Source: an optimization exercise on an open RTL-to-GDS flow (aim: small area). Production flows keep margins and buffers that such runs may drop.
Where RTL was checked, it was by simulation tests only, not by an equivalence proof against the original.
Some runs may be left out. An edit can pass the tests and still lose a function that they never use.
For runs 1 and 9, only the layout was checked, not whether the RTL still works.
No activity file was given, so power comes from the tool's default toggle rates.

## flow/design.v in outline (module list and top-level ports)
// module chen_div_inv: 5 lines
// module chen_div_nand2: 5 lines
// module chen_div_nor2: 5 lines
// module chen_div_aoi21: 5 lines
// module chen_div_oai21: 5 lines
// module chen_div_xor2: 5 lines
// module chen_div_xnor2: 5 lines
// module chen_div_iter_1: 18 lines
// module chen_div_iter_2: 29 lines
// module chen_div_iter_3: 42 lines
// module chen_div_iter_4: 57 lines
// module chen_div_iter_5: 68 lines
// module chen_div_iter_6: 85 lines
// module chen_div_iter_7: 96 lines
// module chen_div_iter_8: 115 lines
// module chen_div_iter_9: 128 lines
// module chen_div_iter_10: 143 lines
// module chen_div_iter_11: 154 lines
// module chen_div_iter_12: 173 lines
// module chen_div_iter_13: 186 lines
// module chen_div_iter_14: 201 lines
// module chen_div_iter_15: 212 lines
// module chen_div_iter_16: 235 lines
// module chen_div_iter_17: 246 lines
// module chen_div_iter_18: 263 lines
// module chen_div_iter_19: 274 lines
// module chen_div_iter_20: 293 lines
// module chen_div_iter_21: 306 lines
// module chen_div_iter_22: 321 lines
// module chen_div_iter_23: 332 lines
// module chen_div_iter_24: 355 lines
// module chen_div_iter_25: 366 lines
// module chen_div_iter_26: 383 lines
// module chen_div_iter_27: 394 lines
// module chen_div_iter_28: 413 lines
// module chen_div_iter_29: 426 lines
// module chen_div_iter_30: 441 lines
// module chen_div_iter_31: 452 lines
// module chen_div_iter_32: 479 lines
// module chen_unsigned_div: 323 lines
module chen_unsigned_div (clk, rst_n, divide_en, dividend, divisor,
                          divide_error, divide_done, quotient, remainde);
  // ...
==> flow/run.sh <==
#!/bin/bash
# synth_recipe.tcl (not shown) runs the flow's synth.tcl, then flattens the netlist and writes it again
# the make line also repeats each setting of config.mk as NAME=value (left out here)
make -C /OpenROAD-flow-scripts/flow DESIGN_CONFIG=/design/flow/config.mk WORK_HOME=/design/flow/orfs CLKGATE_MAP_FILE= SYNTH_SCRIPT=/design/flow/synth_recipe.tcl finish
==> flow/config.mk <==
export PLATFORM = sky130hd
export DESIGN_NAME = chen_unsigned_div
export DESIGN_NICKNAME = chen_unsigned_div
export VERILOG_FILES = /design/flow/design.v
export SDC_FILE = /design/flow/constraint.sdc
export NUM_CORES = 4
export LEC_CHECK = 0
export CAP_MARGIN = 20
export CORE_MARGIN = 2
export CORE_UTILIZATION = 50
export CTS_CLUSTER_DIAMETER = 80
export CTS_CLUSTER_SIZE = 25
export SLEW_MARGIN = 20
export SYNTH_HIERARCHICAL = 1
==> flow/constraint.sdc <==
create_clock -name core_clock -period 5.0 [get_ports {clk}]
set_input_delay 1.0000 -clock core_clock [delete_from_list [all_inputs] [get_ports {clk}]]
set_output_delay 1.0000 -clock core_clock [all_outputs]
set_load 0.01 [all_outputs]
Run 1, clock network drawn from the DEF:
(2 px per um)
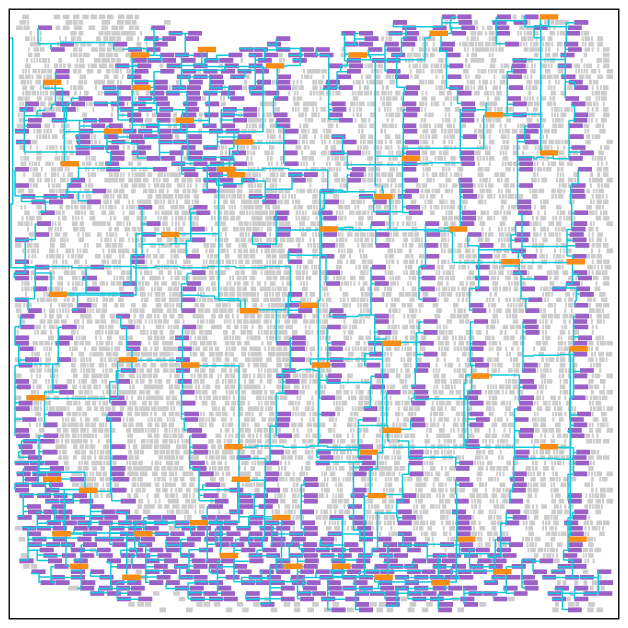
Cyan stands for clock wires, length 10100 um. Purple stands for flip-flops, count 1031. Orange stands for cells driving clock nets, count 55.
There are 56 routed clock nets. Position of the flops: widely spread.
final clock skew: 0.0190 ns
clock power share: 27.0%
clock latency on the worst-skew pair: 0.64 ns

Run 1, finished layout with every layer on:
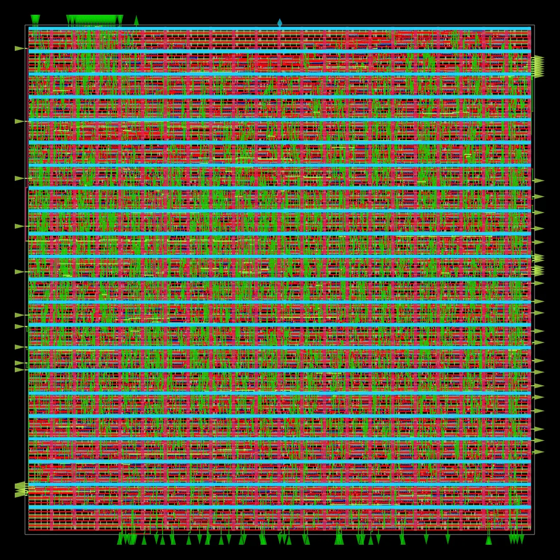
final WL: 84400 um
fin cells: 7262

Run 1, I/O nets highlighted:
(2 px per um)
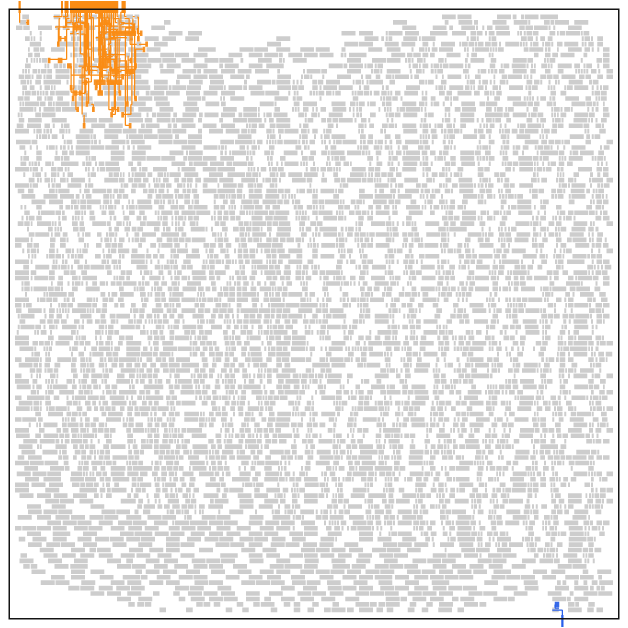
Blue stands for `divide_en`, direction input, end cells 1, buffers 1, wire 12.2 um. Orange stands for `divisor`, direction input, end cells 49, buffers 60, wire 1620 um.

==> impl_metrics.json, run 1 <==
{
  "period_needed_ns": 5.01,
  "grt_setup_unrepaired": "yes",
  "placed_cell_area_sq_um": 52600,
  "clk_pin_slew_ns": 0.09,
  "final_max_slew_viol_count": 0,
  "timing.final.ws_setup_ns": -0.0137,
  "postCtsHoldBufs": 0,
  "cap_violations": 0,
  "fin_area_sq_um": 56300,
  "fin_nets": 6125,
  "path_common_cell": "a21oi_2",
  "cp-start-kind": "flop",
  "grt_overflow": 0,
  "worstMarginPinSlew_ns": 0.815,
  "start_util_pct": 50.2,
  "min_path_cells": 0,
  "wl_met3_um": 1670,
  "vias": 34200,
  "antenna_found_initial": 0,
  "worstPathRequired_ns": 5.53,
  "netlist_area_sq_um": 45000,
  "cts_htree_levels": 2,
  "violations": "negative setup slack",
  "drive_above_1_share_pct": 27.1,
  "cts.sinks": 1031,
  "num_rows": 110,
  "peakVddDrop_uv": 298,
  "setup_violations": 2,
  "r2r_slack_ns": -0.01,
  "power.leakage_nw": 25.0,
  "power_density_nw_per_um2": 320,
  "portBuffers": 132,
  "placed_cells": 7094,
  "grt_max_degree": 34,
  "hold_path.class": "flop to flop",
  "wl_met1_um": 30900,
  "power.total_w": 0.0181,
  "grt_pass1_vias": 33400,
  "cts_inserted_buffers": 55,
  "critical_path.max_fanout": 5,
  "post_drt_wl_per_cell_um": 11.6,
  "finalCritPeriodShare_pct": 100,
  "die_w_um": 304,
  "die_height_um": 304,
  "grt_usage_pct": 17.8,
  "syn_inst": 5188,
  "first_pass_iters": 7,
  "post-place-ws_ns": -0.321,
  "whs_ns": 0.322,
  "clockBufferDepth": 3,
  "status": "complete, but fails checks",
  "slowest_stage": "dfxtp_4",
  "area_delta_synth_final_pct": 25.2,
  "cpPeakStageDelay_ns": 0.36,
  "cts-root-buf": "clkbuf_16",
  "design.die.area_sq_um": 92400,
  "diodes": 0
}
## run 1: layout make-up
| class | instances | area [sq um] |
|---|---|---|
| inverters | 216 | 813 |
| fillers | 7715 | 33300 |
| flip-flops and latches | 1031 | 20700 |
| clock buffers | 60 | 1450 |
| repair buffers | 842 | 6970 |
| clock inverters | 25 | 295 |
| well taps | 1176 | 1470 |
| multi-input cells | 3912 | 24700 |
## run 1: per-stage QoR
step	TNS [ns]	utilization, %
after global placement	-5.75	58.7
after CTS	-0.0201	61.2
final	-0.0196	62.9
after floorplan	0	-
after global routing	-8.81	62.9
after detailed placement	-9.21	58.7
## run 1: worst max-delay path, delay by kind of cell, from the launching register on
family	cells	cell delay (ns)
buf+inv	6	0.65
simple gates	8	0.79
compound gates	16	2.45
xor+xnor	4	0.63
flops	1	0.36
## run 1: placed cells by master (no fill, tap or decap), types with 132 or more instances in the layout
master,instances
buf_4,680
inv_1,205
xnor2_1,406
nor2_1,915
nand2_1,923
dfxtp_1,996
clkdlybuf4s50_1,132
a21oi_2,573
xor2_1,565
o21ai_1,209
## run 1: what timing repair did
action / 4_1_cts / 5_1_grt
endpoints found under the setup margin: 79 / 191
gates cloned: 2 / 5
gates resized for setup: 41 / 252
buffers inserted: 29 / 49
pin swaps: 33 / 152
## run 1: power by group
part | internal [W] | switching (W) | leakage, nW
Sequential | 0.00863 | 0.000369 | 8.60
Combinational | 0.00204 | 0.00213 | 15.6
Clock | 0.00218 | 0.00271 | 0.840
## run 1: metal layers
layer,global-route usage (%),vias up
met4,4.74,0
li1,-,18200
met3,1.95,127
met1,16.7,15600
met5,0,-
met2,39.2,246
Run 1, cells colored by class:
(1.5 px per um) Fill, decap, tap and diode cells in gray.
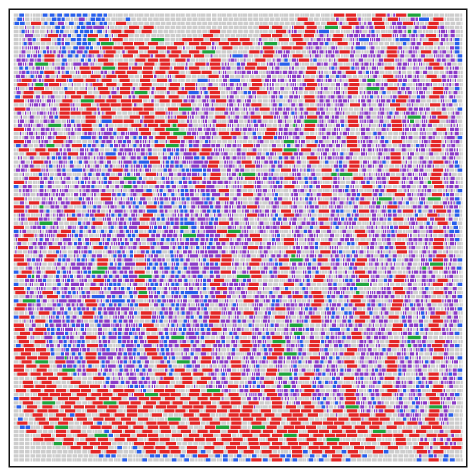

==> inputs of run 2 (changes only) <==
--- a/flow/design.v
+++ b/flow/design.v
@@ -7877,8 +7877,6 @@
   always @(posedge clk) hz_4_17 <= &nd_3[31:17];
   reg hz_4_18;
   always @(posedge clk) hz_4_18 <= &nd_3[31:18];
-  reg hz_4_19;
-  always @(posedge clk) hz_4_19 <= &nd_3[31:19];
   wire q16;
   wire [16:0] r17;
   chen_div_iter_17 it16 (.t({r_4, x_4[31]}), .nd(nd_4[16:0]), .hz(hz_4_17), .nhz(~hz_4_17), .q(q16), .r(r17));
@@ -7887,158 +7885,170 @@
   wire [17:0] r18;
   chen_div_iter_18 it17 (.t({r17, x17[31]}), .nd(nd_4[17:0]), .hz(hz_4_18), .nhz(~hz_4_18), .q(q17), .r(r18));
   wire [31:0] x18 = {x17[30:0], q17};
-  wire q18;
-  wire [18:0] r19;
-  chen_div_iter_19 it18 (.t({r18, x18[31]}), .nd(nd_4[18:0]), .hz(hz_4_19), .nhz(~hz_4_19), .q(q18), .r(r19));
-  wire [31:0] x19 = {x18[30:0], q18};
   reg        v_5;
   reg [31:0] nd_5;
   reg [31:0] x_5;
-  reg [18:0] r_5;
+  reg [17:0] r_5;
   always @(posedge clk) begin
     v_5 <= rst_n & v_4;
     nd_5 <= nd_4;
-    x_5 <= x19;
-    r_5 <= r19;
+    x_5 <= x18;
+    r_5 <= r18;
   end
+  reg hz_5_19;
+  always @(posedge clk) hz_5_19 <= &nd_4[31:19];
   reg hz_5_20;
   always @(posedge clk) hz_5_20 <= &nd_4[31:20];
-  reg hz_5_21;
-  always @(posedge clk) hz_5_21 <= &nd_4[31:21];
+  wire q18;
+  wire [18:0] r19;
+  chen_div_iter_19 it18 (.t({r_5, x_5[31]}), .nd(nd_5[18:0]), .hz(hz_5_19), .nhz(~hz_5_19), .q(q18), .r(r19));
+  wire [31:0] x19 = {x_5[30:0], q18};
   wire q19;
   wire [19:0] r20;
-  chen_div_iter_20 it19 (.t({r_5, x_5[31]}), .nd(nd_5[19:0]), .hz(hz_5_20), .nhz(~hz_5_20), .q(q19), .r(r20));
-  wire [31:0] x20 = {x_5[30:0], q19};
-  wire q20;
-  wire [20:0] r21;
-  chen_div_iter_21 it20 (.t({r20, x20[31]}), .nd(nd_5[20:0]), .hz(hz_5_21), .nhz(~hz_5_21), .q(q20), .r(r21));
-  wire [31:0] x21 = {x20[30:0], q20};
+  chen_div_iter_20 it19 (.t({r19, x19[31]}), .nd(nd_5[19:0]), .hz(hz_5_20), .nhz(~hz_5_20), .q(q19), .r(r20));
+  wire [31:0] x20 = {x19[30:0], q19};
   reg        v_6;
   reg [31:0] nd_6;
   reg [31:0] x_6;
-  reg [20:0] r_6;
+  reg [19:0] r_6;
   always @(posedge clk) begin
     v_6 <= rst_n & v_5;
     nd_6 <= nd_5;
-    x_6 <= x21;
-    r_6 <= r21;
+    x_6 <= x20;
+    r_6 <= r20;
   end
+  reg hz_6_21;
+  always @(posedge clk) hz_6_21 <= &nd_5[31:21];
   reg hz_6_22;
   always @(posedge clk) hz_6_22 <= &nd_5[31:22];
-  reg hz_6_23;
-  always @(posedge clk) hz_6_23 <= &nd_5[31:23];
+  wire q20;
+  wire [20:0] r21;
+  chen_div_iter_21 it20 (.t({r_6, x_6[31]}), .nd(nd_6[20:0]), .hz(hz_6_21), .nhz(~hz_6_21), .q(q20), .r(r21));
+  wire [31:0] x21 = {x_6[30:0], q20};
   wire q21;
   wire [21:0] r22;
-  chen_div_iter_22 it21 (.t({r_6, x_6[31]}), .nd(nd_6[21:0]), .hz(hz_6_22), .nhz(~hz_6_22), .q(q21), .r(r22));
-  wire [31:0] x22 = {x_6[30:0], q21};
-  wire q22;
-  wire [22:0] r23;
-  chen_div_iter_23 it22 (.t({r22, x22[31]}), .nd(nd_6[22:0]), .hz(hz_6_23), .nhz(~hz_6_23), .q(q22), .r(r23));
-  wire [31:0] x23 = {x22[30:0], q22};
+  chen_div_iter_22 it21 (.t({r21, x21[31]}), .nd(nd_6[21:0]), .hz(hz_6_22), .nhz(~hz_6_22), .q(q21), .r(r22));
+  wire [31:0] x22 = {x21[30:0], q21};
   reg        v_7;
   reg [31:0] nd_7;
   reg [31:0] x_7;
-  reg [22:0] r_7;
+  reg [21:0] r_7;
   always @(posedge clk) begin
     v_7 <= rst_n & v_6;
     nd_7 <= nd_6;
-    x_7 <= x23;
-    r_7 <= r23;
+    x_7 <= x22;
+    r_7 <= r22;
   end
+  reg hz_7_23;
+  always @(posedge clk) hz_7_23 <= &nd_6[31:23];
   reg hz_7_24;
   always @(posedge clk) hz_7_24 <= &nd_6[31:24];
-  reg hz_7_25;
-  always @(posedge clk) hz_7_25 <= &nd_6[31:25];
+  wire q22;
+  wire [22:0] r23;
+  chen_div_iter_23 it22 (.t({r_7, x_7[31]}), .nd(nd_7[22:0]), .hz(hz_7_23), .nhz(~hz_7_23), .q(q22), .r(r23));
+  wire [31:0] x23 = {x_7[30:0], q22};
   wire q23;
   wire [23:0] r24;
-  chen_div_iter_24 it23 (.t({r_7, x_7[31]}), .nd(nd_7[23:0]), .hz(hz_7_24), .nhz(~hz_7_24), .q(q23), .r(r24));
-  wire [31:0] x24 = {x_7[30:0], q23};
-  wire q24;
-  wire [24:0] r25;
-  chen_div_iter_25 it24 (.t({r24, x24[31]}), .nd(nd_7[24:0]), .hz(hz_7_25), .nhz(~hz_7_25), .q(q24), .r(r25));
-  wire [31:0] x25 = {x24[30:0], q24};
+  chen_div_iter_24 it23 (.t({r23, x23[31]}), .nd(nd_7[23:0]), .hz(hz_7_24), .nhz(~hz_7_24), .q(q23), .r(r24));
+  wire [31:0] x24 = {x23[30:0], q23};
   reg        v_8;
   reg [31:0] nd_8;
   reg [31:0] x_8;
-  reg [24:0] r_8;
+  reg [23:0] r_8;
   always @(posedge clk) begin
     v_8 <= rst_n & v_7;
     nd_8 <= nd_7;
-    x_8 <= x25;
-    r_8 <= r25;
+    x_8 <= x24;
+    r_8 <= r24;
   end
+  reg hz_8_25;
+  always @(posedge clk) hz_8_25 <= &nd_7[31:25];
   reg hz_8_26;
   always @(posedge clk) hz_8_26 <= &nd_7[31:26];
-  reg hz_8_27;
-  always @(posedge clk) hz_8_27 <= &nd_7[31:27];
+  wire q24;
+  wire [24:0] r25;
+  chen_div_iter_25 it24 (.t({r_8, x_8[31]}), .nd(nd_8[24:0]), .hz(hz_8_25), .nhz(~hz_8_25), .q(q24), .r(r25));
+  wire [31:0] x25 = {x_8[30:0], q24};
   wire q25;
   wire [25:0] r26;
-  chen_div_iter_26 it25 (.t({r_8, x_8[31]}), .nd(nd_8[25:0]), .hz(hz_8_26), .nhz(~hz_8_26), .q(q25), .r(r26));
-  wire [31:0] x26 = {x_8[30:0], q25};
-  wire q26;
-  wire [26:0] r27;
-  chen_div_iter_27 it26 (.t({r26, x26[31]}), .nd(nd_8[26:0]), .hz(hz_8_27), .nhz(~hz_8_27), .q(q26), .r(r27));
-  wire [31:0] x27 = {x26[30:0], q26};
+  chen_div_iter_26 it25 (.t({r25, x25[31]}), .nd(nd_8[25:0]), .hz(hz_8_26), .nhz(~hz_8_26), .q(q25), .r(r26));
+  wire [31:0] x26 = {x25[30:0], q25};
   reg        v_9;
   reg [31:0] nd_9;
   reg [31:0] x_9;
-  reg [26:0] r_9;
+  reg [25:0] r_9;
   always @(posedge clk) begin
     v_9 <= rst_n & v_8;
     nd_9 <= nd_8;
-    x_9 <= x27;
-    r_9 <= r27;
+    x_9 <= x26;
+    r_9 <= r26;
   end
+  reg hz_9_27;
+  always @(posedge clk) hz_9_27 <= &nd_8[31:27];
   reg hz_9_28;
   always @(posedge clk) hz_9_28 <= &nd_8[31:28];
-  reg hz_9_29;
-  always @(posedge clk) hz_9_29 <= &nd_8[31:29];
+  wire q26;
+  wire [26:0] r27;
+  chen_div_iter_27 it26 (.t({r_9, x_9[31]}), .nd(nd_9[26:0]), .hz(hz_9_27), .nhz(~hz_9_27), .q(q26), .r(r27));
+  wire [31:0] x27 = {x_9[30:0], q26};
   wire q27;
   wire [27:0] r28;
-  chen_div_iter_28 it27 (.t({r_9, x_9[31]}), .nd(nd_9[27:0]), .hz(hz_9_28), .nhz(~hz_9_28), .q(q27), .r(r28));
-  wire [31:0] x28 = {x_9[30:0], q27};
-  wire q28;
-  wire [28:0] r29;
-  chen_div_iter_29 it28 (.t({r28, x28[31]}), .nd(nd_9[28:0]), .hz(hz_9_29), .nhz(~hz_9_29), .q(q28), .r(r29));
-  wire [31:0] x29 = {x28[30:0], q28};
+  chen_div_iter_28 it27 (.t({r27, x27[31]}), .nd(nd_9[27:0]), .hz(hz_9_28), .nhz(~hz_9_28), .q(q27), .r(r28));
+  wire [31:0] x28 = {x27[30:0], q27};
   reg        v_10;
   reg [31:0] nd_10;
   reg [31:0] x_10;
-  reg [28:0] r_10;
+  reg [27:0] r_10;
   always @(posedge clk) begin
     v_10 <= rst_n & v_9;
     nd_10 <= nd_9;
-    x_10 <= x29;
-    r_10 <= r29;
+    x_10 <= x28;
+    r_10 <= r28;
   end
+  reg hz_10_29;
+  always @(posedge clk) hz_10_29 <= &nd_9[31:29];
   reg hz_10_30;
   always @(posedge clk) hz_10_30 <= &nd_9[31:30];
-  reg hz_10_31;
-  always @(posedge clk) hz_10_31 <= &nd_9[31:31];
+  wire q28;
+  wire [28:0] r29;
+  chen_div_iter_29 it28 (.t({r_10, x_10[31]}), .nd(nd_10[28:0]), .hz(hz_10_29), .nhz(~hz_10_29), .q(q28), .r(r29));
+  wire [31:0] x29 = {x_10[30:0], q28};
   wire q29;
   wire [29:0] r30;
-  chen_div_iter_30 it29 (.t({r_10, x_10[31]}), .nd(nd_10[29:0]), .hz(hz_10_30), .nhz(~hz_10_30), .q(q29), .r(r30));
-  wire [31:0] x30 = {x_10[30:0], q29};
-  wire q30;
-  wire [30:0] r31;
-  chen_div_iter_31 it30 (.t({r30, x30[31]}), .nd(nd_10[30:0]), .hz(hz_10_31), .nhz(~hz_10_31), .q(q30), .r(r31));
-  wire [31:0] x31 = {x30[30:0], q30};
+  chen_div_iter_30 it29 (.t({r29, x29[31]}), .nd(nd_10[29:0]), .hz(hz_10_30), .nhz(~hz_10_30), .q(q29), .r(r30));
+  wire [31:0] x30 = {x29[30:0], q29};
   reg        v_11;
   reg [31:0] nd_11;
   reg [31:0] x_11;
-  reg [30:0] r_11;
+  reg [29:0] r_11;
   always @(posedge clk) begin
     v_11 <= rst_n & v_10;
     nd_11 <= nd_10;
-    x_11 <= x31;
-    r_11 <= r31;
+    x_11 <= x30;
+    r_11 <= r30;
   end
+  reg hz_11_31;
+  always @(posedge clk) hz_11_31 <= &nd_10[31:31];
+  wire q30;
+  wire [30:0] r31;
+  chen_div_iter_31 it30 (.t({r_11, x_11[31]}), .nd(nd_11[30:0]), .hz(hz_11_31), .nhz(~hz_11_31), .q(q30), .r(r31));
+  wire [31:0] x31 = {x_11[30:0], q30};
   wire q31;
   wire [31:0] r32;
-  chen_div_iter_32 it31 (.t({r_11, x_11[31]}), .nd(nd_11[31:0]), .hz(1'b1), .nhz(~1'b1), .q(q31), .r(r32));
-  wire [31:0] x32 = {x_11[30:0], q31};
-  assign divide_done  = v_11;
-  assign divide_error = v_11 & &nd_11;
-  assign quotient     = x32;
-  assign remainde     = r32;
+  chen_div_iter_32 it31 (.t({r31, x31[31]}), .nd(nd_11[31:0]), .hz(1'b1), .nhz(~1'b1), .q(q31), .r(r32));
+  wire [31:0] x32 = {x31[30:0], q31};
+  reg        v_12;
+  reg        e_12;
+  reg [31:0] x_12;
+  reg [31:0] r_12;
+  always @(posedge clk) begin
+    v_12 <= rst_n & v_11;
+    e_12 <= &nd_11;
+    x_12 <= x32;
+    r_12 <= r32;
+  end
+  assign divide_done  = v_12;
+  assign divide_error = v_12 & e_12;
+  assign quotient     = x_12;
+  assign remainde     = r_12;
 endmodule
Run 2, cells colored by class:
(1.5 px per um) Fill, decap, tap and diode cells in gray.
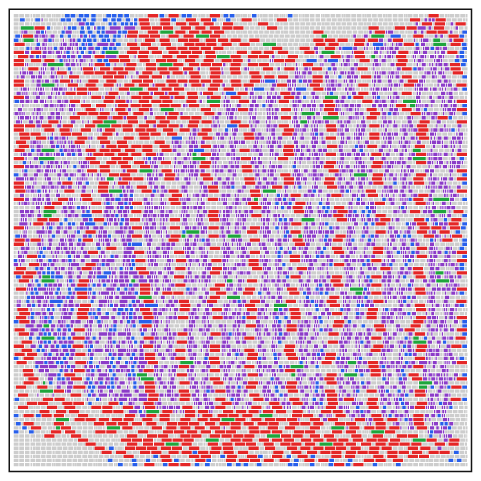
Purple stands for all other logic, cells 4112. Red stands for flip-flops, cells 1090. Blue stands for other buffers and delay cells, cells 582. Green stands for clock drivers and dummy loads, cells 88.
Seq area share: 39.6%
core area: 91400 sq um
num rows: 111

Run 2, clock network drawn from the DEF:
(2 px per um)
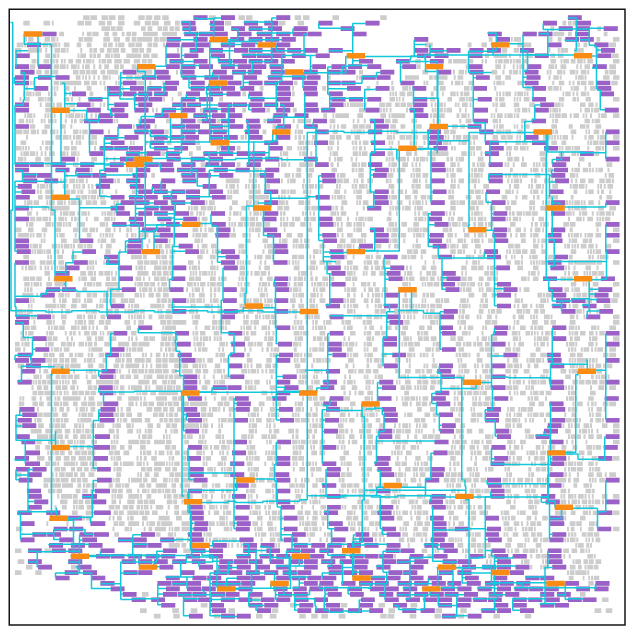
clock power share: 28.0%
P_clk: 0.00525 W

==> run 2 against run 1 <==
The run now finishes clean. Worst setup slack improved by 0.13 ns. Sequential cell count increased by 59. Synthesized cell count up 0.25%. Count of clock-buffer cells in the layout rose by 2. Combinational power shrank 6.0%. Design area fell by 2.0%. Sequential power rose by 6.3%. Clock power grew 7.6%. Wire length decreased by 4.1%. Clock skew increased by 0.0023 ns. Largest cell class unchanged. Critical path depth shrank 1. Via count decreased by 3.0%.
==> impl_metrics.json, run 2 <==
{
  "post-place-ws_ns": -0.600,
  "setup_violations": 0,
  "busiest_layer": "met2",
  "cts-root-buf": "clkbuf_16",
  "use_met1_pct": 16.1,
  "grt_use_met2_pct": 35.6,
  "area_delta_synth_final_pct": 20.2,
  "status": "complete, no violations",
  "die_w_um": 307,
  "post_drt_wl_per_cell_um": 11.5,
  "grt_pass1_vias": 32100,
  "grt_usage_pct": 16.7,
  "clk_pin_slew_ns": 0.09,
  "peakVddDrop_uv": 294,
  "fill_cells": 8002,
  "worstMarginPinSlew_ns": 0.703,
  "die_height_um": 307,
  "cpPeakStageDelay_ns": 0.36,
  "portBuffers": 132,
  "wl_um": 80900,
  "skew_ns": 0.0213,
  "grt.met3_usage_pct": 2.23,
  "final_cell_mix": "1068 x dfxtp_1, 939 x nor2_1, 914 x nand2_1, 579 x a21oi_2, 567 x xor2_1",
  "grt_setup_unrepaired": "yes",
  "power_density_nw_per_um2": 339,
  "syn_inst": 5201
}
Run 2, cell density map:
(1 px per um) The die is cut into 31 by 31 equal tiles; black is low, pale yellow is high, 0 to 100% covered.
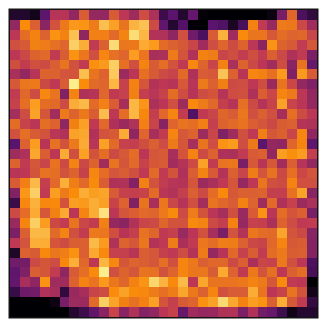
11% of the tiles are over 75% full. The fullest tile reaches 96%. 2.1% of the tiles are nearly empty.
Layout Utilization: 60.4%
initial core utilization: 50.3%

-- run 2: per-stage QoR --
step | TNS (ns) | total power (W) | cells | cell area [sq um]
floorplan | 0 | 0.0124 | 5201 | 46100
global placement | -2.62 | 0.0135 | 6910 | 52000
detailed placement | -2.97 | 0.0136 | 6910 | 52000
CTS | 0 | 0.0189 | 7003 | 54000
global route | -3.99 | 0.0198 | 7058 | 55200
finish | 0 | 0.0187 | 7058 | 55200
-- run 2: timing repair --
action,4_1_cts,5_1_grt
setup buffers,5,48
endpoints found under the setup margin,15,96
pin swaps,5,99
hold buffers,0,0
gates resized for setup,4,200
gates cloned,0,7
-- run 2: worst max-delay path, delay by kind of cell (launching register included) --
| family | cells | cell delay (ns) |
|---|---|---|
| flops | 1 | 0.36 |
| compound gates | 15 | 2.09 |
| buf+inv | 6 | 0.80 |
| xor+xnor | 3 | 0.50 |
| simple gates | 9 | 1.01 |
-- run 2: power by group --
| group | internal (W) | leakage (nW) | switching, W | total (W) |
|---|---|---|---|---|
| logic | 0.00186 | 14.2 | 0.00206 | 0.00392 |
| clock network | 0.00239 | 0.918 | 0.00286 | 0.00525 |
| registers | 0.00919 | 9.09 | 0.000386 | 0.00957 |
| total | 0.0134 | 24.2 | 0.00530 | 0.0187 |
-- run 2: layout make-up --
class / instances / area (sq um) / area share [%]
Multi-Input combinational cell: 3898 / 24200 / 43.8
Sequential cell: 1090 / 21900 / 39.6
Timing Repair Buffer: 582 / 4990 / 9.04
Clock buffer: 62 / 1490 / 2.69
Tap cell: 1186 / 1480 / 2.69
Inverter: 214 / 803 / 1.45
Clock inverter: 26 / 393 / 0.712
-- run 2: routing by layer --
metal | part of all wire [%] | up-vias
met4 | 3.1 | 0
met5 | 0 | -
met1 | 38 | 15100
met2 | 56 | 205
li1 | - | 17800
met3 | 2.0 | 108
Run 2, I/O nets highlighted:
(2 px per um)
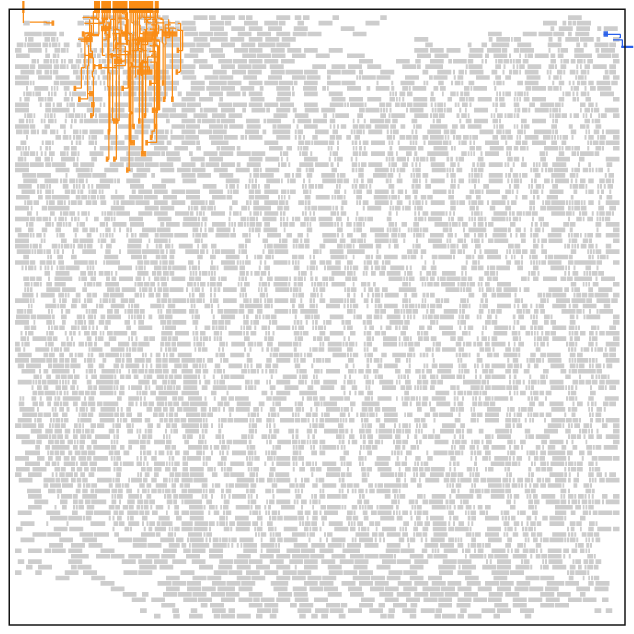

==> inputs of run 3 (changes only) <==
--- a/flow/design.v
+++ b/flow/design.v
@@ -7761,23 +7761,20 @@
     x_0 <= x4;
     r_0 <= r4;
   end
-  reg hz_0_5;
-  always @(posedge clk) hz_0_5 <= &ndiv[31:5];
-  reg hz_0_6;
-  always @(posedge clk) hz_0_6 <= &ndiv[31:6];
-  reg hz_0_7;
-  always @(posedge clk) hz_0_7 <= &ndiv[31:7];
+  wire hzi_5 = &nd_0[31:5];
   wire q4;
   wire [4:0] r5;
-  chen_div_iter_5 it4 (.t({r_0, x_0[31]}), .nd(nd_0[4:0]), .hz(hz_0_5), .nhz(~hz_0_5), .q(q4), .r(r5));
+  chen_div_iter_5 it4 (.t({r_0, x_0[31]}), .nd(nd_0[4:0]), .hz(hzi_5), .nhz(~hzi_5), .q(q4), .r(r5));
   wire [31:0] x5 = {x_0[30:0], q4};
+  wire hzi_6 = &nd_0[31:6];
   wire q5;
   wire [5:0] r6;
-  chen_div_iter_6 it5 (.t({r5, x5[31]}), .nd(nd_0[5:0]), .hz(hz_0_6), .nhz(~hz_0_6), .q(q5), .r(r6));
+  chen_div_iter_6 it5 (.t({r5, x5[31]}), .nd(nd_0[5:0]), .hz(hzi_6), .nhz(~hzi_6), .q(q5), .r(r6));
   wire [31:0] x6 = {x5[30:0], q5};
+  wire hzi_7 = &nd_0[31:7];
   wire q6;
   wire [6:0] r7;
-  chen_div_iter_7 it6 (.t({r6, x6[31]}), .nd(nd_0[6:0]), .hz(hz_0_7), .nhz(~hz_0_7), .q(q6), .r(r7));
+  chen_div_iter_7 it6 (.t({r6, x6[31]}), .nd(nd_0[6:0]), .hz(hzi_7), .nhz(~hzi_7), .q(q6), .r(r7));
   wire [31:0] x7 = {x6[30:0], q6};
   reg        v_1;
   reg [31:0] nd_1;
@@ -7789,23 +7786,20 @@
     x_1 <= x7;
     r_1 <= r7;
   end
-  reg hz_1_8;
-  always @(posedge clk) hz_1_8 <= &nd_0[31:8];
-  reg hz_1_9;
-  always @(posedge clk) hz_1_9 <= &nd_0[31:9];
-  reg hz_1_10;
-  always @(posedge clk) hz_1_10 <= &nd_0[31:10];
+  wire hzi_8 = &nd_1[31:8];
   wire q7;
   wire [7:0] r8;
-  chen_div_iter_8 it7 (.t({r_1, x_1[31]}), .nd(nd_1[7:0]), .hz(hz_1_8), .nhz(~hz_1_8), .q(q7), .r(r8));
+  chen_div_iter_8 it7 (.t({r_1, x_1[31]}), .nd(nd_1[7:0]), .hz(hzi_8), .nhz(~hzi_8), .q(q7), .r(r8));
   wire [31:0] x8 = {x_1[30:0], q7};
+  wire hzi_9 = &nd_1[31:9];
   wire q8;
   wire [8:0] r9;
-  chen_div_iter_9 it8 (.t({r8, x8[31]}), .nd(nd_1[8:0]), .hz(hz_1_9), .nhz(~hz_1_9), .q(q8), .r(r9));
+  chen_div_iter_9 it8 (.t({r8, x8[31]}), .nd(nd_1[8:0]), .hz(hzi_9), .nhz(~hzi_9), .q(q8), .r(r9));
   wire [31:0] x9 = {x8[30:0], q8};
+  wire hzi_10 = &nd_1[31:10];
   wire q9;
   wire [9:0] r10;
-  chen_div_iter_10 it9 (.t({r9, x9[31]}), .nd(nd_1[9:0]), .hz(hz_1_10), .nhz(~hz_1_10), .q(q9), .r(r10));
+  chen_div_iter_10 it9 (.t({r9, x9[31]}), .nd(nd_1[9:0]), .hz(hzi_10), .nhz(~hzi_10), .q(q9), .r(r10));
   wire [31:0] x10 = {x9[30:0], q9};
   reg        v_2;
   reg [31:0] nd_2;
@@ -7817,23 +7811,20 @@
     x_2 <= x10;
     r_2 <= r10;
   end
-  reg hz_2_11;
-  always @(posedge clk) hz_2_11 <= &nd_1[31:11];
-  reg hz_2_12;
-  always @(posedge clk) hz_2_12 <= &nd_1[31:12];
-  reg hz_2_13;
-  always @(posedge clk) hz_2_13 <= &nd_1[31:13];
+  wire hzi_11 = &nd_2[31:11];
   wire q10;
   wire [10:0] r11;
-  chen_div_iter_11 it10 (.t({r_2, x_2[31]}), .nd(nd_2[10:0]), .hz(hz_2_11), .nhz(~hz_2_11), .q(q10), .r(r11));
+  chen_div_iter_11 it10 (.t({r_2, x_2[31]}), .nd(nd_2[10:0]), .hz(hzi_11), .nhz(~hzi_11), .q(q10), .r(r11));
   wire [31:0] x11 = {x_2[30:0], q10};
+  wire hzi_12 = &nd_2[31:12];
   wire q11;
   wire [11:0] r12;
-  chen_div_iter_12 it11 (.t({r11, x11[31]}), .nd(nd_2[11:0]), .hz(hz_2_12), .nhz(~hz_2_12), .q(q11), .r(r12));
+  chen_div_iter_12 it11 (.t({r11, x11[31]}), .nd(nd_2[11:0]), .hz(hzi_12), .nhz(~hzi_12), .q(q11), .r(r12));
   wire [31:0] x12 = {x11[30:0], q11};
+  wire hzi_13 = &nd_2[31:13];
   wire q12;
   wire [12:0] r13;
-  chen_div_iter_13 it12 (.t({r12, x12[31]}), .nd(nd_2[12:0]), .hz(hz_2_13), .nhz(~hz_2_13), .q(q12), .r(r13));
+  chen_div_iter_13 it12 (.t({r12, x12[31]}), .nd(nd_2[12:0]), .hz(hzi_13), .nhz(~hzi_13), .q(q12), .r(r13));
   wire [31:0] x13 = {x12[30:0], q12};
   reg        v_3;
   reg [31:0] nd_3;
@@ -7845,23 +7836,20 @@
     x_3 <= x13;
     r_3 <= r13;
   end
-  reg hz_3_14;
-  always @(posedge clk) hz_3_14 <= &nd_2[31:14];
-  reg hz_3_15;
-  always @(posedge clk) hz_3_15 <= &nd_2[31:15];
-  reg hz_3_16;
-  always @(posedge clk) hz_3_16 <= &nd_2[31:16];
+  wire hzi_14 = &nd_3[31:14];
   wire q13;
   wire [13:0] r14;
-  chen_div_iter_14 it13 (.t({r_3, x_3[31]}), .nd(nd_3[13:0]), .hz(hz_3_14), .nhz(~hz_3_14), .q(q13), .r(r14));
+  chen_div_iter_14 it13 (.t({r_3, x_3[31]}), .nd(nd_3[13:0]), .hz(hzi_14), .nhz(~hzi_14), .q(q13), .r(r14));
   wire [31:0] x14 = {x_3[30:0], q13};
+  wire hzi_15 = &nd_3[31:15];
   wire q14;
   wire [14:0] r15;
-  chen_div_iter_15 it14 (.t({r14, x14[31]}), .nd(nd_3[14:0]), .hz(hz_3_15), .nhz(~hz_3_15), .q(q14), .r(r15));
+  chen_div_iter_15 it14 (.t({r14, x14[31]}), .nd(nd_3[14:0]), .hz(hzi_15), .nhz(~hzi_15), .q(q14), .r(r15));
   wire [31:0] x15 = {x14[30:0], q14};
+  wire hzi_16 = &nd_3[31:16];
   wire q15;
   wire [15:0] r16;
-  chen_div_iter_16 it15 (.t({r15, x15[31]}), .nd(nd_3[15:0]), .hz(hz_3_16), .nhz(~hz_3_16), .q(q15), .r(r16));
+  chen_div_iter_16 it15 (.t({r15, x15[31]}), .nd(nd_3[15:0]), .hz(hzi_16), .nhz(~hzi_16), .q(q15), .r(r16));
   wire [31:0] x16 = {x15[30:0], q15};
   reg        v_4;
   reg [31:0] nd_4;
@@ -7873,182 +7861,157 @@
     x_4 <= x16;
     r_4 <= r16;
   end
-  reg hz_4_17;
-  always @(posedge clk) hz_4_17 <= &nd_3[31:17];
-  reg hz_4_18;
-  always @(posedge clk) hz_4_18 <= &nd_3[31:18];
+  wire hzi_17 = &nd_4[31:17];
   wire q16;
   wire [16:0] r17;
-  chen_div_iter_17 it16 (.t({r_4, x_4[31]}), .nd(nd_4[16:0]), .hz(hz_4_17), .nhz(~hz_4_17), .q(q16), .r(r17));
+  chen_div_iter_17 it16 (.t({r_4, x_4[31]}), .nd(nd_4[16:0]), .hz(hzi_17), .nhz(~hzi_17), .q(q16), .r(r17));
   wire [31:0] x17 = {x_4[30:0], q16};
+  wire hzi_18 = &nd_4[31:18];
   wire q17;
   wire [17:0] r18;
-  chen_div_iter_18 it17 (.t({r17, x17[31]}), .nd(nd_4[17:0]), .hz(hz_4_18), .nhz(~hz_4_18), .q(q17), .r(r18));
+  chen_div_iter_18 it17 (.t({r17, x17[31]}), .nd(nd_4[17:0]), .hz(hzi_18), .nhz(~hzi_18), .q(q17), .r(r18));
   wire [31:0] x18 = {x17[30:0], q17};
+  wire hzi_19 = &nd_4[31:19];
+  wire q18;
+  wire [18:0] r19;
+  chen_div_iter_19 it18 (.t({r18, x18[31]}), .nd(nd_4[18:0]), .hz(hzi_19), .nhz(~hzi_19), .q(q18), .r(r19));
+  wire [31:0] x19 = {x18[30:0], q18};
   reg        v_5;
   reg [31:0] nd_5;
   reg [31:0] x_5;
-  reg [17:0] r_5;
+  reg [18:0] r_5;
   always @(posedge clk) begin
     v_5 <= rst_n & v_4;
     nd_5 <= nd_4;
-    x_5 <= x18;
-    r_5 <= r18;
+    x_5 <= x19;
+    r_5 <= r19;
   end
-  reg hz_5_19;
-  always @(posedge clk) hz_5_19 <= &nd_4[31:19];
-  reg hz_5_20;
-  always @(posedge clk) hz_5_20 <= &nd_4[31:20];
-  wire q18;
-  wire [18:0] r19;
-  chen_div_iter_19 it18 (.t({r_5, x_5[31]}), .nd(nd_5[18:0]), .hz(hz_5_19), .nhz(~hz_5_19), .q(q18), .r(r19));
-  wire [31:0] x19 = {x_5[30:0], q18};
+  wire hzi_20 = &nd_5[31:20];
   wire q19;
   wire [19:0] r20;
-  chen_div_iter_20 it19 (.t({r19, x19[31]}), .nd(nd_5[19:0]), .hz(hz_5_20), .nhz(~hz_5_20), .q(q19), .r(r20));
-  wire [31:0] x20 = {x19[30:0], q19};
+  chen_div_iter_20 it19 (.t({r_5, x_5[31]}), .nd(nd_5[19:0]), .hz(hzi_20), .nhz(~hzi_20), .q(q19), .r(r20));
+  wire [31:0] x20 = {x_5[30:0], q19};
+  wire hzi_21 = &nd_5[31:21];
+  wire q20;
+  wire [20:0] r21;
+  chen_div_iter_21 it20 (.t({r20, x20[31]}), .nd(nd_5[20:0]), .hz(hzi_21), .nhz(~hzi_21), .q(q20), .r(r21));
+  wire [31:0] x21 = {x20[30:0], q20};
   reg        v_6;
   reg [31:0] nd_6;
   reg [31:0] x_6;
-  reg [19:0] r_6;
+  reg [20:0] r_6;
   always @(posedge clk) begin
     v_6 <= rst_n & v_5;
     nd_6 <= nd_5;
-    x_6 <= x20;
-    r_6 <= r20;
+    x_6 <= x21;
+    r_6 <= r21;
   end
-  reg hz_6_21;
-  always @(posedge clk) hz_6_21 <= &nd_5[31:21];
-  reg hz_6_22;
-  always @(posedge clk) hz_6_22 <= &nd_5[31:22];
-  wire q20;
-  wire [20:0] r21;
-  chen_div_iter_21 it20 (.t({r_6, x_6[31]}), .nd(nd_6[20:0]), .hz(hz_6_21), .nhz(~hz_6_21), .q(q20), .r(r21));
-  wire [31:0] x21 = {x_6[30:0], q20};
+  wire hzi_22 = &nd_6[31:22];
   wire q21;
   wire [21:0] r22;
-  chen_div_iter_22 it21 (.t({r21, x21[31]}), .nd(nd_6[21:0]), .hz(hz_6_22), .nhz(~hz_6_22), .q(q21), .r(r22));
-  wire [31:0] x22 = {x21[30:0], q21};
+  chen_div_iter_22 it21 (.t({r_6, x_6[31]}), .nd(nd_6[21:0]), .hz(hzi_22), .nhz(~hzi_22), .q(q21), .r(r22));
+  wire [31:0] x22 = {x_6[30:0], q21};
+  wire hzi_23 = &nd_6[31:23];
+  wire q22;
+  wire [22:0] r23;
+  chen_div_iter_23 it22 (.t({r22, x22[31]}), .nd(nd_6[22:0]), .hz(hzi_23), .nhz(~hzi_23), .q(q22), .r(r23));
+  wire [31:0] x23 = {x22[30:0], q22};
   reg        v_7;
   reg [31:0] nd_7;
   reg [31:0] x_7;
-  reg [21:0] r_7;
+  reg [22:0] r_7;
   always @(posedge clk) begin
     v_7 <= rst_n & v_6;
     nd_7 <= nd_6;
-    x_7 <= x22;
-    r_7 <= r22;
+    x_7 <= x23;
+    r_7 <= r23;
   end
-  reg hz_7_23;
-  always @(posedge clk) hz_7_23 <= &nd_6[31:23];
-  reg hz_7_24;
-  always @(posedge clk) hz_7_24 <= &nd_6[31:24];
-  wire q22;
-  wire [22:0] r23;
-  chen_div_iter_23 it22 (.t({r_7, x_7[31]}), .nd(nd_7[22:0]), .hz(hz_7_23), .nhz(~hz_7_23), .q(q22), .r(r23));
-  wire [31:0] x23 = {x_7[30:0], q22};
+  wire hzi_24 = &nd_7[31:24];
   wire q23;
   wire [23:0] r24;
-  chen_div_iter_24 it23 (.t({r23, x23[31]}), .nd(nd_7[23:0]), .hz(hz_7_24), .nhz(~hz_7_24), .q(q23), .r(r24));
-  wire [31:0] x24 = {x23[30:0], q23};
+  chen_div_iter_24 it23 (.t({r_7, x_7[31]}), .nd(nd_7[23:0]), .hz(hzi_24), .nhz(~hzi_24), .q(q23), .r(r24));
+  wire [31:0] x24 = {x_7[30:0], q23};
+  wire hzi_25 = &nd_7[31:25];
+  wire q24;
+  wire [24:0] r25;
+  chen_div_iter_25 it24 (.t({r24, x24[31]}), .nd(nd_7[24:0]), .hz(hzi_25), .nhz(~hzi_25), .q(q24), .r(r25));
+  wire [31:0] x25 = {x24[30:0], q24};
   reg        v_8;
   reg [31:0] nd_8;
   reg [31:0] x_8;
-  reg [23:0] r_8;
+  reg [24:0] r_8;
   always @(posedge clk) begin
     v_8 <= rst_n & v_7;
     nd_8 <= nd_7;
-    x_8 <= x24;
-    r_8 <= r24;
+    x_8 <= x25;
+    r_8 <= r25;
   end
-  reg hz_8_25;
-  always @(posedge clk) hz_8_25 <= &nd_7[31:25];
-  reg hz_8_26;
-  always @(posedge clk) hz_8_26 <= &nd_7[31:26];
-  wire q24;
-  wire [24:0] r25;
-  chen_div_iter_25 it24 (.t({r_8, x_8[31]}), .nd(nd_8[24:0]), .hz(hz_8_25), .nhz(~hz_8_25), .q(q24), .r(r25));
-  wire [31:0] x25 = {x_8[30:0], q24};
+  wire hzi_26 = &nd_8[31:26];
   wire q25;
   wire [25:0] r26;
-  chen_div_iter_26 it25 (.t({r25, x25[31]}), .nd(nd_8[25:0]), .hz(hz_8_26), .nhz(~hz_8_26), .q(q25), .r(r26));
-  wire [31:0] x26 = {x25[30:0], q25};
+  chen_div_iter_26 it25 (.t({r_8, x_8[31]}), .nd(nd_8[25:0]), .hz(hzi_26), .nhz(~hzi_26), .q(q25), .r(r26));
+  wire [31:0] x26 = {x_8[30:0], q25};
+  wire hzi_27 = &nd_8[31:27];
+  wire q26;
+  wire [26:0] r27;
+  chen_div_iter_27 it26 (.t({r26, x26[31]}), .nd(nd_8[26:0]), .hz(hzi_27), .nhz(~hzi_27), .q(q26), .r(r27));
+  wire [31:0] x27 = {x26[30:0], q26};
   reg        v_9;
   reg [31:0] nd_9;
   reg [31:0] x_9;
-  reg [25:0] r_9;
+  reg [26:0] r_9;
   always @(posedge clk) begin
     v_9 <= rst_n & v_8;
     nd_9 <= nd_8;
-    x_9 <= x26;
-    r_9 <= r26;
+    x_9 <= x27;
+    r_9 <= r27;
   end
-  reg hz_9_27;
-  always @(posedge clk) hz_9_27 <= &nd_8[31:27];
-  reg hz_9_28;
-  always @(posedge clk) hz_9_28 <= &nd_8[31:28];
-  wire q26;
-  wire [26:0] r27;
-  chen_div_iter_27 it26 (.t({r_9, x_9[31]}), .nd(nd_9[26:0]), .hz(hz_9_27), .nhz(~hz_9_27), .q(q26), .r(r27));
-  wire [31:0] x27 = {x_9[30:0], q26};
+  wire hzi_28 = &nd_9[31:28];
   wire q27;
   wire [27:0] r28;
-  chen_div_iter_28 it27 (.t({r27, x27[31]}), .nd(nd_9[27:0]), .hz(hz_9_28), .nhz(~hz_9_28), .q(q27), .r(r28));
-  wire [31:0] x28 = {x27[30:0], q27};
+  chen_div_iter_28 it27 (.t({r_9, x_9[31]}), .nd(nd_9[27:0]), .hz(hzi_28), .nhz(~hzi_28), .q(q27), .r(r28));
+  wire [31:0] x28 = {x_9[30:0], q27};
+  wire hzi_29 = &nd_9[31:29];
+  wire q28;
+  wire [28:0] r29;
+  chen_div_iter_29 it28 (.t({r28, x28[31]}), .nd(nd_9[28:0]), .hz(hzi_29), .nhz(~hzi_29), .q(q28), .r(r29));
+  wire [31:0] x29 = {x28[30:0], q28};
   reg        v_10;
   reg [31:0] nd_10;
   reg [31:0] x_10;
-  reg [27:0] r_10;
+  reg [28:0] r_10;
   always @(posedge clk) begin
     v_10 <= rst_n & v_9;
     nd_10 <= nd_9;
-    x_10 <= x28;
-    r_10 <= r28;
+    x_10 <= x29;
+    r_10 <= r29;
   end
-  reg hz_10_29;
-  always @(posedge clk) hz_10_29 <= &nd_9[31:29];
-  reg hz_10_30;
-  always @(posedge clk) hz_10_30 <= &nd_9[31:30];
-  wire q28;
-  wire [28:0] r29;
-  chen_div_iter_29 it28 (.t({r_10, x_10[31]}), .nd(nd_10[28:0]), .hz(hz_10_29), .nhz(~hz_10_29), .q(q28), .r(r29));
-  wire [31:0] x29 = {x_10[30:0], q28};
+  wire hzi_30 = &nd_10[31:30];
   wire q29;
   wire [29:0] r30;
-  chen_div_iter_30 it29 (.t({r29, x29[31]}), .nd(nd_10[29:0]), .hz(hz_10_30), .nhz(~hz_10_30), .q(q29), .r(r30));
-  wire [31:0] x30 = {x29[30:0], q29};
+  chen_div_iter_30 it29 (.t({r_10, x_10[31]}), .nd(nd_10[29:0]), .hz(hzi_30), .nhz(~hzi_30), .q(q29), .r(r30));
+  wire [31:0] x30 = {x_10[30:0], q29};
+  wire hzi_31 = &nd_10[31:31];
+  wire q30;
+  wire [30:0] r31;
+  chen_div_iter_31 it30 (.t({r30, x30[31]}), .nd(nd_10[30:0]), .hz(hzi_31), .nhz(~hzi_31), .q(q30), .r(r31));
+  wire [31:0] x31 = {x30[30:0], q30};
   reg        v_11;
   reg [31:0] nd_11;
   reg [31:0] x_11;
-  reg [29:0] r_11;
+  reg [30:0] r_11;
   always @(posedge clk) begin
     v_11 <= rst_n & v_10;
     nd_11 <= nd_10;
-    x_11 <= x30;
-    r_11 <= r30;
+    x_11 <= x31;
+    r_11 <= r31;
   end
-  reg hz_11_31;
-  always @(posedge clk) hz_11_31 <= &nd_10[31:31];
-  wire q30;
-  wire [30:0] r31;
-  chen_div_iter_31 it30 (.t({r_11, x_11[31]}), .nd(nd_11[30:0]), .hz(hz_11_31), .nhz(~hz_11_31), .q(q30), .r(r31));
-  wire [31:0] x31 = {x_11[30:0], q30};
   wire q31;
   wire [31:0] r32;
-  chen_div_iter_32 it31 (.t({r31, x31[31]}), .nd(nd_11[31:0]), .hz(1'b1), .nhz(~1'b1), .q(q31), .r(r32));
-  wire [31:0] x32 = {x31[30:0], q31};
-  reg        v_12;
-  reg        e_12;
-  reg [31:0] x_12;
-  reg [31:0] r_12;
-  always @(posedge clk) begin
-    v_12 <= rst_n & v_11;
-    e_12 <= &nd_11;
-    x_12 <= x32;
-    r_12 <= r32;
-  end
-  assign divide_done  = v_12;
-  assign divide_error = v_12 & e_12;
-  assign quotient     = x_12;
-  assign remainde     = r_12;
+  chen_div_iter_32 it31 (.t({r_11, x_11[31]}), .nd(nd_11[31:0]), .hz(1'b1), .nhz(~1'b1), .q(q31), .r(r32));
+  wire [31:0] x32 = {x_11[30:0], q31};
+  assign divide_done  = v_11;
+  assign divide_error = v_11 & &nd_11;
+  assign quotient     = x32;
+  assign remainde     = r32;
 endmodule
==> flow/flow/run.sh (new file) <==
#!/bin/bash
# Own layout flow: the standard flow (standard.sh), except that synthesis
# runs with ABC_LOAD_IN_FF=1, so ABC sizes each mapped gate for a 1 fF load
# instead of the platform's 5 fF (the netlist's gate modules are single
# gates, and the larger load made ABC pick double-strength cells).  The
# registers, their names and cell types are those of the standard synthesis.
set -euo pipefail
work="$(pwd)"
sed -e 's#^make -C #make ABC_LOAD_IN_FF=1 -C #' standard.sh > "$work/standard_load1.sh"
grep -q 'ABC_LOAD_IN_FF=1' "$work/standard_load1.sh"
bash "$work/standard_load1.sh" synth > "$work/synth.log" 2>&1
bash standard.sh > "$work/layout.log" 2>&1
==> flow/standard.sh (new file) <==
#!/bin/bash
# synth_recipe.tcl (not shown) runs the flow's synth.tcl, then flattens the netlist and writes it again
# the make line also repeats each setting of config.mk as NAME=value (left out here)
make -C /OpenROAD-flow-scripts/flow DESIGN_CONFIG=/design/flow/config.mk WORK_HOME=/design/flow/orfs CLKGATE_MAP_FILE= SYNTH_SCRIPT=/design/flow/synth_recipe.tcl "${@:-finish}"
removed: flow/run.sh
Run 3, I/O nets highlighted:
(2 px per um)
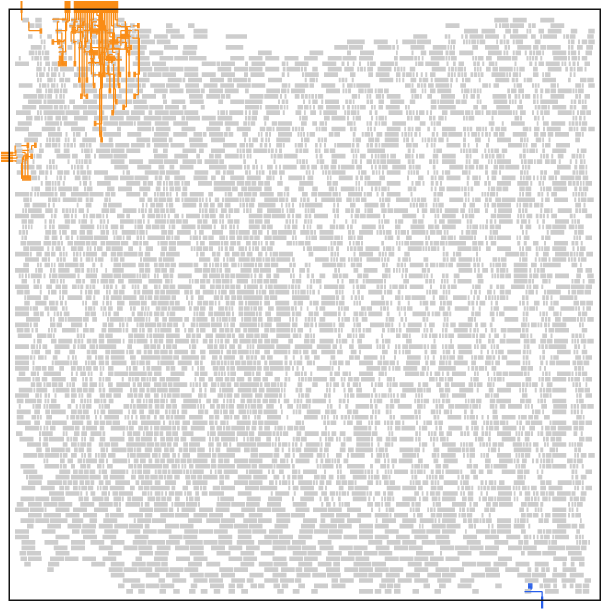
Blue stands for `divide_en`, direction input, end cells 1, buffers 1, wire 15.1 um. Orange stands for `divisor`, direction input, end cells 42, buffers 60, wire 1360 um.
I/O pin cnt: 133
port bufs: 132

Run 3, cell density map:
(1 px per um) The die is cut into 29 by 29 equal tiles; black is low, pale yellow is high, 0 to 100% covered.
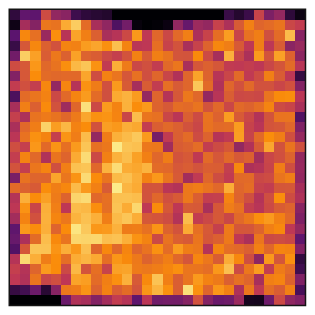
initial core utilization: 50.5%
core area: 83700 sq um
Layout Utilization: 64.8%

==> run 3 against run 2 <==
Now fails the layout checks on negative setup slack. Via count increased by 2.0%. Worst setup slack got worse by 0.15 ns. Register-to-register slack got worse by 0.15 ns. Wire length increased by 3.4%. Synthesized cell count decreased by 1.1%. Largest power group unchanged. Utilization increased by 4.4 points.
==> impl_metrics.json, run 3 <==
{
  "status": "complete, but fails checks",
  "violations": "negative setup slack",
  "post-place-ws_ns": -0.560,
  "final_cell_count_no_fill": 7135,
  "setup_violations": 6,
  "grt_use_met2_pct": 39.3,
  "postCtsHoldBufs": 0,
  "timing.final.ws_setup_ns": -0.0415,
  "drive_above_1_share_pct": 20.1,
  "power.leakage_nw": 24.7,
  "die_w_um": 295,
  "sw_frac_of_total_pct": 27.9,
  "finalSetupTns_ns": -0.122,
  "hold_path.class": "flop to flop",
  "cts-root-buf": "clkbuf_16",
  "slowest_stage": "dfxtp_2",
  "grt_usage_pct": 18.2,
  "final_max_slew_viol_count": 0,
  "grt.met3_usage_pct": 2.16,
  "skew_ns": 0.0226,
  "critical_path.max_fanout": 5,
  "netlist_area_sq_um": 42300,
  "busiest_layer": "met2",
  "placed_cells": 6931,
  "worstMarginPinSlew_ns": 0.604,
  "critPathTopFamily": "compound AO/OA/AOI/OAI gates",
  "layout_commonest_cell": "dfxtp_1",
  "grt_pass1_vias": 31900,
  "area_delta_synth_final_pct": 28.2,
  "diodes": 0,
  "grt_setup_unrepaired": "yes",
  "cap_violations": 0,
  "power_density_nw_per_um2": 321,
  "seqPwrFrac_pct": 50.5,
  "clk_pin_slew_ns": 0.09,
  "path_common_cell": "a21oi_2",
  "grt_max_degree": 33,
  "combinationalPowerShare_pct": 22.4,
  "peakVddDrop_uv": 313,
  "use_met1_pct": 17.1,
  "cts_htree_levels": 2,
  "grt_overflow": 0,
  "wl_um": 83700,
  "r2r_slack_ns": -0.04,
  "placed_cell_area_sq_um": 49300,
  "cp-start-kind": "flop",
  "final_cell_mix": "959 x dfxtp_1, 898 x nand2_1, 884 x nor2_1, 633 x buf_4, 551 x xor2_1",
  "post_drt_wl_per_cell_um": 11.7,
  "internal_power_w": 0.0125,
  "die_height_um": 295,
  "worstPathRequired_ns": 5.53,
  "clockBufferDepth": 3
}
Run 3, cells colored by class:
(1.5 px per um) Fill, decap, tap and diode cells in gray.
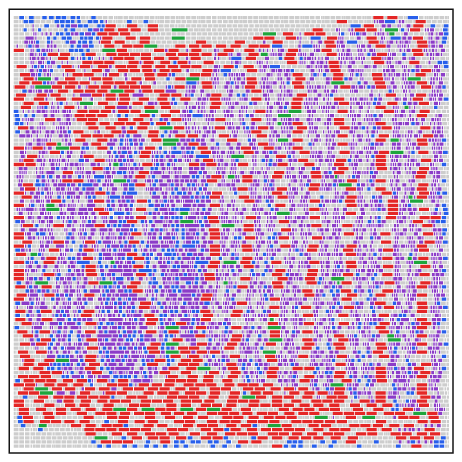
Seq area share: 37.2%
Design Area, Final: 54200 sq um
num rows: 106

==> run 3: layout make-up <==
class                           instances  area, sq um  area share [%]
Clock buffer                           58         1390            2.55
Timing Repair Buffer                  807         6800            12.5
Inverter                              207          779            1.44
Multi-Input combinational cell       3905        23400            43.1
Sequential cell                      1005        20200            37.2
Tap cell                             1134         1420            2.62
Clock inverter                         19          273           0.503
==> run 3: power by group through the flow <==
stage | combinational [W] | clock, W | sequential (W)
2_1_floorplan | 0.00231 | 0 | 0.00894
3_3_place_gp | 0.00351 | 0 | 0.00897
3_5_place_dp | 0.00358 | 0 | 0.00898
4_1_cts | 0.00367 | 0.00493 | 0.00879
5_1_grt | 0.00434 | 0.00522 | 0.00887
6_report | 0.00390 | 0.00472 | 0.00879
==> run 3: per-layer routing <==
| metal | up-vias | part of all wire [%] |
|---|---|---|
| li1 | 18000 | - |
| met1 | 15500 | 37 |
| met2 | 248 | 57 |
| met3 | 145 | 2.0 |
| met4 | 0 | 3.6 |
| met5 | - | 0 |
==> run 3: per-stage QoR <==
stage	hold WS (ns)	power (W)
floorplan	0.310	0.0113
global placement	0.310	0.0125
detailed placement	0.312	0.0126
CTS	0.306	0.0174
global route	0.320	0.0184
finish	0.314	0.0174
==> run 3: timing repair <==
item	4_1_cts	5_1_grt
endpoints found under the setup margin	138	205
cloned	4	8
endpoints found under the hold margin	0	0
setup buffers	37	79
resized for setup	92	436
pin swaps	60	219
==> run 3: worst reg2reg max path, delay by kind of cell (launching register included) <==
kind	cells	cell delay, ns
flops	1	0.36
simple gates	8	0.84
xor+xnor	4	0.67
compound gates	17	2.47
buf+inv	5	0.60
Run 3, finished layout with every layer on:
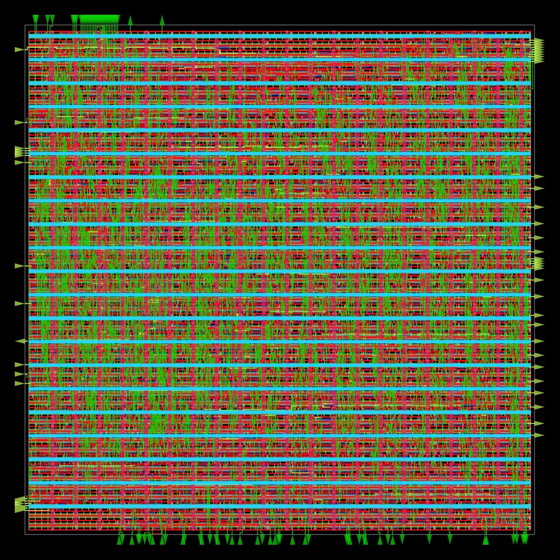

==> inputs of run 4 (changes only) <==
==> flow/run.sh (new file) <==
#!/bin/bash
# synth_recipe.tcl (not shown) runs the flow's synth.tcl, then flattens the netlist and writes it again
# the make line also repeats each setting of config.mk as NAME=value (left out here)
make -C /OpenROAD-flow-scripts/flow DESIGN_CONFIG=/design/flow/config.mk WORK_HOME=/design/flow/orfs CLKGATE_MAP_FILE= SYNTH_SCRIPT=/design/flow/synth_recipe.tcl finish
--- a/flow/config.mk
+++ b/flow/config.mk
@@ -7,8 +7,9 @@
 export LEC_CHECK = 0
 export CAP_MARGIN = 20
 export CORE_MARGIN = 2
-export CORE_UTILIZATION = 50
+export CORE_UTILIZATION = 60
 export CTS_CLUSTER_DIAMETER = 80
 export CTS_CLUSTER_SIZE = 25
+export PLACE_DENSITY = 0.7
 export SLEW_MARGIN = 20
 export SYNTH_HIERARCHICAL = 1
removed: flow/flow/run.sh
removed: flow/standard.sh
Run 4, finished layout with every layer on:
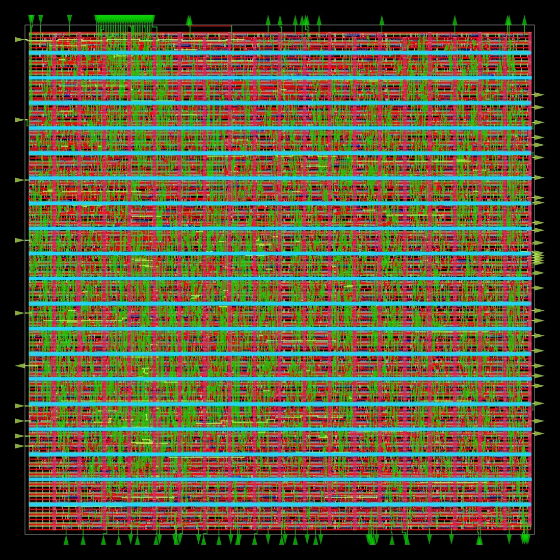
Design Area, Final: 53900 sq um
final WL: 82600 um
die width: 276 um
Die ar.: 76300 sq um

Run 4, cells colored by class:
(1.5 px per um) Fill, decap, tap and diode cells in gray.
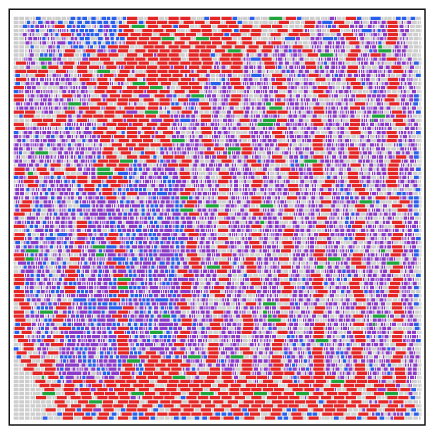
Blue stands for other buffers and delay cells, cells 626. Purple stands for all other logic, cells 4113. Green stands for clock drivers and dummy loads, cells 74. Red stands for flip-flops, cells 1005.
Seq area share: 37.4%
num rows: 99
Layout Utilization: 73.7%
core area: 73200 sq um

Run 4, clock network drawn from the DEF:
(2 px per um)
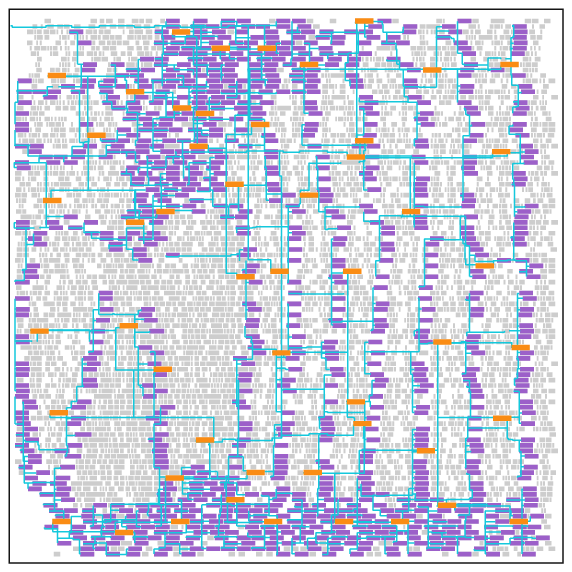
Cyan stands for clock wires, length 8890 um. Purple stands for flip-flops, count 1005. Orange stands for cells driving clock nets, count 51.
Position of the flops: widely spread. There are 52 routed clock nets.

==> run 4 against run 3 <==
Still fails the layout checks on negative setup slack. Count of clock-buffer cells in the layout fell by 3. Hold slack improved by 0.0034 ns. Die area fell by 12%. Non-clock buffer count fell by 181. Critical path type unchanged. Largest cell class unchanged.
==> impl_metrics.json, run 4 <==
{
  "status": "complete, but fails checks",
  "slowest_stage": "dfxtp_1",
  "r2r_slack_ns": -0.15,
  "timing.final.ws_setup_ns": -0.153,
  "placed_cell_area_sq_um": 50100,
  "worstMarginPinSlew_ns": 0.852,
  "start_util_pct": 60.7,
  "final_max_slew_viol_count": 0,
  "cts.sinks": 1005,
  "final_cell_mix": "974 x dfxtp_1, 922 x nor2_1, 910 x nand2_1, 577 x a21oi_2, 559 x xor2_1",
  "setup_violations": 36,
  "drive_above_1_share_pct": 24.6,
  "cts_inserted_buffers": 51,
  "grt_pass1_vias": 32200,
  "fin_nets": 5864,
  "violations": "negative setup slack",
  "clockBufferDepth": 3,
  "cp-start-kind": "flop",
  "power.leakage_nw": 23.9,
  "power_density_nw_per_um2": 321,
  "cpPeakStageDelay_ns": 0.36,
  "first_pass_iters": 5,
  "clkLatencyLatePin_ns": 0.64,
  "diodes": 0,
  "hold_path.class": "flop to flop"
}
==> run 4: metal layers <==
layer	track usage [%]	share of wire, %	up-vias
met5	0	0	-
met4	6.31	2.9	0
met3	2.36	2.1	141
met2	43.7	57	314
met1	19.8	38	15300
li1	-	-	17700
==> run 4: what timing repair did <==
| item | CTS | global route |
|---|---|---|
| cloned | 3 | 6 |
| pin swaps | 24 | 156 |
| setup buffers | 27 | 63 |
| hold buffers | 0 | 0 |
| gates resized for setup | 47 | 282 |
| setup endpoints to repair | 69 | 177 |
==> run 4: per-stage QoR <==
stage          hold slack (ns)  worst slack (ns)  utilization [%]  total power [W]
2_1_floorplan            0.310           0.00750                -           0.0116
3_3_place_gp             0.310            -0.223             68.4           0.0127
3_5_place_dp             0.312            -0.294             68.4           0.0128
4_1_cts                  0.320           -0.0173             71.1           0.0173
5_1_grt                  0.328            -0.451             73.7           0.0183
6_report                 0.317            -0.153             73.7           0.0173
==> run 4: worst max-delay path, delay by kind of cell, from the launching register on <==
kind / cells / cell delay (ns)
flops: 1 / 0.36
simple gates: 11 / 1.63
xor+xnor: 3 / 0.65
buf+inv: 5 / 0.84
compound gates: 10 / 1.57
==> run 4: area by class of cell <==
cell class                      count  area, sq um
Multi-Input combinational cell   3906        24900
Timing Repair Buffer              626         5350
Sequential cell                  1005        20200
Clock buffer                       55         1300
Fill cell                        5405        19300
Inverter                          207          777
Tap cell                          959         1200
Clock inverter                     19          249
==> run 4: where the power goes <==
group	internal, W	leakage [nW]	total (W)	switching (W)
clock network	0.00199	0.756	0.00449	0.00250
registers	0.00842	8.39	0.00881	0.000383
logic	0.00189	14.8	0.00400	0.00211
total	0.0123	23.9	0.0173	0.00499
Run 4, I/O nets highlighted:
(2 px per um)
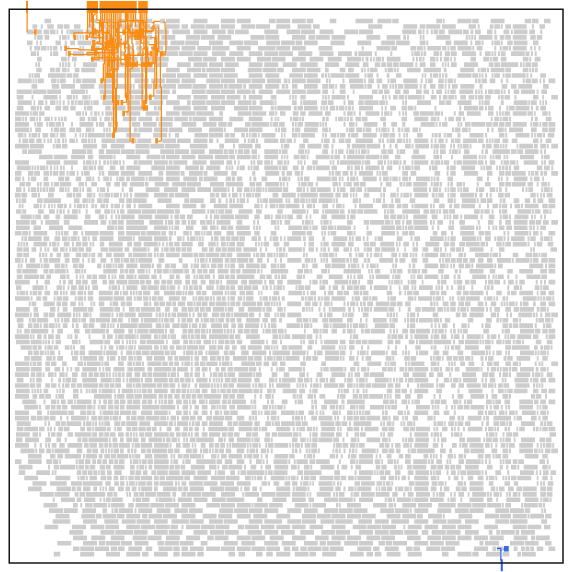

==> inputs of run 5 (changes only) <==
--- a/flow/config.mk
+++ b/flow/config.mk
@@ -7,9 +7,9 @@
 export LEC_CHECK = 0
 export CAP_MARGIN = 20
 export CORE_MARGIN = 2
-export CORE_UTILIZATION = 60
+export CORE_UTILIZATION = 50
 export CTS_CLUSTER_DIAMETER = 80
 export CTS_CLUSTER_SIZE = 25
-export PLACE_DENSITY = 0.7
+export GPL_TIMING_DRIVEN = 0
 export SLEW_MARGIN = 20
 export SYNTH_HIERARCHICAL = 1
Run 5, I/O nets highlighted:
(2 px per um)
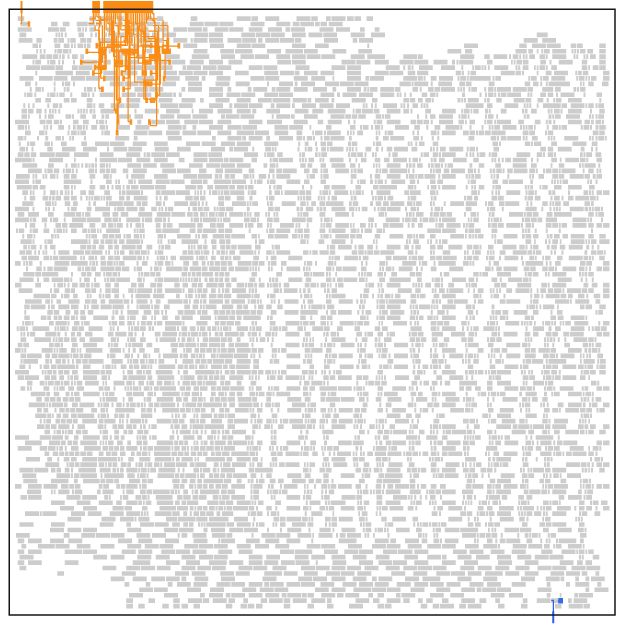
Orange stands for `divisor`, direction input, end cells 42, buffers 32, wire 1470 um. Blue stands for `divide_en`, direction input, end cells 1, buffers 1, wire 8.00 um.

Run 5, cell density map:
(1 px per um) The die is cut into 30 by 30 equal tiles; black is low, pale yellow is high, 0 to 100% covered.
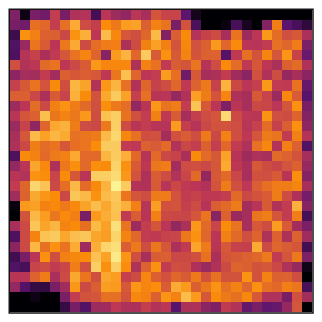
The mean over all tiles is 58%. 17% of the tiles are over 75% full. The densest ninth of the die: left middle.
Layout Utilization: 61.4%
initial core utilization: 50.4%
core area: 88200 sq um

==> run 5 against run 4 <==
Still fails the layout checks on negative setup slack. Via count fell by 2.1%. Critical path depth rose by 4. Combinational power barely moved. Die area rose by 20%. Final cell count rose by 0.53%. First-iteration DRC count rose by 8.2%. Register-to-register slack got worse by 0.04 ns. Global-route usage fell by 2.9 points. Sequential share of layout area rose by 0.17 points. Count of clock-buffer cells in the layout rose by 1. Critical path type unchanged. Largest cell class unchanged.
==> impl_metrics.json, run 5 <==
{
  "worstMarginPinSlew_ns": 1.10,
  "clk_pin_slew_ns": 0.10,
  "power.leakage_nw": 23.3,
  "wl_met3_um": 1710,
  "path_common_cell": "a21oi_4",
  "final_max_slew_viol_count": 0,
  "cts-root-buf": "clkbuf_16",
  "antenna_found_initial": 0,
  "num_rows": 109,
  "die_height_um": 302,
  "drive_above_1_share_pct": 25.5,
  "hpwl_um": 58100,
  "syn_inst": 5146,
  "power_density_nw_per_um2": 324,
  "ioPinCount": 133,
  "timing.final.ws_setup_ns": -0.195,
  "finalCritPeriodShare_pct": 104,
  "status": "complete, but fails checks",
  "cap_violations": 0,
  "wl_um": 84700,
  "cts.sinks": 1005,
  "clkLatencyLatePin_ns": 0.64,
  "violations": "negative setup slack",
  "grt_overflow": 0,
  "gp_congestion": 0.857,
  "post-place-ws_ns": -1.74,
  "period_needed_ns": 5.19,
  "area_delta_synth_final_pct": 21.9,
  "grt_setup_unrepaired": "yes",
  "hold_path.class": "flop to flop",
  "first_pass_iters": 5,
  "path_class": "flop to flop",
  "grt_max_degree": 33,
  "cp-start-kind": "flop",
  "critical_path.max_fanout": 8,
  "netlist_area_sq_um": 44400,
  "cts_htree_levels": 2,
  "layout_commonest_cell": "dfxtp_1",
  "vias": 32700,
  "setup_violations": 35,
  "whs_ns": 0.320,
  "diodes": 0,
  "cts_inserted_buffers": 51,
  "clockBufferDepth": 3,
  "min_path_cells": 0,
  "grt_usage_pct": 17.5,
  "postCtsHoldBufs": 0,
  "fin_nets": 5689,
  "fill_cells": 7597,
  "peakVddDrop_uv": 265,
  "worstPathRequired_ns": 5.54,
  "die_w_um": 302,
  "final_cell_mix": "921 x dfxtp_1, 887 x nand2_1, 874 x nor2_1, 551 x xor2_1, 542 x a21oi_2",
  "route.met2.wl_um": 48000,
  "post_drt_wl_per_cell_um": 12.4,
  "r2r_slack_ns": -0.19,
  "grt_pass1_vias": 31200
}
Run 5, clock network drawn from the DEF:
(2 px per um)
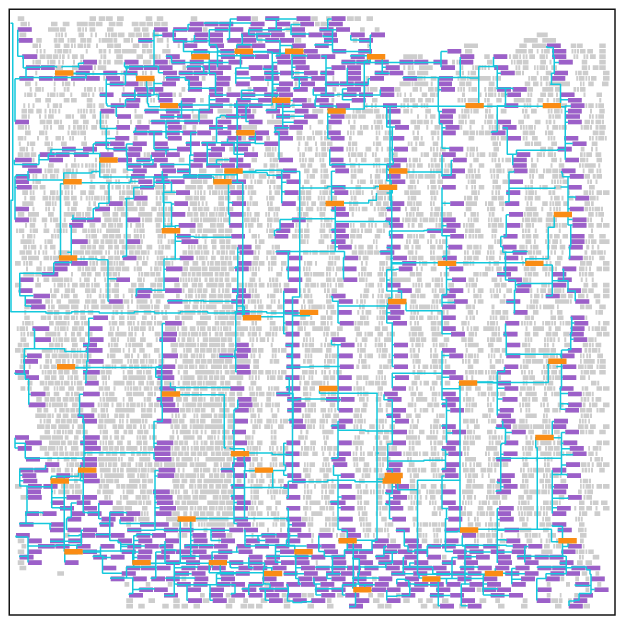
Cyan stands for clock wires, length 9730 um. Purple stands for flip-flops, count 1005. Orange stands for cells driving clock nets, count 51.
There are 52 routed clock nets.
P_clk: 0.00466 W
final clock skew: 0.0221 ns

## run 5: where the power goes
part           internal (W)  total (W)  leakage, nW  switching [W]
Clock               0.00211    0.00466        0.778        0.00255
Sequential          0.00842    0.00884         8.41       0.000426
Combinational       0.00185    0.00403         14.1        0.00218
## run 5: cell type report
| type | instances | area, sq um | share of cell area (%) |
|---|---|---|---|
| Inverter | 207 | 777 | 1.43 |
| Timing Repair Buffer | 408 | 3630 | 6.71 |
| Clock inverter | 23 | 309 | 0.571 |
| Clock buffer | 56 | 1320 | 2.43 |
| Tap cell | 1165 | 1460 | 2.69 |
| Sequential cell | 1005 | 20300 | 37.5 |
| Multi-Input combinational cell | 3916 | 26100 | 48.2 |
| Buffer | 33 | 244 | 0.451 |
## run 5: critical path, delay by kind of cell, from the launching register on
family	cells	cell delay [ns]
AND/OR/NAND/NOR	8	0.95
flip-flops	1	0.39
buffers and inverters	4	0.44
AO/OA/AOI/OAI	17	2.59
XOR/XNOR	4	0.68
## run 5: metal layers
layer | vias to the layer above | GRT usage, %
met5 | - | 0
met2 | 268 | 36.8
met4 | 0 | 5.98
met3 | 157 | 2.04
li1 | 17300 | -
met1 | 15000 | 17.2
## run 5: metrics by stage
stage | total power (W) | util (%) | setup TNS, ns | std cells | cell area (sq um)
5_1_grt | 0.0185 | 61.4 | -14.49 | 6813 | 54200
2_1_floorplan | 0.0116 | - | 0 | 5146 | 44600
3_5_place_dp | 0.0125 | 53.7 | -263.55 | 6446 | 47400
6_report | 0.0175 | 61.4 | -3.57 | 6813 | 54200
3_3_place_gp | 0.0124 | 53.7 | -287.81 | 6443 | 47400
4_1_cts | 0.0174 | 58.2 | -3.00 | 6673 | 51400
## run 5: what timing repair did
action,CTS,global route
hold endpoints to repair,0,0
setup buffers,138,133
setup endpoints to repair,254,238
cloned,10,7
resized for setup,279,368
pin swaps,94,185
Run 5, finished layout with every layer on:
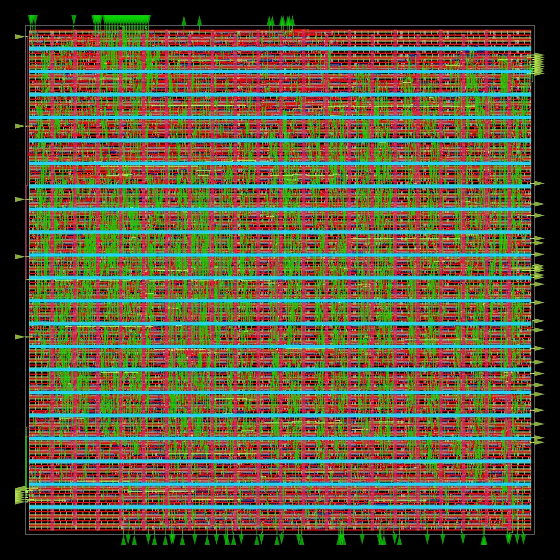

==> inputs of run 6 (changes only) <==
--- a/flow/config.mk
+++ b/flow/config.mk
@@ -10,6 +10,5 @@
 export CORE_UTILIZATION = 50
 export CTS_CLUSTER_DIAMETER = 80
 export CTS_CLUSTER_SIZE = 25
-export GPL_TIMING_DRIVEN = 0
 export SLEW_MARGIN = 20
 export SYNTH_HIERARCHICAL = 1
Run 6, finished layout with every layer on:
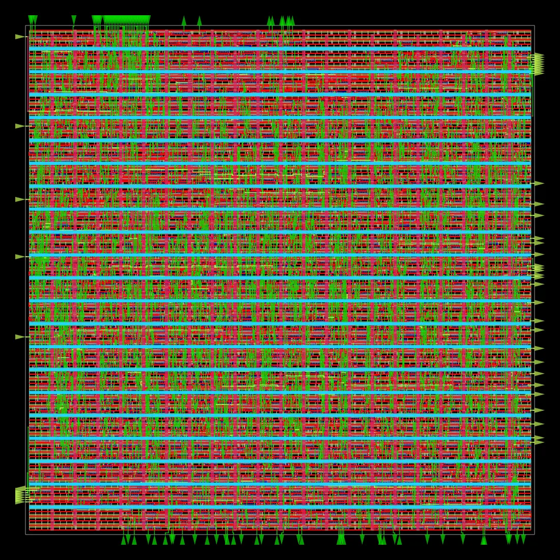
Design Area, Final: 54100 sq um
fin cells: 7017

Run 6, I/O nets highlighted:
(2 px per um)
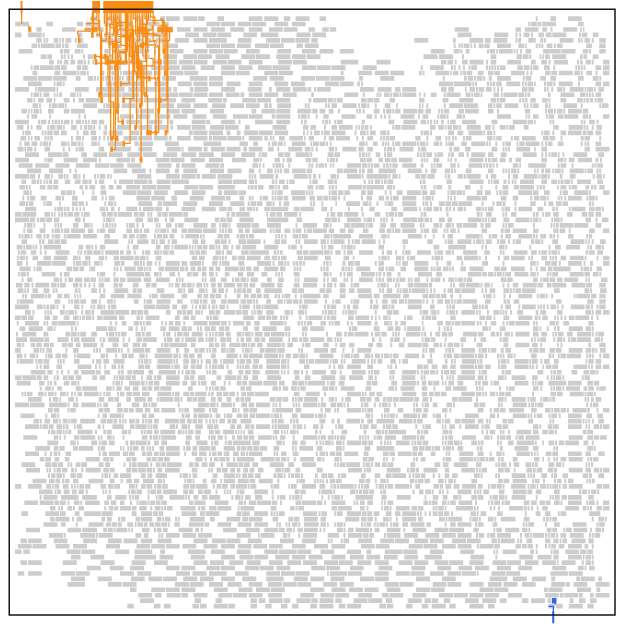
Blue stands for `divide_en`, direction input, end cells 1, buffers 1, wire 8.90 um. Orange stands for `divisor`, direction input, end cells 42, buffers 54, wire 1720 um.

==> run 6 against run 5 <==
Count of clock-buffer cells in the layout shrank 1. Power up 0.54%. Sequential share of layout area shrank 0.30 points. Critical path type unchanged. Die area is the same. Critical path depth did not move. Maximum frequency rose by 5.4%. The run now finishes clean. Sequential cell count unchanged. Critical endpoint is now r_4[1]. Via count up 1.1%. Design area barely moved.
==> impl_metrics.json, run 6 <==
{
  "status": "complete, no violations",
  "power_density_nw_per_um2": 326,
  "cpPeakStageDelay_ns": 0.36,
  "peakVddDrop_uv": 278,
  "vias": 33100,
  "first_pass_iters": 5,
  "r2r_slack_ns": 0.07,
  "critical_path.max_fanout": 10,
  "period_needed_ns": 4.93,
  "die_w_um": 302,
  "ioPinCount": 133,
  "grt_setup_unrepaired": "yes",
  "cp-start-kind": "flop",
  "finalSetupTns_ns": 0,
  "cts_inserted_buffers": 53,
  "clkLatencyLatePin_ns": 0.64,
  "final_max_slew_viol_count": 0,
  "worstMarginPinSlew_ns": 0.715,
  "syn_inst": 5146,
  "hold_path.class": "flop to flop",
  "num_rows": 109,
  "cap_violations": 0,
  "grt_max_degree": 33,
  "die_height_um": 302,
  "worstPathRequired_ns": 5.56,
  "layout_commonest_cell": "dfxtp_1",
  "fin_nets": 5894,
  "cts.sinks": 1005,
  "cts_htree_levels": 2,
  "portBuffers": 132,
  "hpwl_um": 63300,
  "cts-root-buf": "clkbuf_16",
  "core_area_sq_um": 88200,
  "path_class": "flop to flop",
  "skew_ns": 0.0254,
  "grt_overflow": 0,
  "gp_congestion": 0.828,
  "clockBufferDepth": 3,
  "whs_ns": 0.316,
  "grt_pass1_vias": 31800,
  "slowest_stage": "dfxtp_2",
  "finalCritPeriodShare_pct": 98.6,
  "clk_pin_slew_ns": 0.09,
  "wl_um": 81600,
  "final_cell_mix": "970 x dfxtp_1, 929 x nand2_1, 928 x nor2_1, 576 x a21oi_2, 561 x xor2_1",
  "start_util_pct": 50.4,
  "netlist_area_sq_um": 44400,
  "design.die.area_sq_um": 91300,
  "diodes": 0
}
Run 6, clock network drawn from the DEF:
(2 px per um)
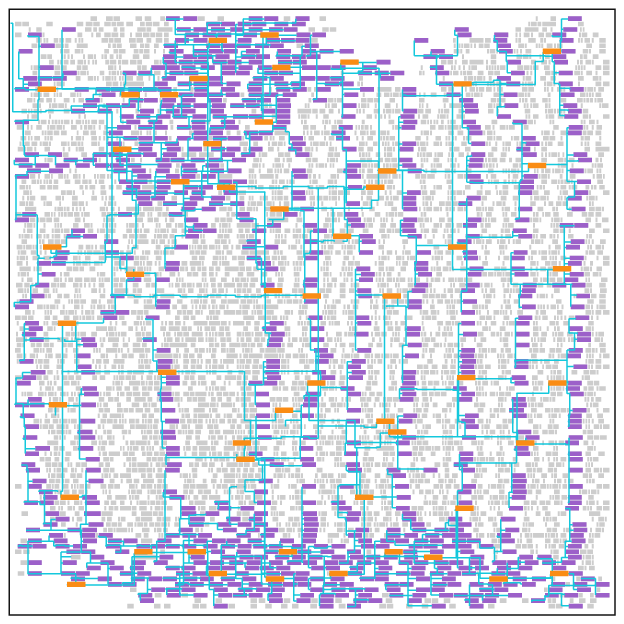
Orange stands for cells driving clock nets, count 53. Cyan stands for clock wires, length 9800 um. Purple stands for flip-flops, count 1005.
There are 54 routed clock nets. Position of the flops: widely spread.

-- run 6: layout make-up --
class | instances | area [sq um] | area share [%]
well taps | 1165 | 1460 | 2.69
multi-input cells | 3906 | 24500 | 45.3
flip-flops and latches | 1005 | 20200 | 37.2
clock buffers | 55 | 1370 | 2.52
inverters | 207 | 777 | 1.43
repair buffers | 654 | 5480 | 10.1
clock inverters | 25 | 359 | 0.663
-- run 6: power breakdown --
group	total (W)	switching (W)	leakage, nW	internal (W)
Combinational	0.00400	0.00209	14.6	0.00191
Sequential	0.00880	0.000372	8.39	0.00842
Clock	0.00483	0.00261	0.826	0.00221
-- run 6: worst max-delay path, delay by kind of cell (launching register included) --
kind            cells  cell delay, ns
xor+xnor            3            0.55
simple gates        9            0.91
compound gates     15            2.17
buf+inv             6            0.82
flops               1            0.36
-- run 6: per-layer routing --
layer | track usage (%) | routed length, um | vias to the layer above
met4 | 5.00 | 2470 | 0
li1 | - | - | 17700
met2 | 37.1 | 46100 | 240
met1 | 17.3 | 31500 | 15000
met3 | 2.00 | 1600 | 131
met5 | 0 | 0 | -
-- run 6: repair_timing --
item / CTS / global route
pin swaps: 35 / 100
endpoints found under the setup margin: 104 / 190
setup buffers: 33 / 36
gates cloned: 2 / 5
resized for setup: 38 / 217
hold buffers: 0 / 0
-- run 6: metrics by stage --
step | total power, W | utilization (%) | setup slack [ns] | instances
finish | 0.0176 | 61.4 | 0.0716 | 7017
CTS | 0.0177 | 59.9 | -0.00196 | 6976
global placement | 0.0128 | 57.4 | -0.403 | 6861
detailed placement | 0.0128 | 57.4 | -0.461 | 6861
global route | 0.0186 | 61.4 | -0.345 | 7017
floorplan | 0.0116 | - | 0.00750 | 5146
Run 6, cell density map:
(1 px per um) The die is cut into 30 by 30 equal tiles; black is low, pale yellow is high, 0 to 100% covered.
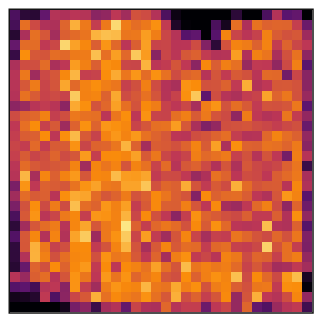

## Run 7: large edit since run 6, in outline
flow/design.v: 8017 -> 8315 lines; modules unchanged: 28
  chen_div_iter_8: edited, 115 -> 123 lines
  chen_div_iter_9: edited, 128 -> 136 lines
  chen_div_iter_10: edited, 143 -> 151 lines
  chen_div_iter_11: edited, 154 -> 170 lines
  chen_div_iter_12: edited, 173 -> 189 lines
  chen_div_iter_13: edited, 186 -> 204 lines
  chen_div_iter_14: edited, 201 -> 227 lines
  chen_div_iter_15: edited, 212 -> 250 lines
  chen_div_iter_16: edited, 235 -> 273 lines
  chen_div_iter_17: edited, 246 -> 284 lines
  chen_div_iter_18: edited, 263 -> 301 lines
  chen_div_iter_19: edited, 274 -> 320 lines
==> module chen_div_iter_10 as of run 7 <==
module chen_div_iter_10 (t, nd, hz, nhz, q, r);
  input  [9:0] t;
  input  [9:0] nd;
  input         hz;
  input         nhz;
  output        q;
  output [9:0] r;
  wire n1;
  chen_div_nor2 u1 (.a(t[0]), .b(nd[0]), .y(n1));
  wire n2;
  chen_div_nand2 u2 (.a(t[0]), .b(nd[0]), .y(n2));
  wire n3;
  chen_div_nor2 u3 (.a(t[1]), .b(nd[1]), .y(n3));
  wire n4;
  chen_div_nand2 u4 (.a(t[1]), .b(nd[1]), .y(n4));
  wire n5;
  chen_div_nor2 u5 (.a(t[2]), .b(nd[2]), .y(n5));
  wire n6;
  chen_div_nand2 u6 (.a(t[2]), .b(nd[2]), .y(n6));
  wire n7;
  chen_div_nor2 u7 (.a(t[3]), .b(nd[3]), .y(n7));
  wire n8;
  chen_div_nand2 u8 (.a(t[3]), .b(nd[3]), .y(n8));
  wire n9;
  chen_div_nor2 u9 (.a(t[4]), .b(nd[4]), .y(n9));
  wire n10;
  chen_div_nand2 u10 (.a(t[4]), .b(nd[4]), .y(n10));
  wire n11;
  chen_div_nor2 u11 (.a(t[5]), .b(nd[5]), .y(n11));
  wire n12;
  chen_div_nand2 u12 (.a(t[5]), .b(nd[5]), .y(n12));
  wire n13;
  chen_div_nor2 u13 (.a(t[6]), .b(nd[6]), .y(n13));
  wire n14;
  chen_div_nand2 u14 (.a(t[6]), .b(nd[6]), .y(n14));
  wire n15;
  chen_div_nor2 u15 (.a(t[7]), .b(nd[7]), .y(n15));
  wire n16;
  chen_div_nand2 u16 (.a(t[7]), .b(nd[7]), .y(n16));
  wire n17;
  chen_div_nor2 u17 (.a(t[8]), .b(nd[8]), .y(n17));
  wire n18;
  chen_div_nand2 u18 (.a(t[8]), .b(nd[8]), .y(n18));
  wire n19;
  chen_div_nor2 u19 (.a(t[9]), .b(nd[9]), .y(n19));
  wire n20;
  chen_div_nand2 u20 (.a(t[9]), .b(nd[9]), .y(n20));
  wire n21;
  chen_div_aoi21 u21 (.a1(n4), .a2(n1), .b1(n3), .y(n21));
  wire n22;
  chen_div_aoi21 u22 (.a1(n8), .a2(n5), .b1(n7), .y(n22));
  wire n23;
  chen_div_nand2 u23 (.a(n8), .b(n6), .y(n23));
  wire n24;
  chen_div_aoi21 u24 (.a1(n12), .a2(n9), .b1(n11), .y(n24));
  wire n25;
  chen_div_nand2 u25 (.a(n12), .b(n10), .y(n25));
  wire n26;
  chen_div_aoi21 u26 (.a1(n16), .a2(n13), .b1(n15), .y(n26));
  wire n27;
  chen_div_nand2 u27 (.a(n16), .b(n14), .y(n27));
  wire n28;
  chen_div_aoi21 u28 (.a1(n20), .a2(n17), .b1(n19), .y(n28));
  wire n29;
  chen_div_nand2 u29 (.a(n20), .b(n18), .y(n29));
  wire n30;
  chen_div_inv u30 (.a(n21), .y(n30));
  wire n31;
  chen_div_aoi21 u31 (.a1(n6), .a2(n30), .b1(n5), .y(n31));
  wire n32;
  chen_div_oai21 u32 (.a1(n23), .a2(n21), .b1(n22), .y(n32));
  wire n33;
  chen_div_inv u33 (.a(n24), .y(n33));
  wire n34;
  chen_div_aoi21 u34 (.a1(n14), .a2(n33), .b1(n13), .y(n34));
  wire n35;
  chen_div_inv u35 (.a(n25), .y(n35));
  wire n36;
  chen_div_nand2 u36 (.a(n14), .b(n35), .y(n36));
  wire n37;
  chen_div_oai21 u37 (.a1(n27), .a2(n24), .b1(n26), .y(n37));
  wire n38;
  chen_div_nor2 u38 (.a(n27), .b(n25), .y(n38));
  wire n39;
  chen_div_aoi21 u39 (.a1(n10), .a2(n32), .b1(n9), .y(n39));
  wire n40;
  chen_div_inv u40 (.a(n32), .y(n40));
  wire n41;
  chen_div_oai21 u41 (.a1(n25), .a2(n40), .b1(n24), .y(n41));
  wire n42;
  chen_div_oai21 u42 (.a1(n36), .a2(n40), .b1(n34), .y(n42));
  wire n43;
  chen_div_aoi21 u43 (.a1(n38), .a2(n32), .b1(n37), .y(n43));
  wire n44;
  chen_div_inv u44 (.a(n43), .y(n44));
  wire n45;
  chen_div_aoi21 u45 (.a1(n18), .a2(n44), .b1(n17), .y(n45));
  wire n46;
  chen_div_oai21 u46 (.a1(n29), .a2(n43), .b1(n28), .y(n46));
  chen_div_nor2 u47 (.a(nhz), .b(n46), .y(q));
  wire n48;
  chen_div_inv u48 (.a(nd[0]), .y(n48));
  wire n49;
  chen_div_nand2 u49 (.a(q), .b(n48), .y(n49));
  chen_div_xnor2 u50 (.a(t[0]), .b(n49), .y(r[0]));
  wire n51;
  chen_div_xnor2 u51 (.a(nd[1]), .b(n1), .y(n51));
  wire n52;
  chen_div_nand2 u52 (.a(q), .b(n51), .y(n52));
  chen_div_xnor2 u53 (.a(t[1]), .b(n52), .y(r[1]));
  wire n54;
  chen_div_xor2 u54 (.a(nd[2]), .b(n21), .y(n54));
  wire n55;
  chen_div_nand2 u55 (.a(q), .b(n54), .y(n55));
  chen_div_xnor2 u56 (.a(t[2]), .b(n55), .y(r[2]));
  wire n57;
  chen_div_xor2 u57 (.a(nd[3]), .b(n31), .y(n57));
  wire n58;
  chen_div_nand2 u58 (.a(q), .b(n57), .y(n58));
  chen_div_xnor2 u59 (.a(t[3]), .b(n58), .y(r[3]));
  wire n60;
  chen_div_xnor2 u60 (.a(nd[4]), .b(n32), .y(n60));
  wire n61;
  chen_div_nand2 u61 (.a(q), .b(n60), .y(n61));
  chen_div_xnor2 u62 (.a(t[4]), .b(n61), .y(r[4]));
  wire n63;
  chen_div_xor2 u63 (.a(nd[5]), .b(n39), .y(n63));
  wire n64;
  chen_div_nand2 u64 (.a(q), .b(n63), .y(n64));
  chen_div_xnor2 u65 (.a(t[5]), .b(n64), .y(r[5]));
  wire n66;
  chen_div_xnor2 u66 (.a(nd[6]), .b(n41), .y(n66));
  wire n67;
  chen_div_nand2 u67 (.a(q), .b(n66), .y(n67));
  chen_div_xnor2 u68 (.a(t[6]), .b(n67), .y(r[6]));
  wire n69;
  chen_div_xnor2 u69 (.a(nd[7]), .b(n42), .y(n69));
  wire n70;
  chen_div_nand2 u70 (.a(q), .b(n69), .y(n70));
  chen_div_xnor2 u71 (.a(t[7]), .b(n70), .y(r[7]));
  wire n72;
  chen_div_xor2 u72 (.a(nd[8]), .b(n43), .y(n72));
  wire n73;
  chen_div_nand2 u73 (.a(q), .b(n72), .y(n73));
  chen_div_xnor2 u74 (.a(t[8]), .b(n73), .y(r[8]));
  wire n75;
  chen_div_xor2 u75 (.a(nd[9]), .b(n45), .y(n75));
  wire n76;
  chen_div_nand2 u76 (.a(q), .b(n75), .y(n76));
  chen_div_xnor2 u77 (.a(t[9]), .b(n76), .y(r[9]));
endmodule
Run 7, cell density map:
(1 px per um) The die is cut into 30 by 30 equal tiles; black is low, pale yellow is high, 0 to 100% covered.
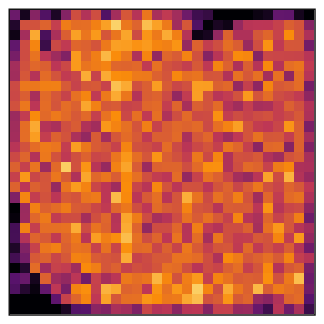
The fullest tile reaches 90%. 9.1% of the tiles are over 75% full. 2.0% of the tiles are nearly empty. The mean over all tiles is 56%.

Run 7, I/O nets highlighted:
(2 px per um)
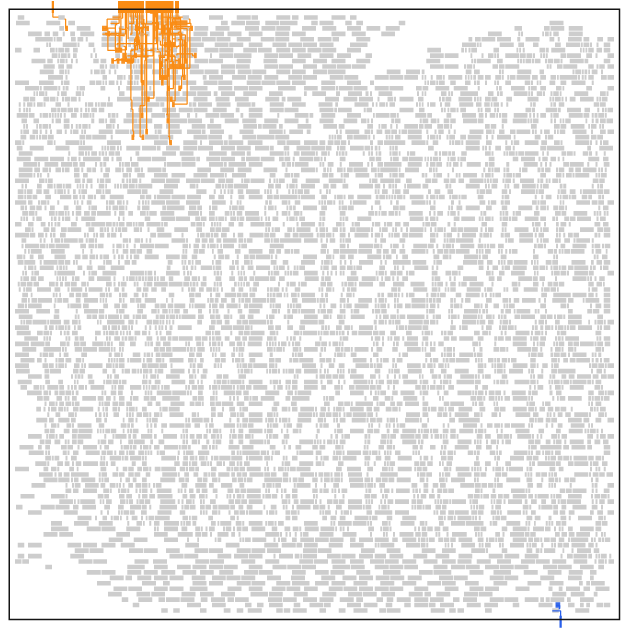
Orange stands for `divisor`, direction input, end cells 42, buffers 52, wire 1520 um. Blue stands for `divide_en`, direction input, end cells 1, buffers 1, wire 11.7 um.

==> run 7 against run 6 <==
First-iteration DRC count fell by 16%. Maximum frequency rose by 1.8%. Critical path depth rose by 2. Critical endpoint is now r_5[5]. Largest cell class unchanged.
==> impl_metrics.json, run 7 <==
{
  "cap_violations": 0,
  "final_cell_count_no_fill": 7046,
  "final_max_slew_viol_count": 0,
  "cp_num_cells": 35,
  "seqPwrFrac_pct": 50.3,
  "grt_max_degree": 33,
  "syn_inst": 5295,
  "cts_htree_levels": 2,
  "worstPathRequired_ns": 5.52,
  "netlist_area_sq_um": 45100,
  "portBuffers": 132,
  "grt_setup_unrepaired": "yes",
  "route.met2.wl_um": 45100,
  "wl_met1_um": 31900,
  "highest_layer": "met4",
  "ioPinCount": 133,
  "vias": 33400,
  "final_cell_mix": "1001 x nand2_1, 980 x dfxtp_1, 936 x nor2_1, 589 x a21oi_2, 544 x xor2_1",
  "wl_um": 81000,
  "switchingPower_w": 0.00503,
  "start_util_pct": 50.3,
  "clkLatencyLatePin_ns": 0.64,
  "cts_inserted_buffers": 52,
  "clockBufferDepth": 3,
  "clk_pin_slew_ns": 0.09,
  "internal_power_w": 0.0125,
  "critical_path.max_fanout": 20,
  "status": "complete, no violations"
}
Run 7, clock network drawn from the DEF:
(2 px per um)
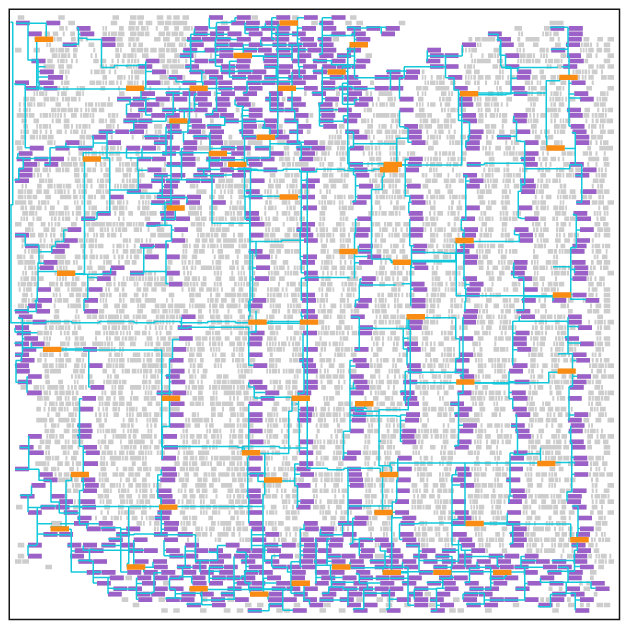
P_clk: 0.00473 W
clock power share: 27.0%
final clock skew: 0.0261 ns

-- run 7: cell types whose count changed in the layout (fill, tap and decap cells not counted), sizes merged, moves of 2 or more --
cell / before / now
a21oi: 588 / 599
and2: 18 / 16
buf: 520 / 395
clkbuf: 57 / 54
inv: 215 / 274
nand2: 958 / 1018
nor2: 991 / 976
o21ai: 252 / 286
xnor2: 436 / 459
xor2: 588 / 565
-- run 7: repair_timing --
item	4_1_cts	5_1_grt
setup buffers	9	62
pin swaps	2	98
gates resized for setup	10	179
setup endpoints to repair	43	192
cloned	0	5
-- run 7: worst reg2reg max path, delay by kind of cell, from the launching register on --
kind / cells / cell delay (ns)
flops: 1 / 0.35
buf+inv: 8 / 1.02
xor+xnor: 3 / 0.59
simple gates: 9 / 0.81
compound gates: 15 / 1.95
-- run 7: cell type report --
class                           instances  area, sq um
Multi-Input combinational cell       3994        24600
Clock buffer                           53         1310
Timing Repair Buffer                  528         4550
Inverter                              266         1010
Tap cell                             1176         1470
Fill cell                            7859        36300
Clock inverter                         24          362
Sequential cell                      1005        20200
-- run 7: through the flow --
step,utilization (%),setup slack (ns),power (W),hold slack [ns],instance area [sq um]
2_1_floorplan,-,0.00793,0.0117,0.310,45200
4_1_cts,58.1,0.000136,0.0176,0.328,52100
6_report,59.6,0.160,0.0175,0.326,53500
5_1_grt,59.6,-0.156,0.0186,0.323,53500
3_3_place_gp,56.1,-0.278,0.0128,0.310,50400
3_5_place_dp,56.1,-0.366,0.0128,0.312,50400
-- run 7: layer usage --
layer / GRT usage, % / vias to the layer above
met3: 2.05 / 124
met1: 17.3 / 15100
met5: 0 / -
met2: 35.4 / 257
met4: 4.89 / 0
li1: - / 17900
-- run 7: power groups by stage --
| stage | logic, W | registers (W) | clock network [W] |
|---|---|---|---|
| 6_report | 0.00397 | 0.00881 | 0.00473 |
| 5_1_grt | 0.00442 | 0.00889 | 0.00526 |
| 4_1_cts | 0.00387 | 0.00881 | 0.00497 |
| 3_5_place_dp | 0.00384 | 0.00899 | 0 |
| 3_3_place_gp | 0.00377 | 0.00899 | 0 |
| 2_1_floorplan | 0.00275 | 0.00894 | 0 |
Run 7, cells colored by class:
(1.5 px per um) Fill, decap, tap and diode cells in gray.
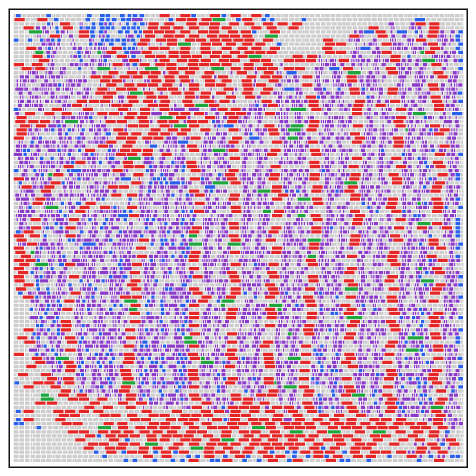

==> inputs of run 8 (changes only) <==
==> flow/flow/run.sh (new file) <==
#!/bin/bash
# Own layout flow: the standard flow (standard.sh), except that synthesis
# runs with ABC_LOAD_IN_FF=1, so ABC sizes each mapped gate for a 1 fF load
# instead of the platform's 5 fF (the netlist's gate modules are single
# gates, and the larger load made ABC pick double-strength cells).  The
# registers, their names and cell types are those of the standard synthesis.
set -euo pipefail
work="$(pwd)"
sed -e 's#^make -C #make ABC_LOAD_IN_FF=1 -C #' standard.sh > "$work/standard_load1.sh"
grep -q 'ABC_LOAD_IN_FF=1' "$work/standard_load1.sh"
bash "$work/standard_load1.sh" synth > "$work/synth.log" 2>&1
bash standard.sh > "$work/layout.log" 2>&1
==> flow/standard.sh (new file) <==
#!/bin/bash
# synth_recipe.tcl (not shown) runs the flow's synth.tcl, then flattens the netlist and writes it again
# the make line also repeats each setting of config.mk as NAME=value (left out here)
make -C /OpenROAD-flow-scripts/flow DESIGN_CONFIG=/design/flow/config.mk WORK_HOME=/design/flow/orfs CLKGATE_MAP_FILE= SYNTH_SCRIPT=/design/flow/synth_recipe.tcl "${@:-finish}"
removed: flow/run.sh
Run 8, cells colored by class:
(1.5 px per um) Fill, decap, tap and diode cells in gray.
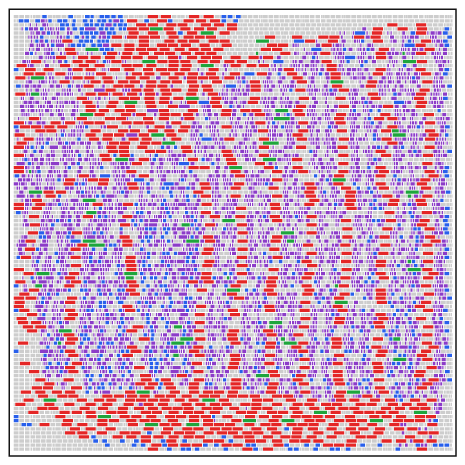
Purple stands for all other logic, cells 4260. Red stands for flip-flops, cells 1005. Blue stands for other buffers and delay cells, cells 650. Green stands for clock drivers and dummy loads, cells 74.

Run 8, finished layout with every layer on:
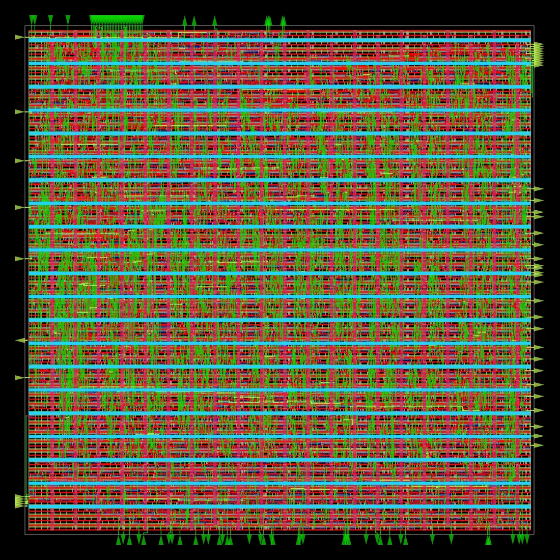
fin cells: 7133
Die ar.: 88100 sq um
die height: 297 um
final WL: 79800 um

==> run 8 against run 7 <==
Still clean on timing, DRC and antenna. Worst setup slack gained 0.090 ns. Wire length shrank 1.6%. Sequential share of layout area grew 1.0 points. Sequential cell count is the same. Via count grew 1.3%. Die area shrank 4.8%. Combinational power shrank 6.8%. Count of clock-buffer cells in the layout grew 3. First-iteration DRC count shrank 1.4%. Critical path depth shrank 6. Clock power shrank 3%. Largest cell class unchanged.
==> impl_metrics.json, run 8 <==
{
  "setup_violations": 0,
  "post_drt_wl_per_cell_um": 11.2,
  "power.leakage_nw": 23.8,
  "placed_cells": 7014,
  "hold_path.class": "flop to flop",
  "vias": 33800,
  "status": "complete, no violations",
  "slowest_stage": "and4_1",
  "peakVddDrop_uv": 280,
  "num_rows": 107,
  "clk_pin_slew_ns": 0.09,
  "antenna_found_initial": 0,
  "gp_congestion": 0.844,
  "syn_inst": 5295,
  "path_common_cell": "nand2_1",
  "cts_htree_levels": 2,
  "post-place-ws_ns": -0.627,
  "worstPathRequired_ns": 5.56,
  "final_cell_mix": "1008 x nand2_1, 986 x dfxtp_1, 955 x nor2_1, 555 x xor2_1, 520 x a21oi_1",
  "r2r_slack_ns": 0.25,
  "timing.final.ws_setup_ns": 0.250,
  "cts-root-buf": "clkbuf_16",
  "min_path_cells": 0,
  "path_class": "flop to flop",
  "area_delta_synth_final_pct": 21.2,
  "grt_max_degree": 34,
  "portBuffers": 132,
  "grt_pass1_vias": 32400,
  "netlist_area_sq_um": 42900,
  "power_density_nw_per_um2": 329,
  "fin_nets": 6035,
  "ioPinCount": 133,
  "diodes": 0,
  "grt_usage_pct": 17.7,
  "grt_setup_unrepaired": "yes"
}
Run 8, cell density map:
(1 px per um) The die is cut into 30 by 30 equal tiles; black is low, pale yellow is high, 0 to 100% covered.
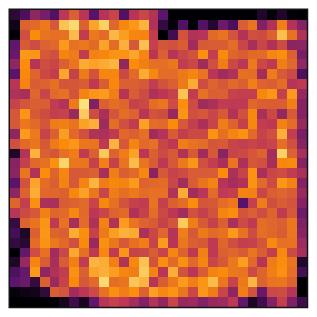
initial core utilization: 50.4%
core area: 85100 sq um
Layout Utilization: 61.1%

run 8: repair_timing:
item	4_1_cts	5_1_grt
hold buffers	0	0
cloned	2	1
pin swaps	15	71
resized for setup	22	158
setup buffers	11	31
endpoints found under the setup margin	87	189
run 8: area by class of cell:
class	count	area, sq um
fill	7715	33200
sequential	1005	20100
tap	1144	1430
inverter	266	1000
clock inverter	18	249
clock buffer	56	1340
multi-input combinational	3994	22400
timing repair buffer	650	5420
run 8: metrics by stage:
step	area, sq um	hold WS (ns)	TNS [ns]	util (%)	power, W
global placement	49300	0.310	-11.34	57.9	0.0125
floorplan	43000	0.310	0	-	0.0113
finish	52000	0.317	0	61.1	0.0171
CTS	51100	0.308	0	60.0	0.0172
global route	52000	0.318	-3.66	61.1	0.0181
detailed placement	49300	0.312	-16.98	57.9	0.0126
run 8: worst max-delay path: cells and delay by family (launching register included):
| kind | cells | cell delay (ns) |
|---|---|---|
| AOI/OAI and AO/OA | 10 | 1.34 |
| xor gates and xnor gates | 3 | 0.58 |
| buffers and inverters | 5 | 0.64 |
| DFF | 1 | 0.34 |
| and+or+nand+nor | 11 | 1.75 |
run 8: layer usage:
| metal | track usage [%] | routed length [um] | up-vias | part of all wire [%] |
|---|---|---|---|---|
| li1 | - | - | 18100 | - |
| met1 | 17.2 | 30900 | 15300 | 39 |
| met2 | 38.0 | 44900 | 263 | 56 |
| met3 | 1.88 | 1640 | 142 | 2.1 |
| met4 | 4.81 | 2250 | 0 | 2.8 |
| met5 | 0 | 0 | - | 0 |
run 8: power breakdown:
group | total [W] | internal (W) | leakage [nW] | switching [W]
sequential | 0.00879 | 0.00842 | 8.39 | 0.000371
combinational | 0.00370 | 0.00181 | 14.6 | 0.00189
clock | 0.00459 | 0.00203 | 0.761 | 0.00255
total | 0.0171 | 0.0123 | 23.8 | 0.00482
Run 8, I/O nets highlighted:
(2 px per um)
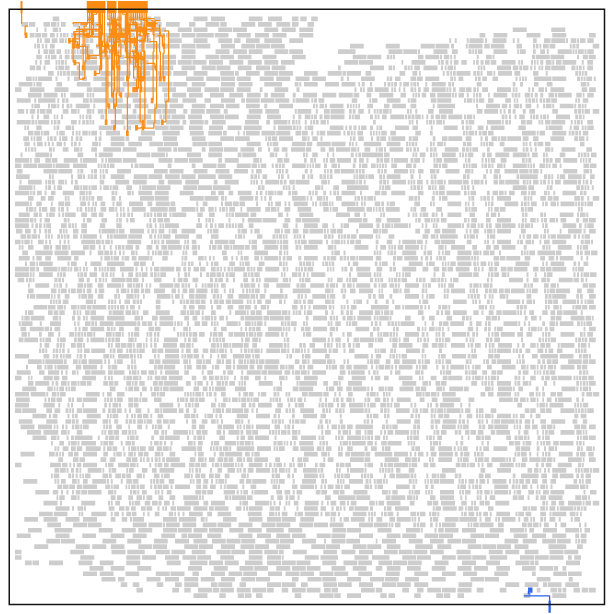

==> inputs of run 9 (changes only) <==
--- a/flow/design.v
+++ b/flow/design.v
@@ -213,13 +213,13 @@
   wire n13;
   chen_div_nand2 u13 (.a(n8), .b(n6), .y(n13));
   wire n14;
-  chen_div_oai21 u14 (.a1(n13), .a2(n11), .b1(n12), .y(n14));
+  chen_div_inv u14 (.a(n11), .y(n14));
   wire n15;
-  chen_div_inv u15 (.a(n11), .y(n15));
+  chen_div_aoi21 u15 (.a1(n6), .a2(n14), .b1(n5), .y(n15));
   wire n16;
-  chen_div_aoi21 u16 (.a1(n6), .a2(n15), .b1(n5), .y(n16));
+  chen_div_oai21 u16 (.a1(n13), .a2(n11), .b1(n12), .y(n16));
   wire n17;
-  chen_div_aoi21 u17 (.a1(n10), .a2(n14), .b1(n9), .y(n17));
+  chen_div_aoi21 u17 (.a1(n10), .a2(n16), .b1(n9), .y(n17));
   wire n18;
   chen_div_nand2 u18 (.a(hz), .b(n17), .y(n18));
   chen_div_inv u19 (.a(n18), .y(q));
@@ -237,12 +237,12 @@
   chen_div_nor2 u26 (.a(n18), .b(n25), .y(n26));
   chen_div_xor2 u27 (.a(t[2]), .b(n26), .y(r[2]));
   wire n28;
-  chen_div_xnor2 u28 (.a(nd[3]), .b(n16), .y(n28));
+  chen_div_xnor2 u28 (.a(nd[3]), .b(n15), .y(n28));
   wire n29;
   chen_div_nor2 u29 (.a(n18), .b(n28), .y(n29));
   chen_div_xor2 u30 (.a(t[3]), .b(n29), .y(r[3]));
   wire n31;
-  chen_div_xor2 u31 (.a(nd[4]), .b(n14), .y(n31));
+  chen_div_xor2 u31 (.a(nd[4]), .b(n16), .y(n31));
   wire n32;
   chen_div_nor2 u32 (.a(n18), .b(n31), .y(n32));
   chen_div_xor2 u33 (.a(t[4]), .b(n32), .y(r[4]));
@@ -289,18 +289,18 @@
   wire n17;
   chen_div_nand2 u17 (.a(n12), .b(n10), .y(n17));
   wire n18;
-  chen_div_oai21 u18 (.a1(n15), .a2(n13), .b1(n14), .y(n18));
+  chen_div_inv u18 (.a(n13), .y(n18));
   wire n19;
-  chen_div_inv u19 (.a(n18), .y(n19));
+  chen_div_aoi21 u19 (.a1(n6), .a2(n18), .b1(n5), .y(n19));
   wire n20;
-  chen_div_oai21 u20 (.a1(n17), .a2(n19), .b1(n16), .y(n20));
+  chen_div_oai21 u20 (.a1(n15), .a2(n13), .b1(n14), .y(n20));
   wire n21;
-  chen_div_inv u21 (.a(n13), .y(n21));
+  chen_div_aoi21 u21 (.a1(n10), .a2(n20), .b1(n9), .y(n21));
   wire n22;
-  chen_div_aoi21 u22 (.a1(n6), .a2(n21), .b1(n5), .y(n22));
+  chen_div_inv u22 (.a(n20), .y(n22));
   wire n23;
-  chen_div_aoi21 u23 (.a1(n10), .a2(n18), .b1(n9), .y(n23));
-  chen_div_nor2 u24 (.a(nhz), .b(n20), .y(q));
+  chen_div_oai21 u23 (.a1(n17), .a2(n22), .b1(n16), .y(n23));
+  chen_div_nor2 u24 (.a(nhz), .b(n23), .y(q));
   wire n25;
   chen_div_inv u25 (.a(nd[0]), .y(n25));
   wire n26;
@@ -317,17 +317,17 @@
   chen_div_nand2 u32 (.a(q), .b(n31), .y(n32));
   chen_div_xnor2 u33 (.a(t[2]), .b(n32), .y(r[2]));
   wire n34;
-  chen_div_xor2 u34 (.a(nd[3]), .b(n22), .y(n34));
+  chen_div_xor2 u34 (.a(nd[3]), .b(n19), .y(n34));
   wire n35;
   chen_div_nand2 u35 (.a(q), .b(n34), .y(n35));
   chen_div_xnor2 u36 (.a(t[3]), .b(n35), .y(r[3]));
   wire n37;
-  chen_div_xnor2 u37 (.a(nd[4]), .b(n18), .y(n37));
+  chen_div_xnor2 u37 (.a(nd[4]), .b(n20), .y(n37));
   wire n38;
   chen_div_nand2 u38 (.a(q), .b(n37), .y(n38));
   chen_div_xnor2 u39 (.a(t[4]), .b(n38), .y(r[4]));
   wire n40;
-  chen_div_xor2 u40 (.a(nd[5]), .b(n23), .y(n40));
+  chen_div_xor2 u40 (.a(nd[5]), .b(n21), .y(n40));
   wire n41;
   chen_div_nand2 u41 (.a(q), .b(n40), .y(n41));
   chen_div_xnor2 u42 (.a(t[5]), .b(n41), .y(r[5]));
@@ -378,55 +378,63 @@
   wire n19;
   chen_div_nand2 u19 (.a(n12), .b(n10), .y(n19));
   wire n20;
-  chen_div_oai21 u20 (.a1(n17), .a2(n15), .b1(n16), .y(n20));
+  chen_div_inv u20 (.a(n15), .y(n20));
   wire n21;
-  chen_div_inv u21 (.a(n20), .y(n21));
+  chen_div_aoi21 u21 (.a1(n6), .a2(n20), .b1(n5), .y(n21));
   wire n22;
-  chen_div_oai21 u22 (.a1(n19), .a2(n21), .b1(n18), .y(n22));
+  chen_div_oai21 u22 (.a1(n17), .a2(n15), .b1(n16), .y(n22));
   wire n23;
-  chen_div_inv u23 (.a(n15), .y(n23));
+  chen_div_inv u23 (.a(n18), .y(n23));
   wire n24;
-  chen_div_aoi21 u24 (.a1(n6), .a2(n23), .b1(n5), .y(n24));
+  chen_div_aoi21 u24 (.a1(n14), .a2(n23), .b1(n13), .y(n24));
   wire n25;
-  chen_div_aoi21 u25 (.a1(n10), .a2(n20), .b1(n9), .y(n25));
+  chen_div_inv u25 (.a(n19), .y(n25));
   wire n26;
-  chen_div_aoi21 u26 (.a1(n14), .a2(n22), .b1(n13), .y(n26));
+  chen_div_nand2 u26 (.a(n14), .b(n25), .y(n26));
   wire n27;
-  chen_div_nand2 u27 (.a(hz), .b(n26), .y(n27));
-  chen_div_inv u28 (.a(n27), .y(q));
+  chen_div_aoi21 u27 (.a1(n10), .a2(n22), .b1(n9), .y(n27));
+  wire n28;
+  chen_div_inv u28 (.a(n22), .y(n28));
   wire n29;
-  chen_div_nor2 u29 (.a(n27), .b(nd[0]), .y(n29));
-  chen_div_xor2 u30 (.a(t[0]), .b(n29), .y(r[0]));
-  wire n31;
-  chen_div_xor2 u31 (.a(nd[1]), .b(n1), .y(n31));
+  chen_div_oai21 u29 (.a1(n19), .a2(n28), .b1(n18), .y(n29));
+  wire n30;
+  chen_div_oai21 u30 (.a1(n26), .a2(n28), .b1(n24), .y(n30));
+  chen_div_nor2 u31 (.a(nhz), .b(n30), .y(q));
   wire n32;
-  chen_div_nor2 u32 (.a(n27), .b(n31), .y(n32));
-  chen_div_xor2 u33 (.a(t[1]), .b(n32), .y(r[1]));
-  wire n34;
-  chen_div_xnor2 u34 (.a(nd[2]), .b(n15), .y(n34));
+  chen_div_inv u32 (.a(nd[0]), .y(n32));
+  wire n33;
+  chen_div_nand2 u33 (.a(q), .b(n32), .y(n33));
+  chen_div_xnor2 u34 (.a(t[0]), .b(n33), .y(r[0]));
   wire n35;
-  chen_div_nor2 u35 (.a(n27), .b(n34), .y(n35));
-  chen_div_xor2 u36 (.a(t[2]), .b(n35), .y(r[2]));
-  wire n37;
-  chen_div_xnor2 u37 (.a(nd[3]), .b(n24), .y(n37));
+  chen_div_xnor2 u35 (.a(nd[1]), .b(n1), .y(n35));
+  wire n36;
+  chen_div_nand2 u36 (.a(q), .b(n35), .y(n36));
+  chen_div_xnor2 u37 (.a(t[1]), .b(n36), .y(r[1]));
   wire n38;
-  chen_div_nor2 u38 (.a(n27), .b(n37), .y(n38));
-  chen_div_xor2 u39 (.a(t[3]), .b(n38), .y(r[3]));
-  wire n40;
-  chen_div_xor2 u40 (.a(nd[4]), .b(n20), .y(n40));
+  chen_div_xor2 u38 (.a(nd[2]), .b(n15), .y(n38));
+  wire n39;
+  chen_div_nand2 u39 (.a(q), .b(n38), .y(n39));
+  chen_div_xnor2 u40 (.a(t[2]), .b(n39), .y(r[2]));
   wire n41;
-  chen_div_nor2 u41 (.a(n27), .b(n40), .y(n41));
-  chen_div_xor2 u42 (.a(t[4]), .b(n41), .y(r[4]));
-  wire n43;
-  chen_div_xnor2 u43 (.a(nd[5]), .b(n25), .y(n43));
+  chen_div_xor2 u41 (.a(nd[3]), .b(n21), .y(n41));
+  wire n42;
+  chen_div_nand2 u42 (.a(q), .b(n41), .y(n42));
+  chen_div_xnor2 u43 (.a(t[3]), .b(n42), .y(r[3]));
   wire n44;
-  chen_div_nor2 u44 (.a(n27), .b(n43), .y(n44));
-  chen_div_xor2 u45 (.a(t[5]), .b(n44), .y(r[5]));
-  wire n46;
-  chen_div_xor2 u46 (.a(nd[6]), .b(n22), .y(n46));
+  chen_div_xnor2 u44 (.a(nd[4]), .b(n22), .y(n44));
+  wire n45;
+  chen_div_nand2 u45 (.a(q), .b(n44), .y(n45));
+  chen_div_xnor2 u46 (.a(t[4]), .b(n45), .y(r[4]));
   wire n47;
-  chen_div_nor2 u47 (.a(n27), .b(n46), .y(n47));
-  chen_div_xor2 u48 (.a(t[6]), .b(n47), .y(r[6]));
+  chen_div_xor2 u47 (.a(nd[5]), .b(n27), .y(n47));
+  wire n48;
+  chen_div_nand2 u48 (.a(q), .b(n47), .y(n48));
+  chen_div_xnor2 u49 (.a(t[5]), .b(n48), .y(r[5]));
+  wire n50;
+  chen_div_xnor2 u50 (.a(nd[6]), .b(n29), .y(n50));
+  wire n51;
+  chen_div_nand2 u51 (.a(q), .b(n50), .y(n51));
+  chen_div_xnor2 u52 (.a(t[6]), .b(n51), .y(r[6]));
 endmodule
 module chen_div_iter_8 (t, nd, hz, nhz, q, r);
   input  [7:0] t;
Run 9, I/O nets highlighted:
(2 px per um)
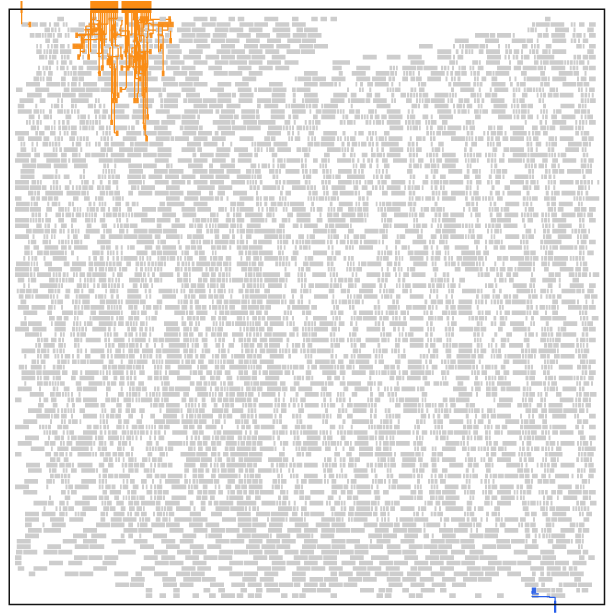
Orange stands for `divisor`, direction input, end cells 42, buffers 56, wire 1410 um. Blue stands for `divide_en`, direction input, end cells 1, buffers 1, wire 19.6 um.

Run 9, finished layout with every layer on:
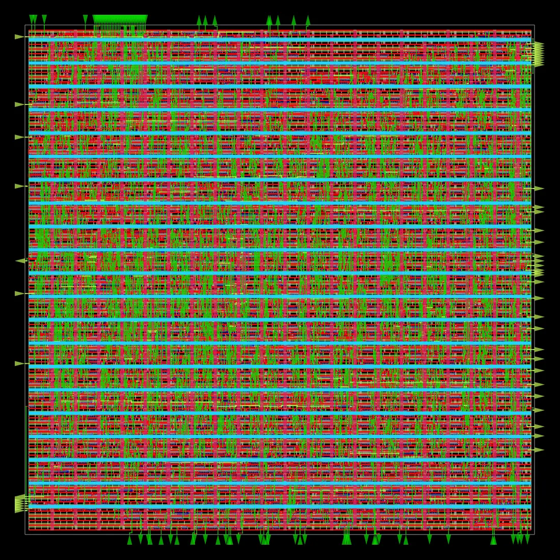
num rows: 107
final WL: 81000 um

Run 9, cell density map:
(1 px per um) The die is cut into 30 by 30 equal tiles; black is low, pale yellow is high, 0 to 100% covered.
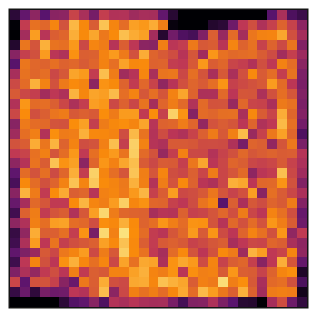
2.2% of the tiles are nearly empty. The fullest tile reaches 94%. 16% of the tiles are over 75% full. The mean over all tiles is 58%.

==> run 9 against run 8 <==
Clock power grew 1%. First-iteration DRC count grew 11%. Die area about the same. Critical endpoint is now r_5[0]. Area after synthesis about the same. Global-route usage is 0.21 points lower. Register-to-register slack lost 0.15 ns. Combinational power rose by 1%.
==> impl_metrics.json, run 9 <==
{
  "status": "complete, no violations",
  "grt_overflow": 0,
  "vias": 34000,
  "hold_path.class": "flop to flop",
  "post_drt_wl_per_cell_um": 11.4,
  "final_max_slew_viol_count": 0,
  "sw_frac_of_total_pct": 28.3,
  "power.leakage_nw": 24.0,
  "antenna_found_initial": 0,
  "timing.final.ws_setup_ns": 0.0989,
  "netlist_area_sq_um": 42900,
  "clk_pin_slew_ns": 0.09,
  "grt_setup_unrepaired": "yes",
  "design.die.area_sq_um": 88200,
  "cpPeakStageDelay_ns": 0.35,
  "critical_path.max_fanout": 7,
  "power_density_nw_per_um2": 326,
  "worstPathRequired_ns": 5.52,
  "first_pass_iters": 5,
  "combinationalPowerShare_pct": 21.8,
  "start_util_pct": 50.4,
  "grt_pass1_vias": 32200,
  "switchingPower_w": 0.00487,
  "fill_cells": 7542,
  "syn_inst": 5299,
  "cts.sinks": 1005,
  "finalSetupTns_ns": 0,
  "portBuffers": 132,
  "area_delta_synth_final_pct": 23.0,
  "gp_congestion": 0.864,
  "finalCritPeriodShare_pct": 98.0,
  "min_path_cells": 0,
  "period_needed_ns": 4.90,
  "internal_power_w": 0.0123,
  "clkPwrFrac_pct": 27.0,
  "ioPinCount": 133,
  "path_class": "flop to flop",
  "final_cell_mix": "985 x nand2_1, 973 x dfxtp_1, 925 x nor2_1, 529 x xor2_1, 515 x a21oi_1",
  "peakVddDrop_uv": 270,
  "grt_max_degree": 33,
  "clockBufferDepth": 3,
  "seqPwrFrac_pct": 51.2,
  "placed_cells": 6983,
  "drive_above_1_share_pct": 15.2,
  "layout_commonest_cell": "nand2_1",
  "fin_nets": 6037,
  "cts-root-buf": "clkbuf_16"
}
run 9: cell types whose count changed in the layout (fill, tap and decap cells not counted), moves of 19 or more:
| cell | delta |
|---|---|
| nor2_1 | -30 |
| xor2_1 | -26 |
| nand2_1 | -23 |
| nand2_2 | +22 |
| xor2_2 | +19 |
run 9: area by class of cell:
cell class	instances	area, sq um	area share [%]
timing repair buffer	647	5550	10.5
clock inverter	23	284	0.538
multi-input combinational	3996	23000	43.5
clock buffer	57	1360	2.58
tap	1144	1430	2.71
sequential	1005	20200	38.2
inverter	268	1010	1.91
run 9: power by group through the flow:
| stage | Combinational [W] | Sequential, W | Clock (W) |
|---|---|---|---|
| after floorplan | 0.00237 | 0.00894 | 0 |
| after global placement | 0.00349 | 0.00898 | 0 |
| after detailed placement | 0.00355 | 0.00899 | 0 |
| after CTS | 0.00358 | 0.00881 | 0.00486 |
| after global routing | 0.00419 | 0.00888 | 0.00515 |
| final | 0.00375 | 0.00880 | 0.00465 |
run 9: what timing repair did:
item	in CTS	in global routing
pin swaps	6	142
cloned	0	10
hold buffers	0	0
gates resized for setup	16	301
setup buffers	2	65
setup endpoints to repair	93	214
run 9: metrics by stage:
step | power (W) | area (sq um) | hold WS, ns | utilization, %
after floorplan | 0.0113 | 43000 | 0.310 | -
after global placement | 0.0125 | 49100 | 0.310 | 57.6
after detailed placement | 0.0125 | 49100 | 0.312 | 57.6
after CTS | 0.0173 | 50800 | 0.313 | 59.7
after global routing | 0.0182 | 52800 | 0.312 | 62.0
final | 0.0172 | 52800 | 0.325 | 62.0
run 9: worst max-delay path, delay by kind of cell (launching register included):
| kind | cells | cell delay [ns] |
|---|---|---|
| flops | 1 | 0.35 |
| simple gates | 9 | 1.13 |
| compound gates | 15 | 2.05 |
| buf+inv | 5 | 0.72 |
| xor+xnor | 3 | 0.47 |
run 9: metal layers:
metal | part of all wire [%] | global-route usage, % | wire length [um] | up-vias
li1 | - | - | - | 18100
met1 | 39 | 17.4 | 31300 | 15400
met2 | 56 | 36.4 | 45400 | 293
met3 | 2.2 | 2.05 | 1750 | 166
met4 | 3.2 | 5.81 | 2590 | 0
met5 | 0 | 0 | 0 | -

## re-timing with driven ports
In the flow no input, the clock included, has a driving cell. The finished layouts below were timed again as built, in two steps. Step 1 (the two cells are an assumption about what drives the block):
set clk [get_ports {clk}]
set_driving_cell -lib_cell sky130_fd_sc_hd__clkbuf_16 $clk
set_driving_cell -lib_cell sky130_fd_sc_hd__buf_2 [delete_from_list [all_inputs] $clk]
Step 2 also shifts input and output timing later by t, the mid clock arrival at the registers, as if the neighbouring blocks saw the same clock. Three values: no drivers, after step 1, after step 2; two values: the first two.
| run | t, ns | setup slack, ns | hold slack, ns | cell pins on the clock port's net |
|---|---|---|---|---|
| run 1 | 0.700 | -0.014 / -0.014 / -0.129 | 0.322 / 0.322 / 0.322 | 1 |
| run 2 | 0.746 | 0.112 / 0.112 / -0.429 | 0.323 / 0.323 / 0.323 | 1 |
| run 3 | 0.694 | -0.042 / -0.042 / -0.268 | 0.314 / 0.314 / 0.314 | 1 |
| run 4 | 0.693 | -0.153 / -0.153 / -0.157 | 0.317 / 0.317 / 0.317 | 1 |
| run 5 | 0.696 | -0.195 / -0.195 / -0.295 | 0.320 / 0.320 / 0.320 | 1 |
| run 6 | 0.697 | 0.072 / 0.072 / -0.173 | 0.316 / 0.316 / 0.316 | 1 |
| run 7 | 0.696 | 0.160 / 0.160 / -0.154 | 0.326 / 0.326 / 0.326 | 1 |
| run 8 | 0.702 | 0.250 / 0.247 / -0.199 | 0.317 / 0.317 / 0.317 | 1 |
| run 9 | 0.698 | 0.099 / 0.099 / -0.232 | 0.325 / 0.325 / 0.325 | 1 |
With both steps, setup timing fails in 5 of these runs, where it was met with ideal ports. The setup slack of run 2, which loses most, moves by 0.000 ns with the drivers and by -0.541 ns with both steps.
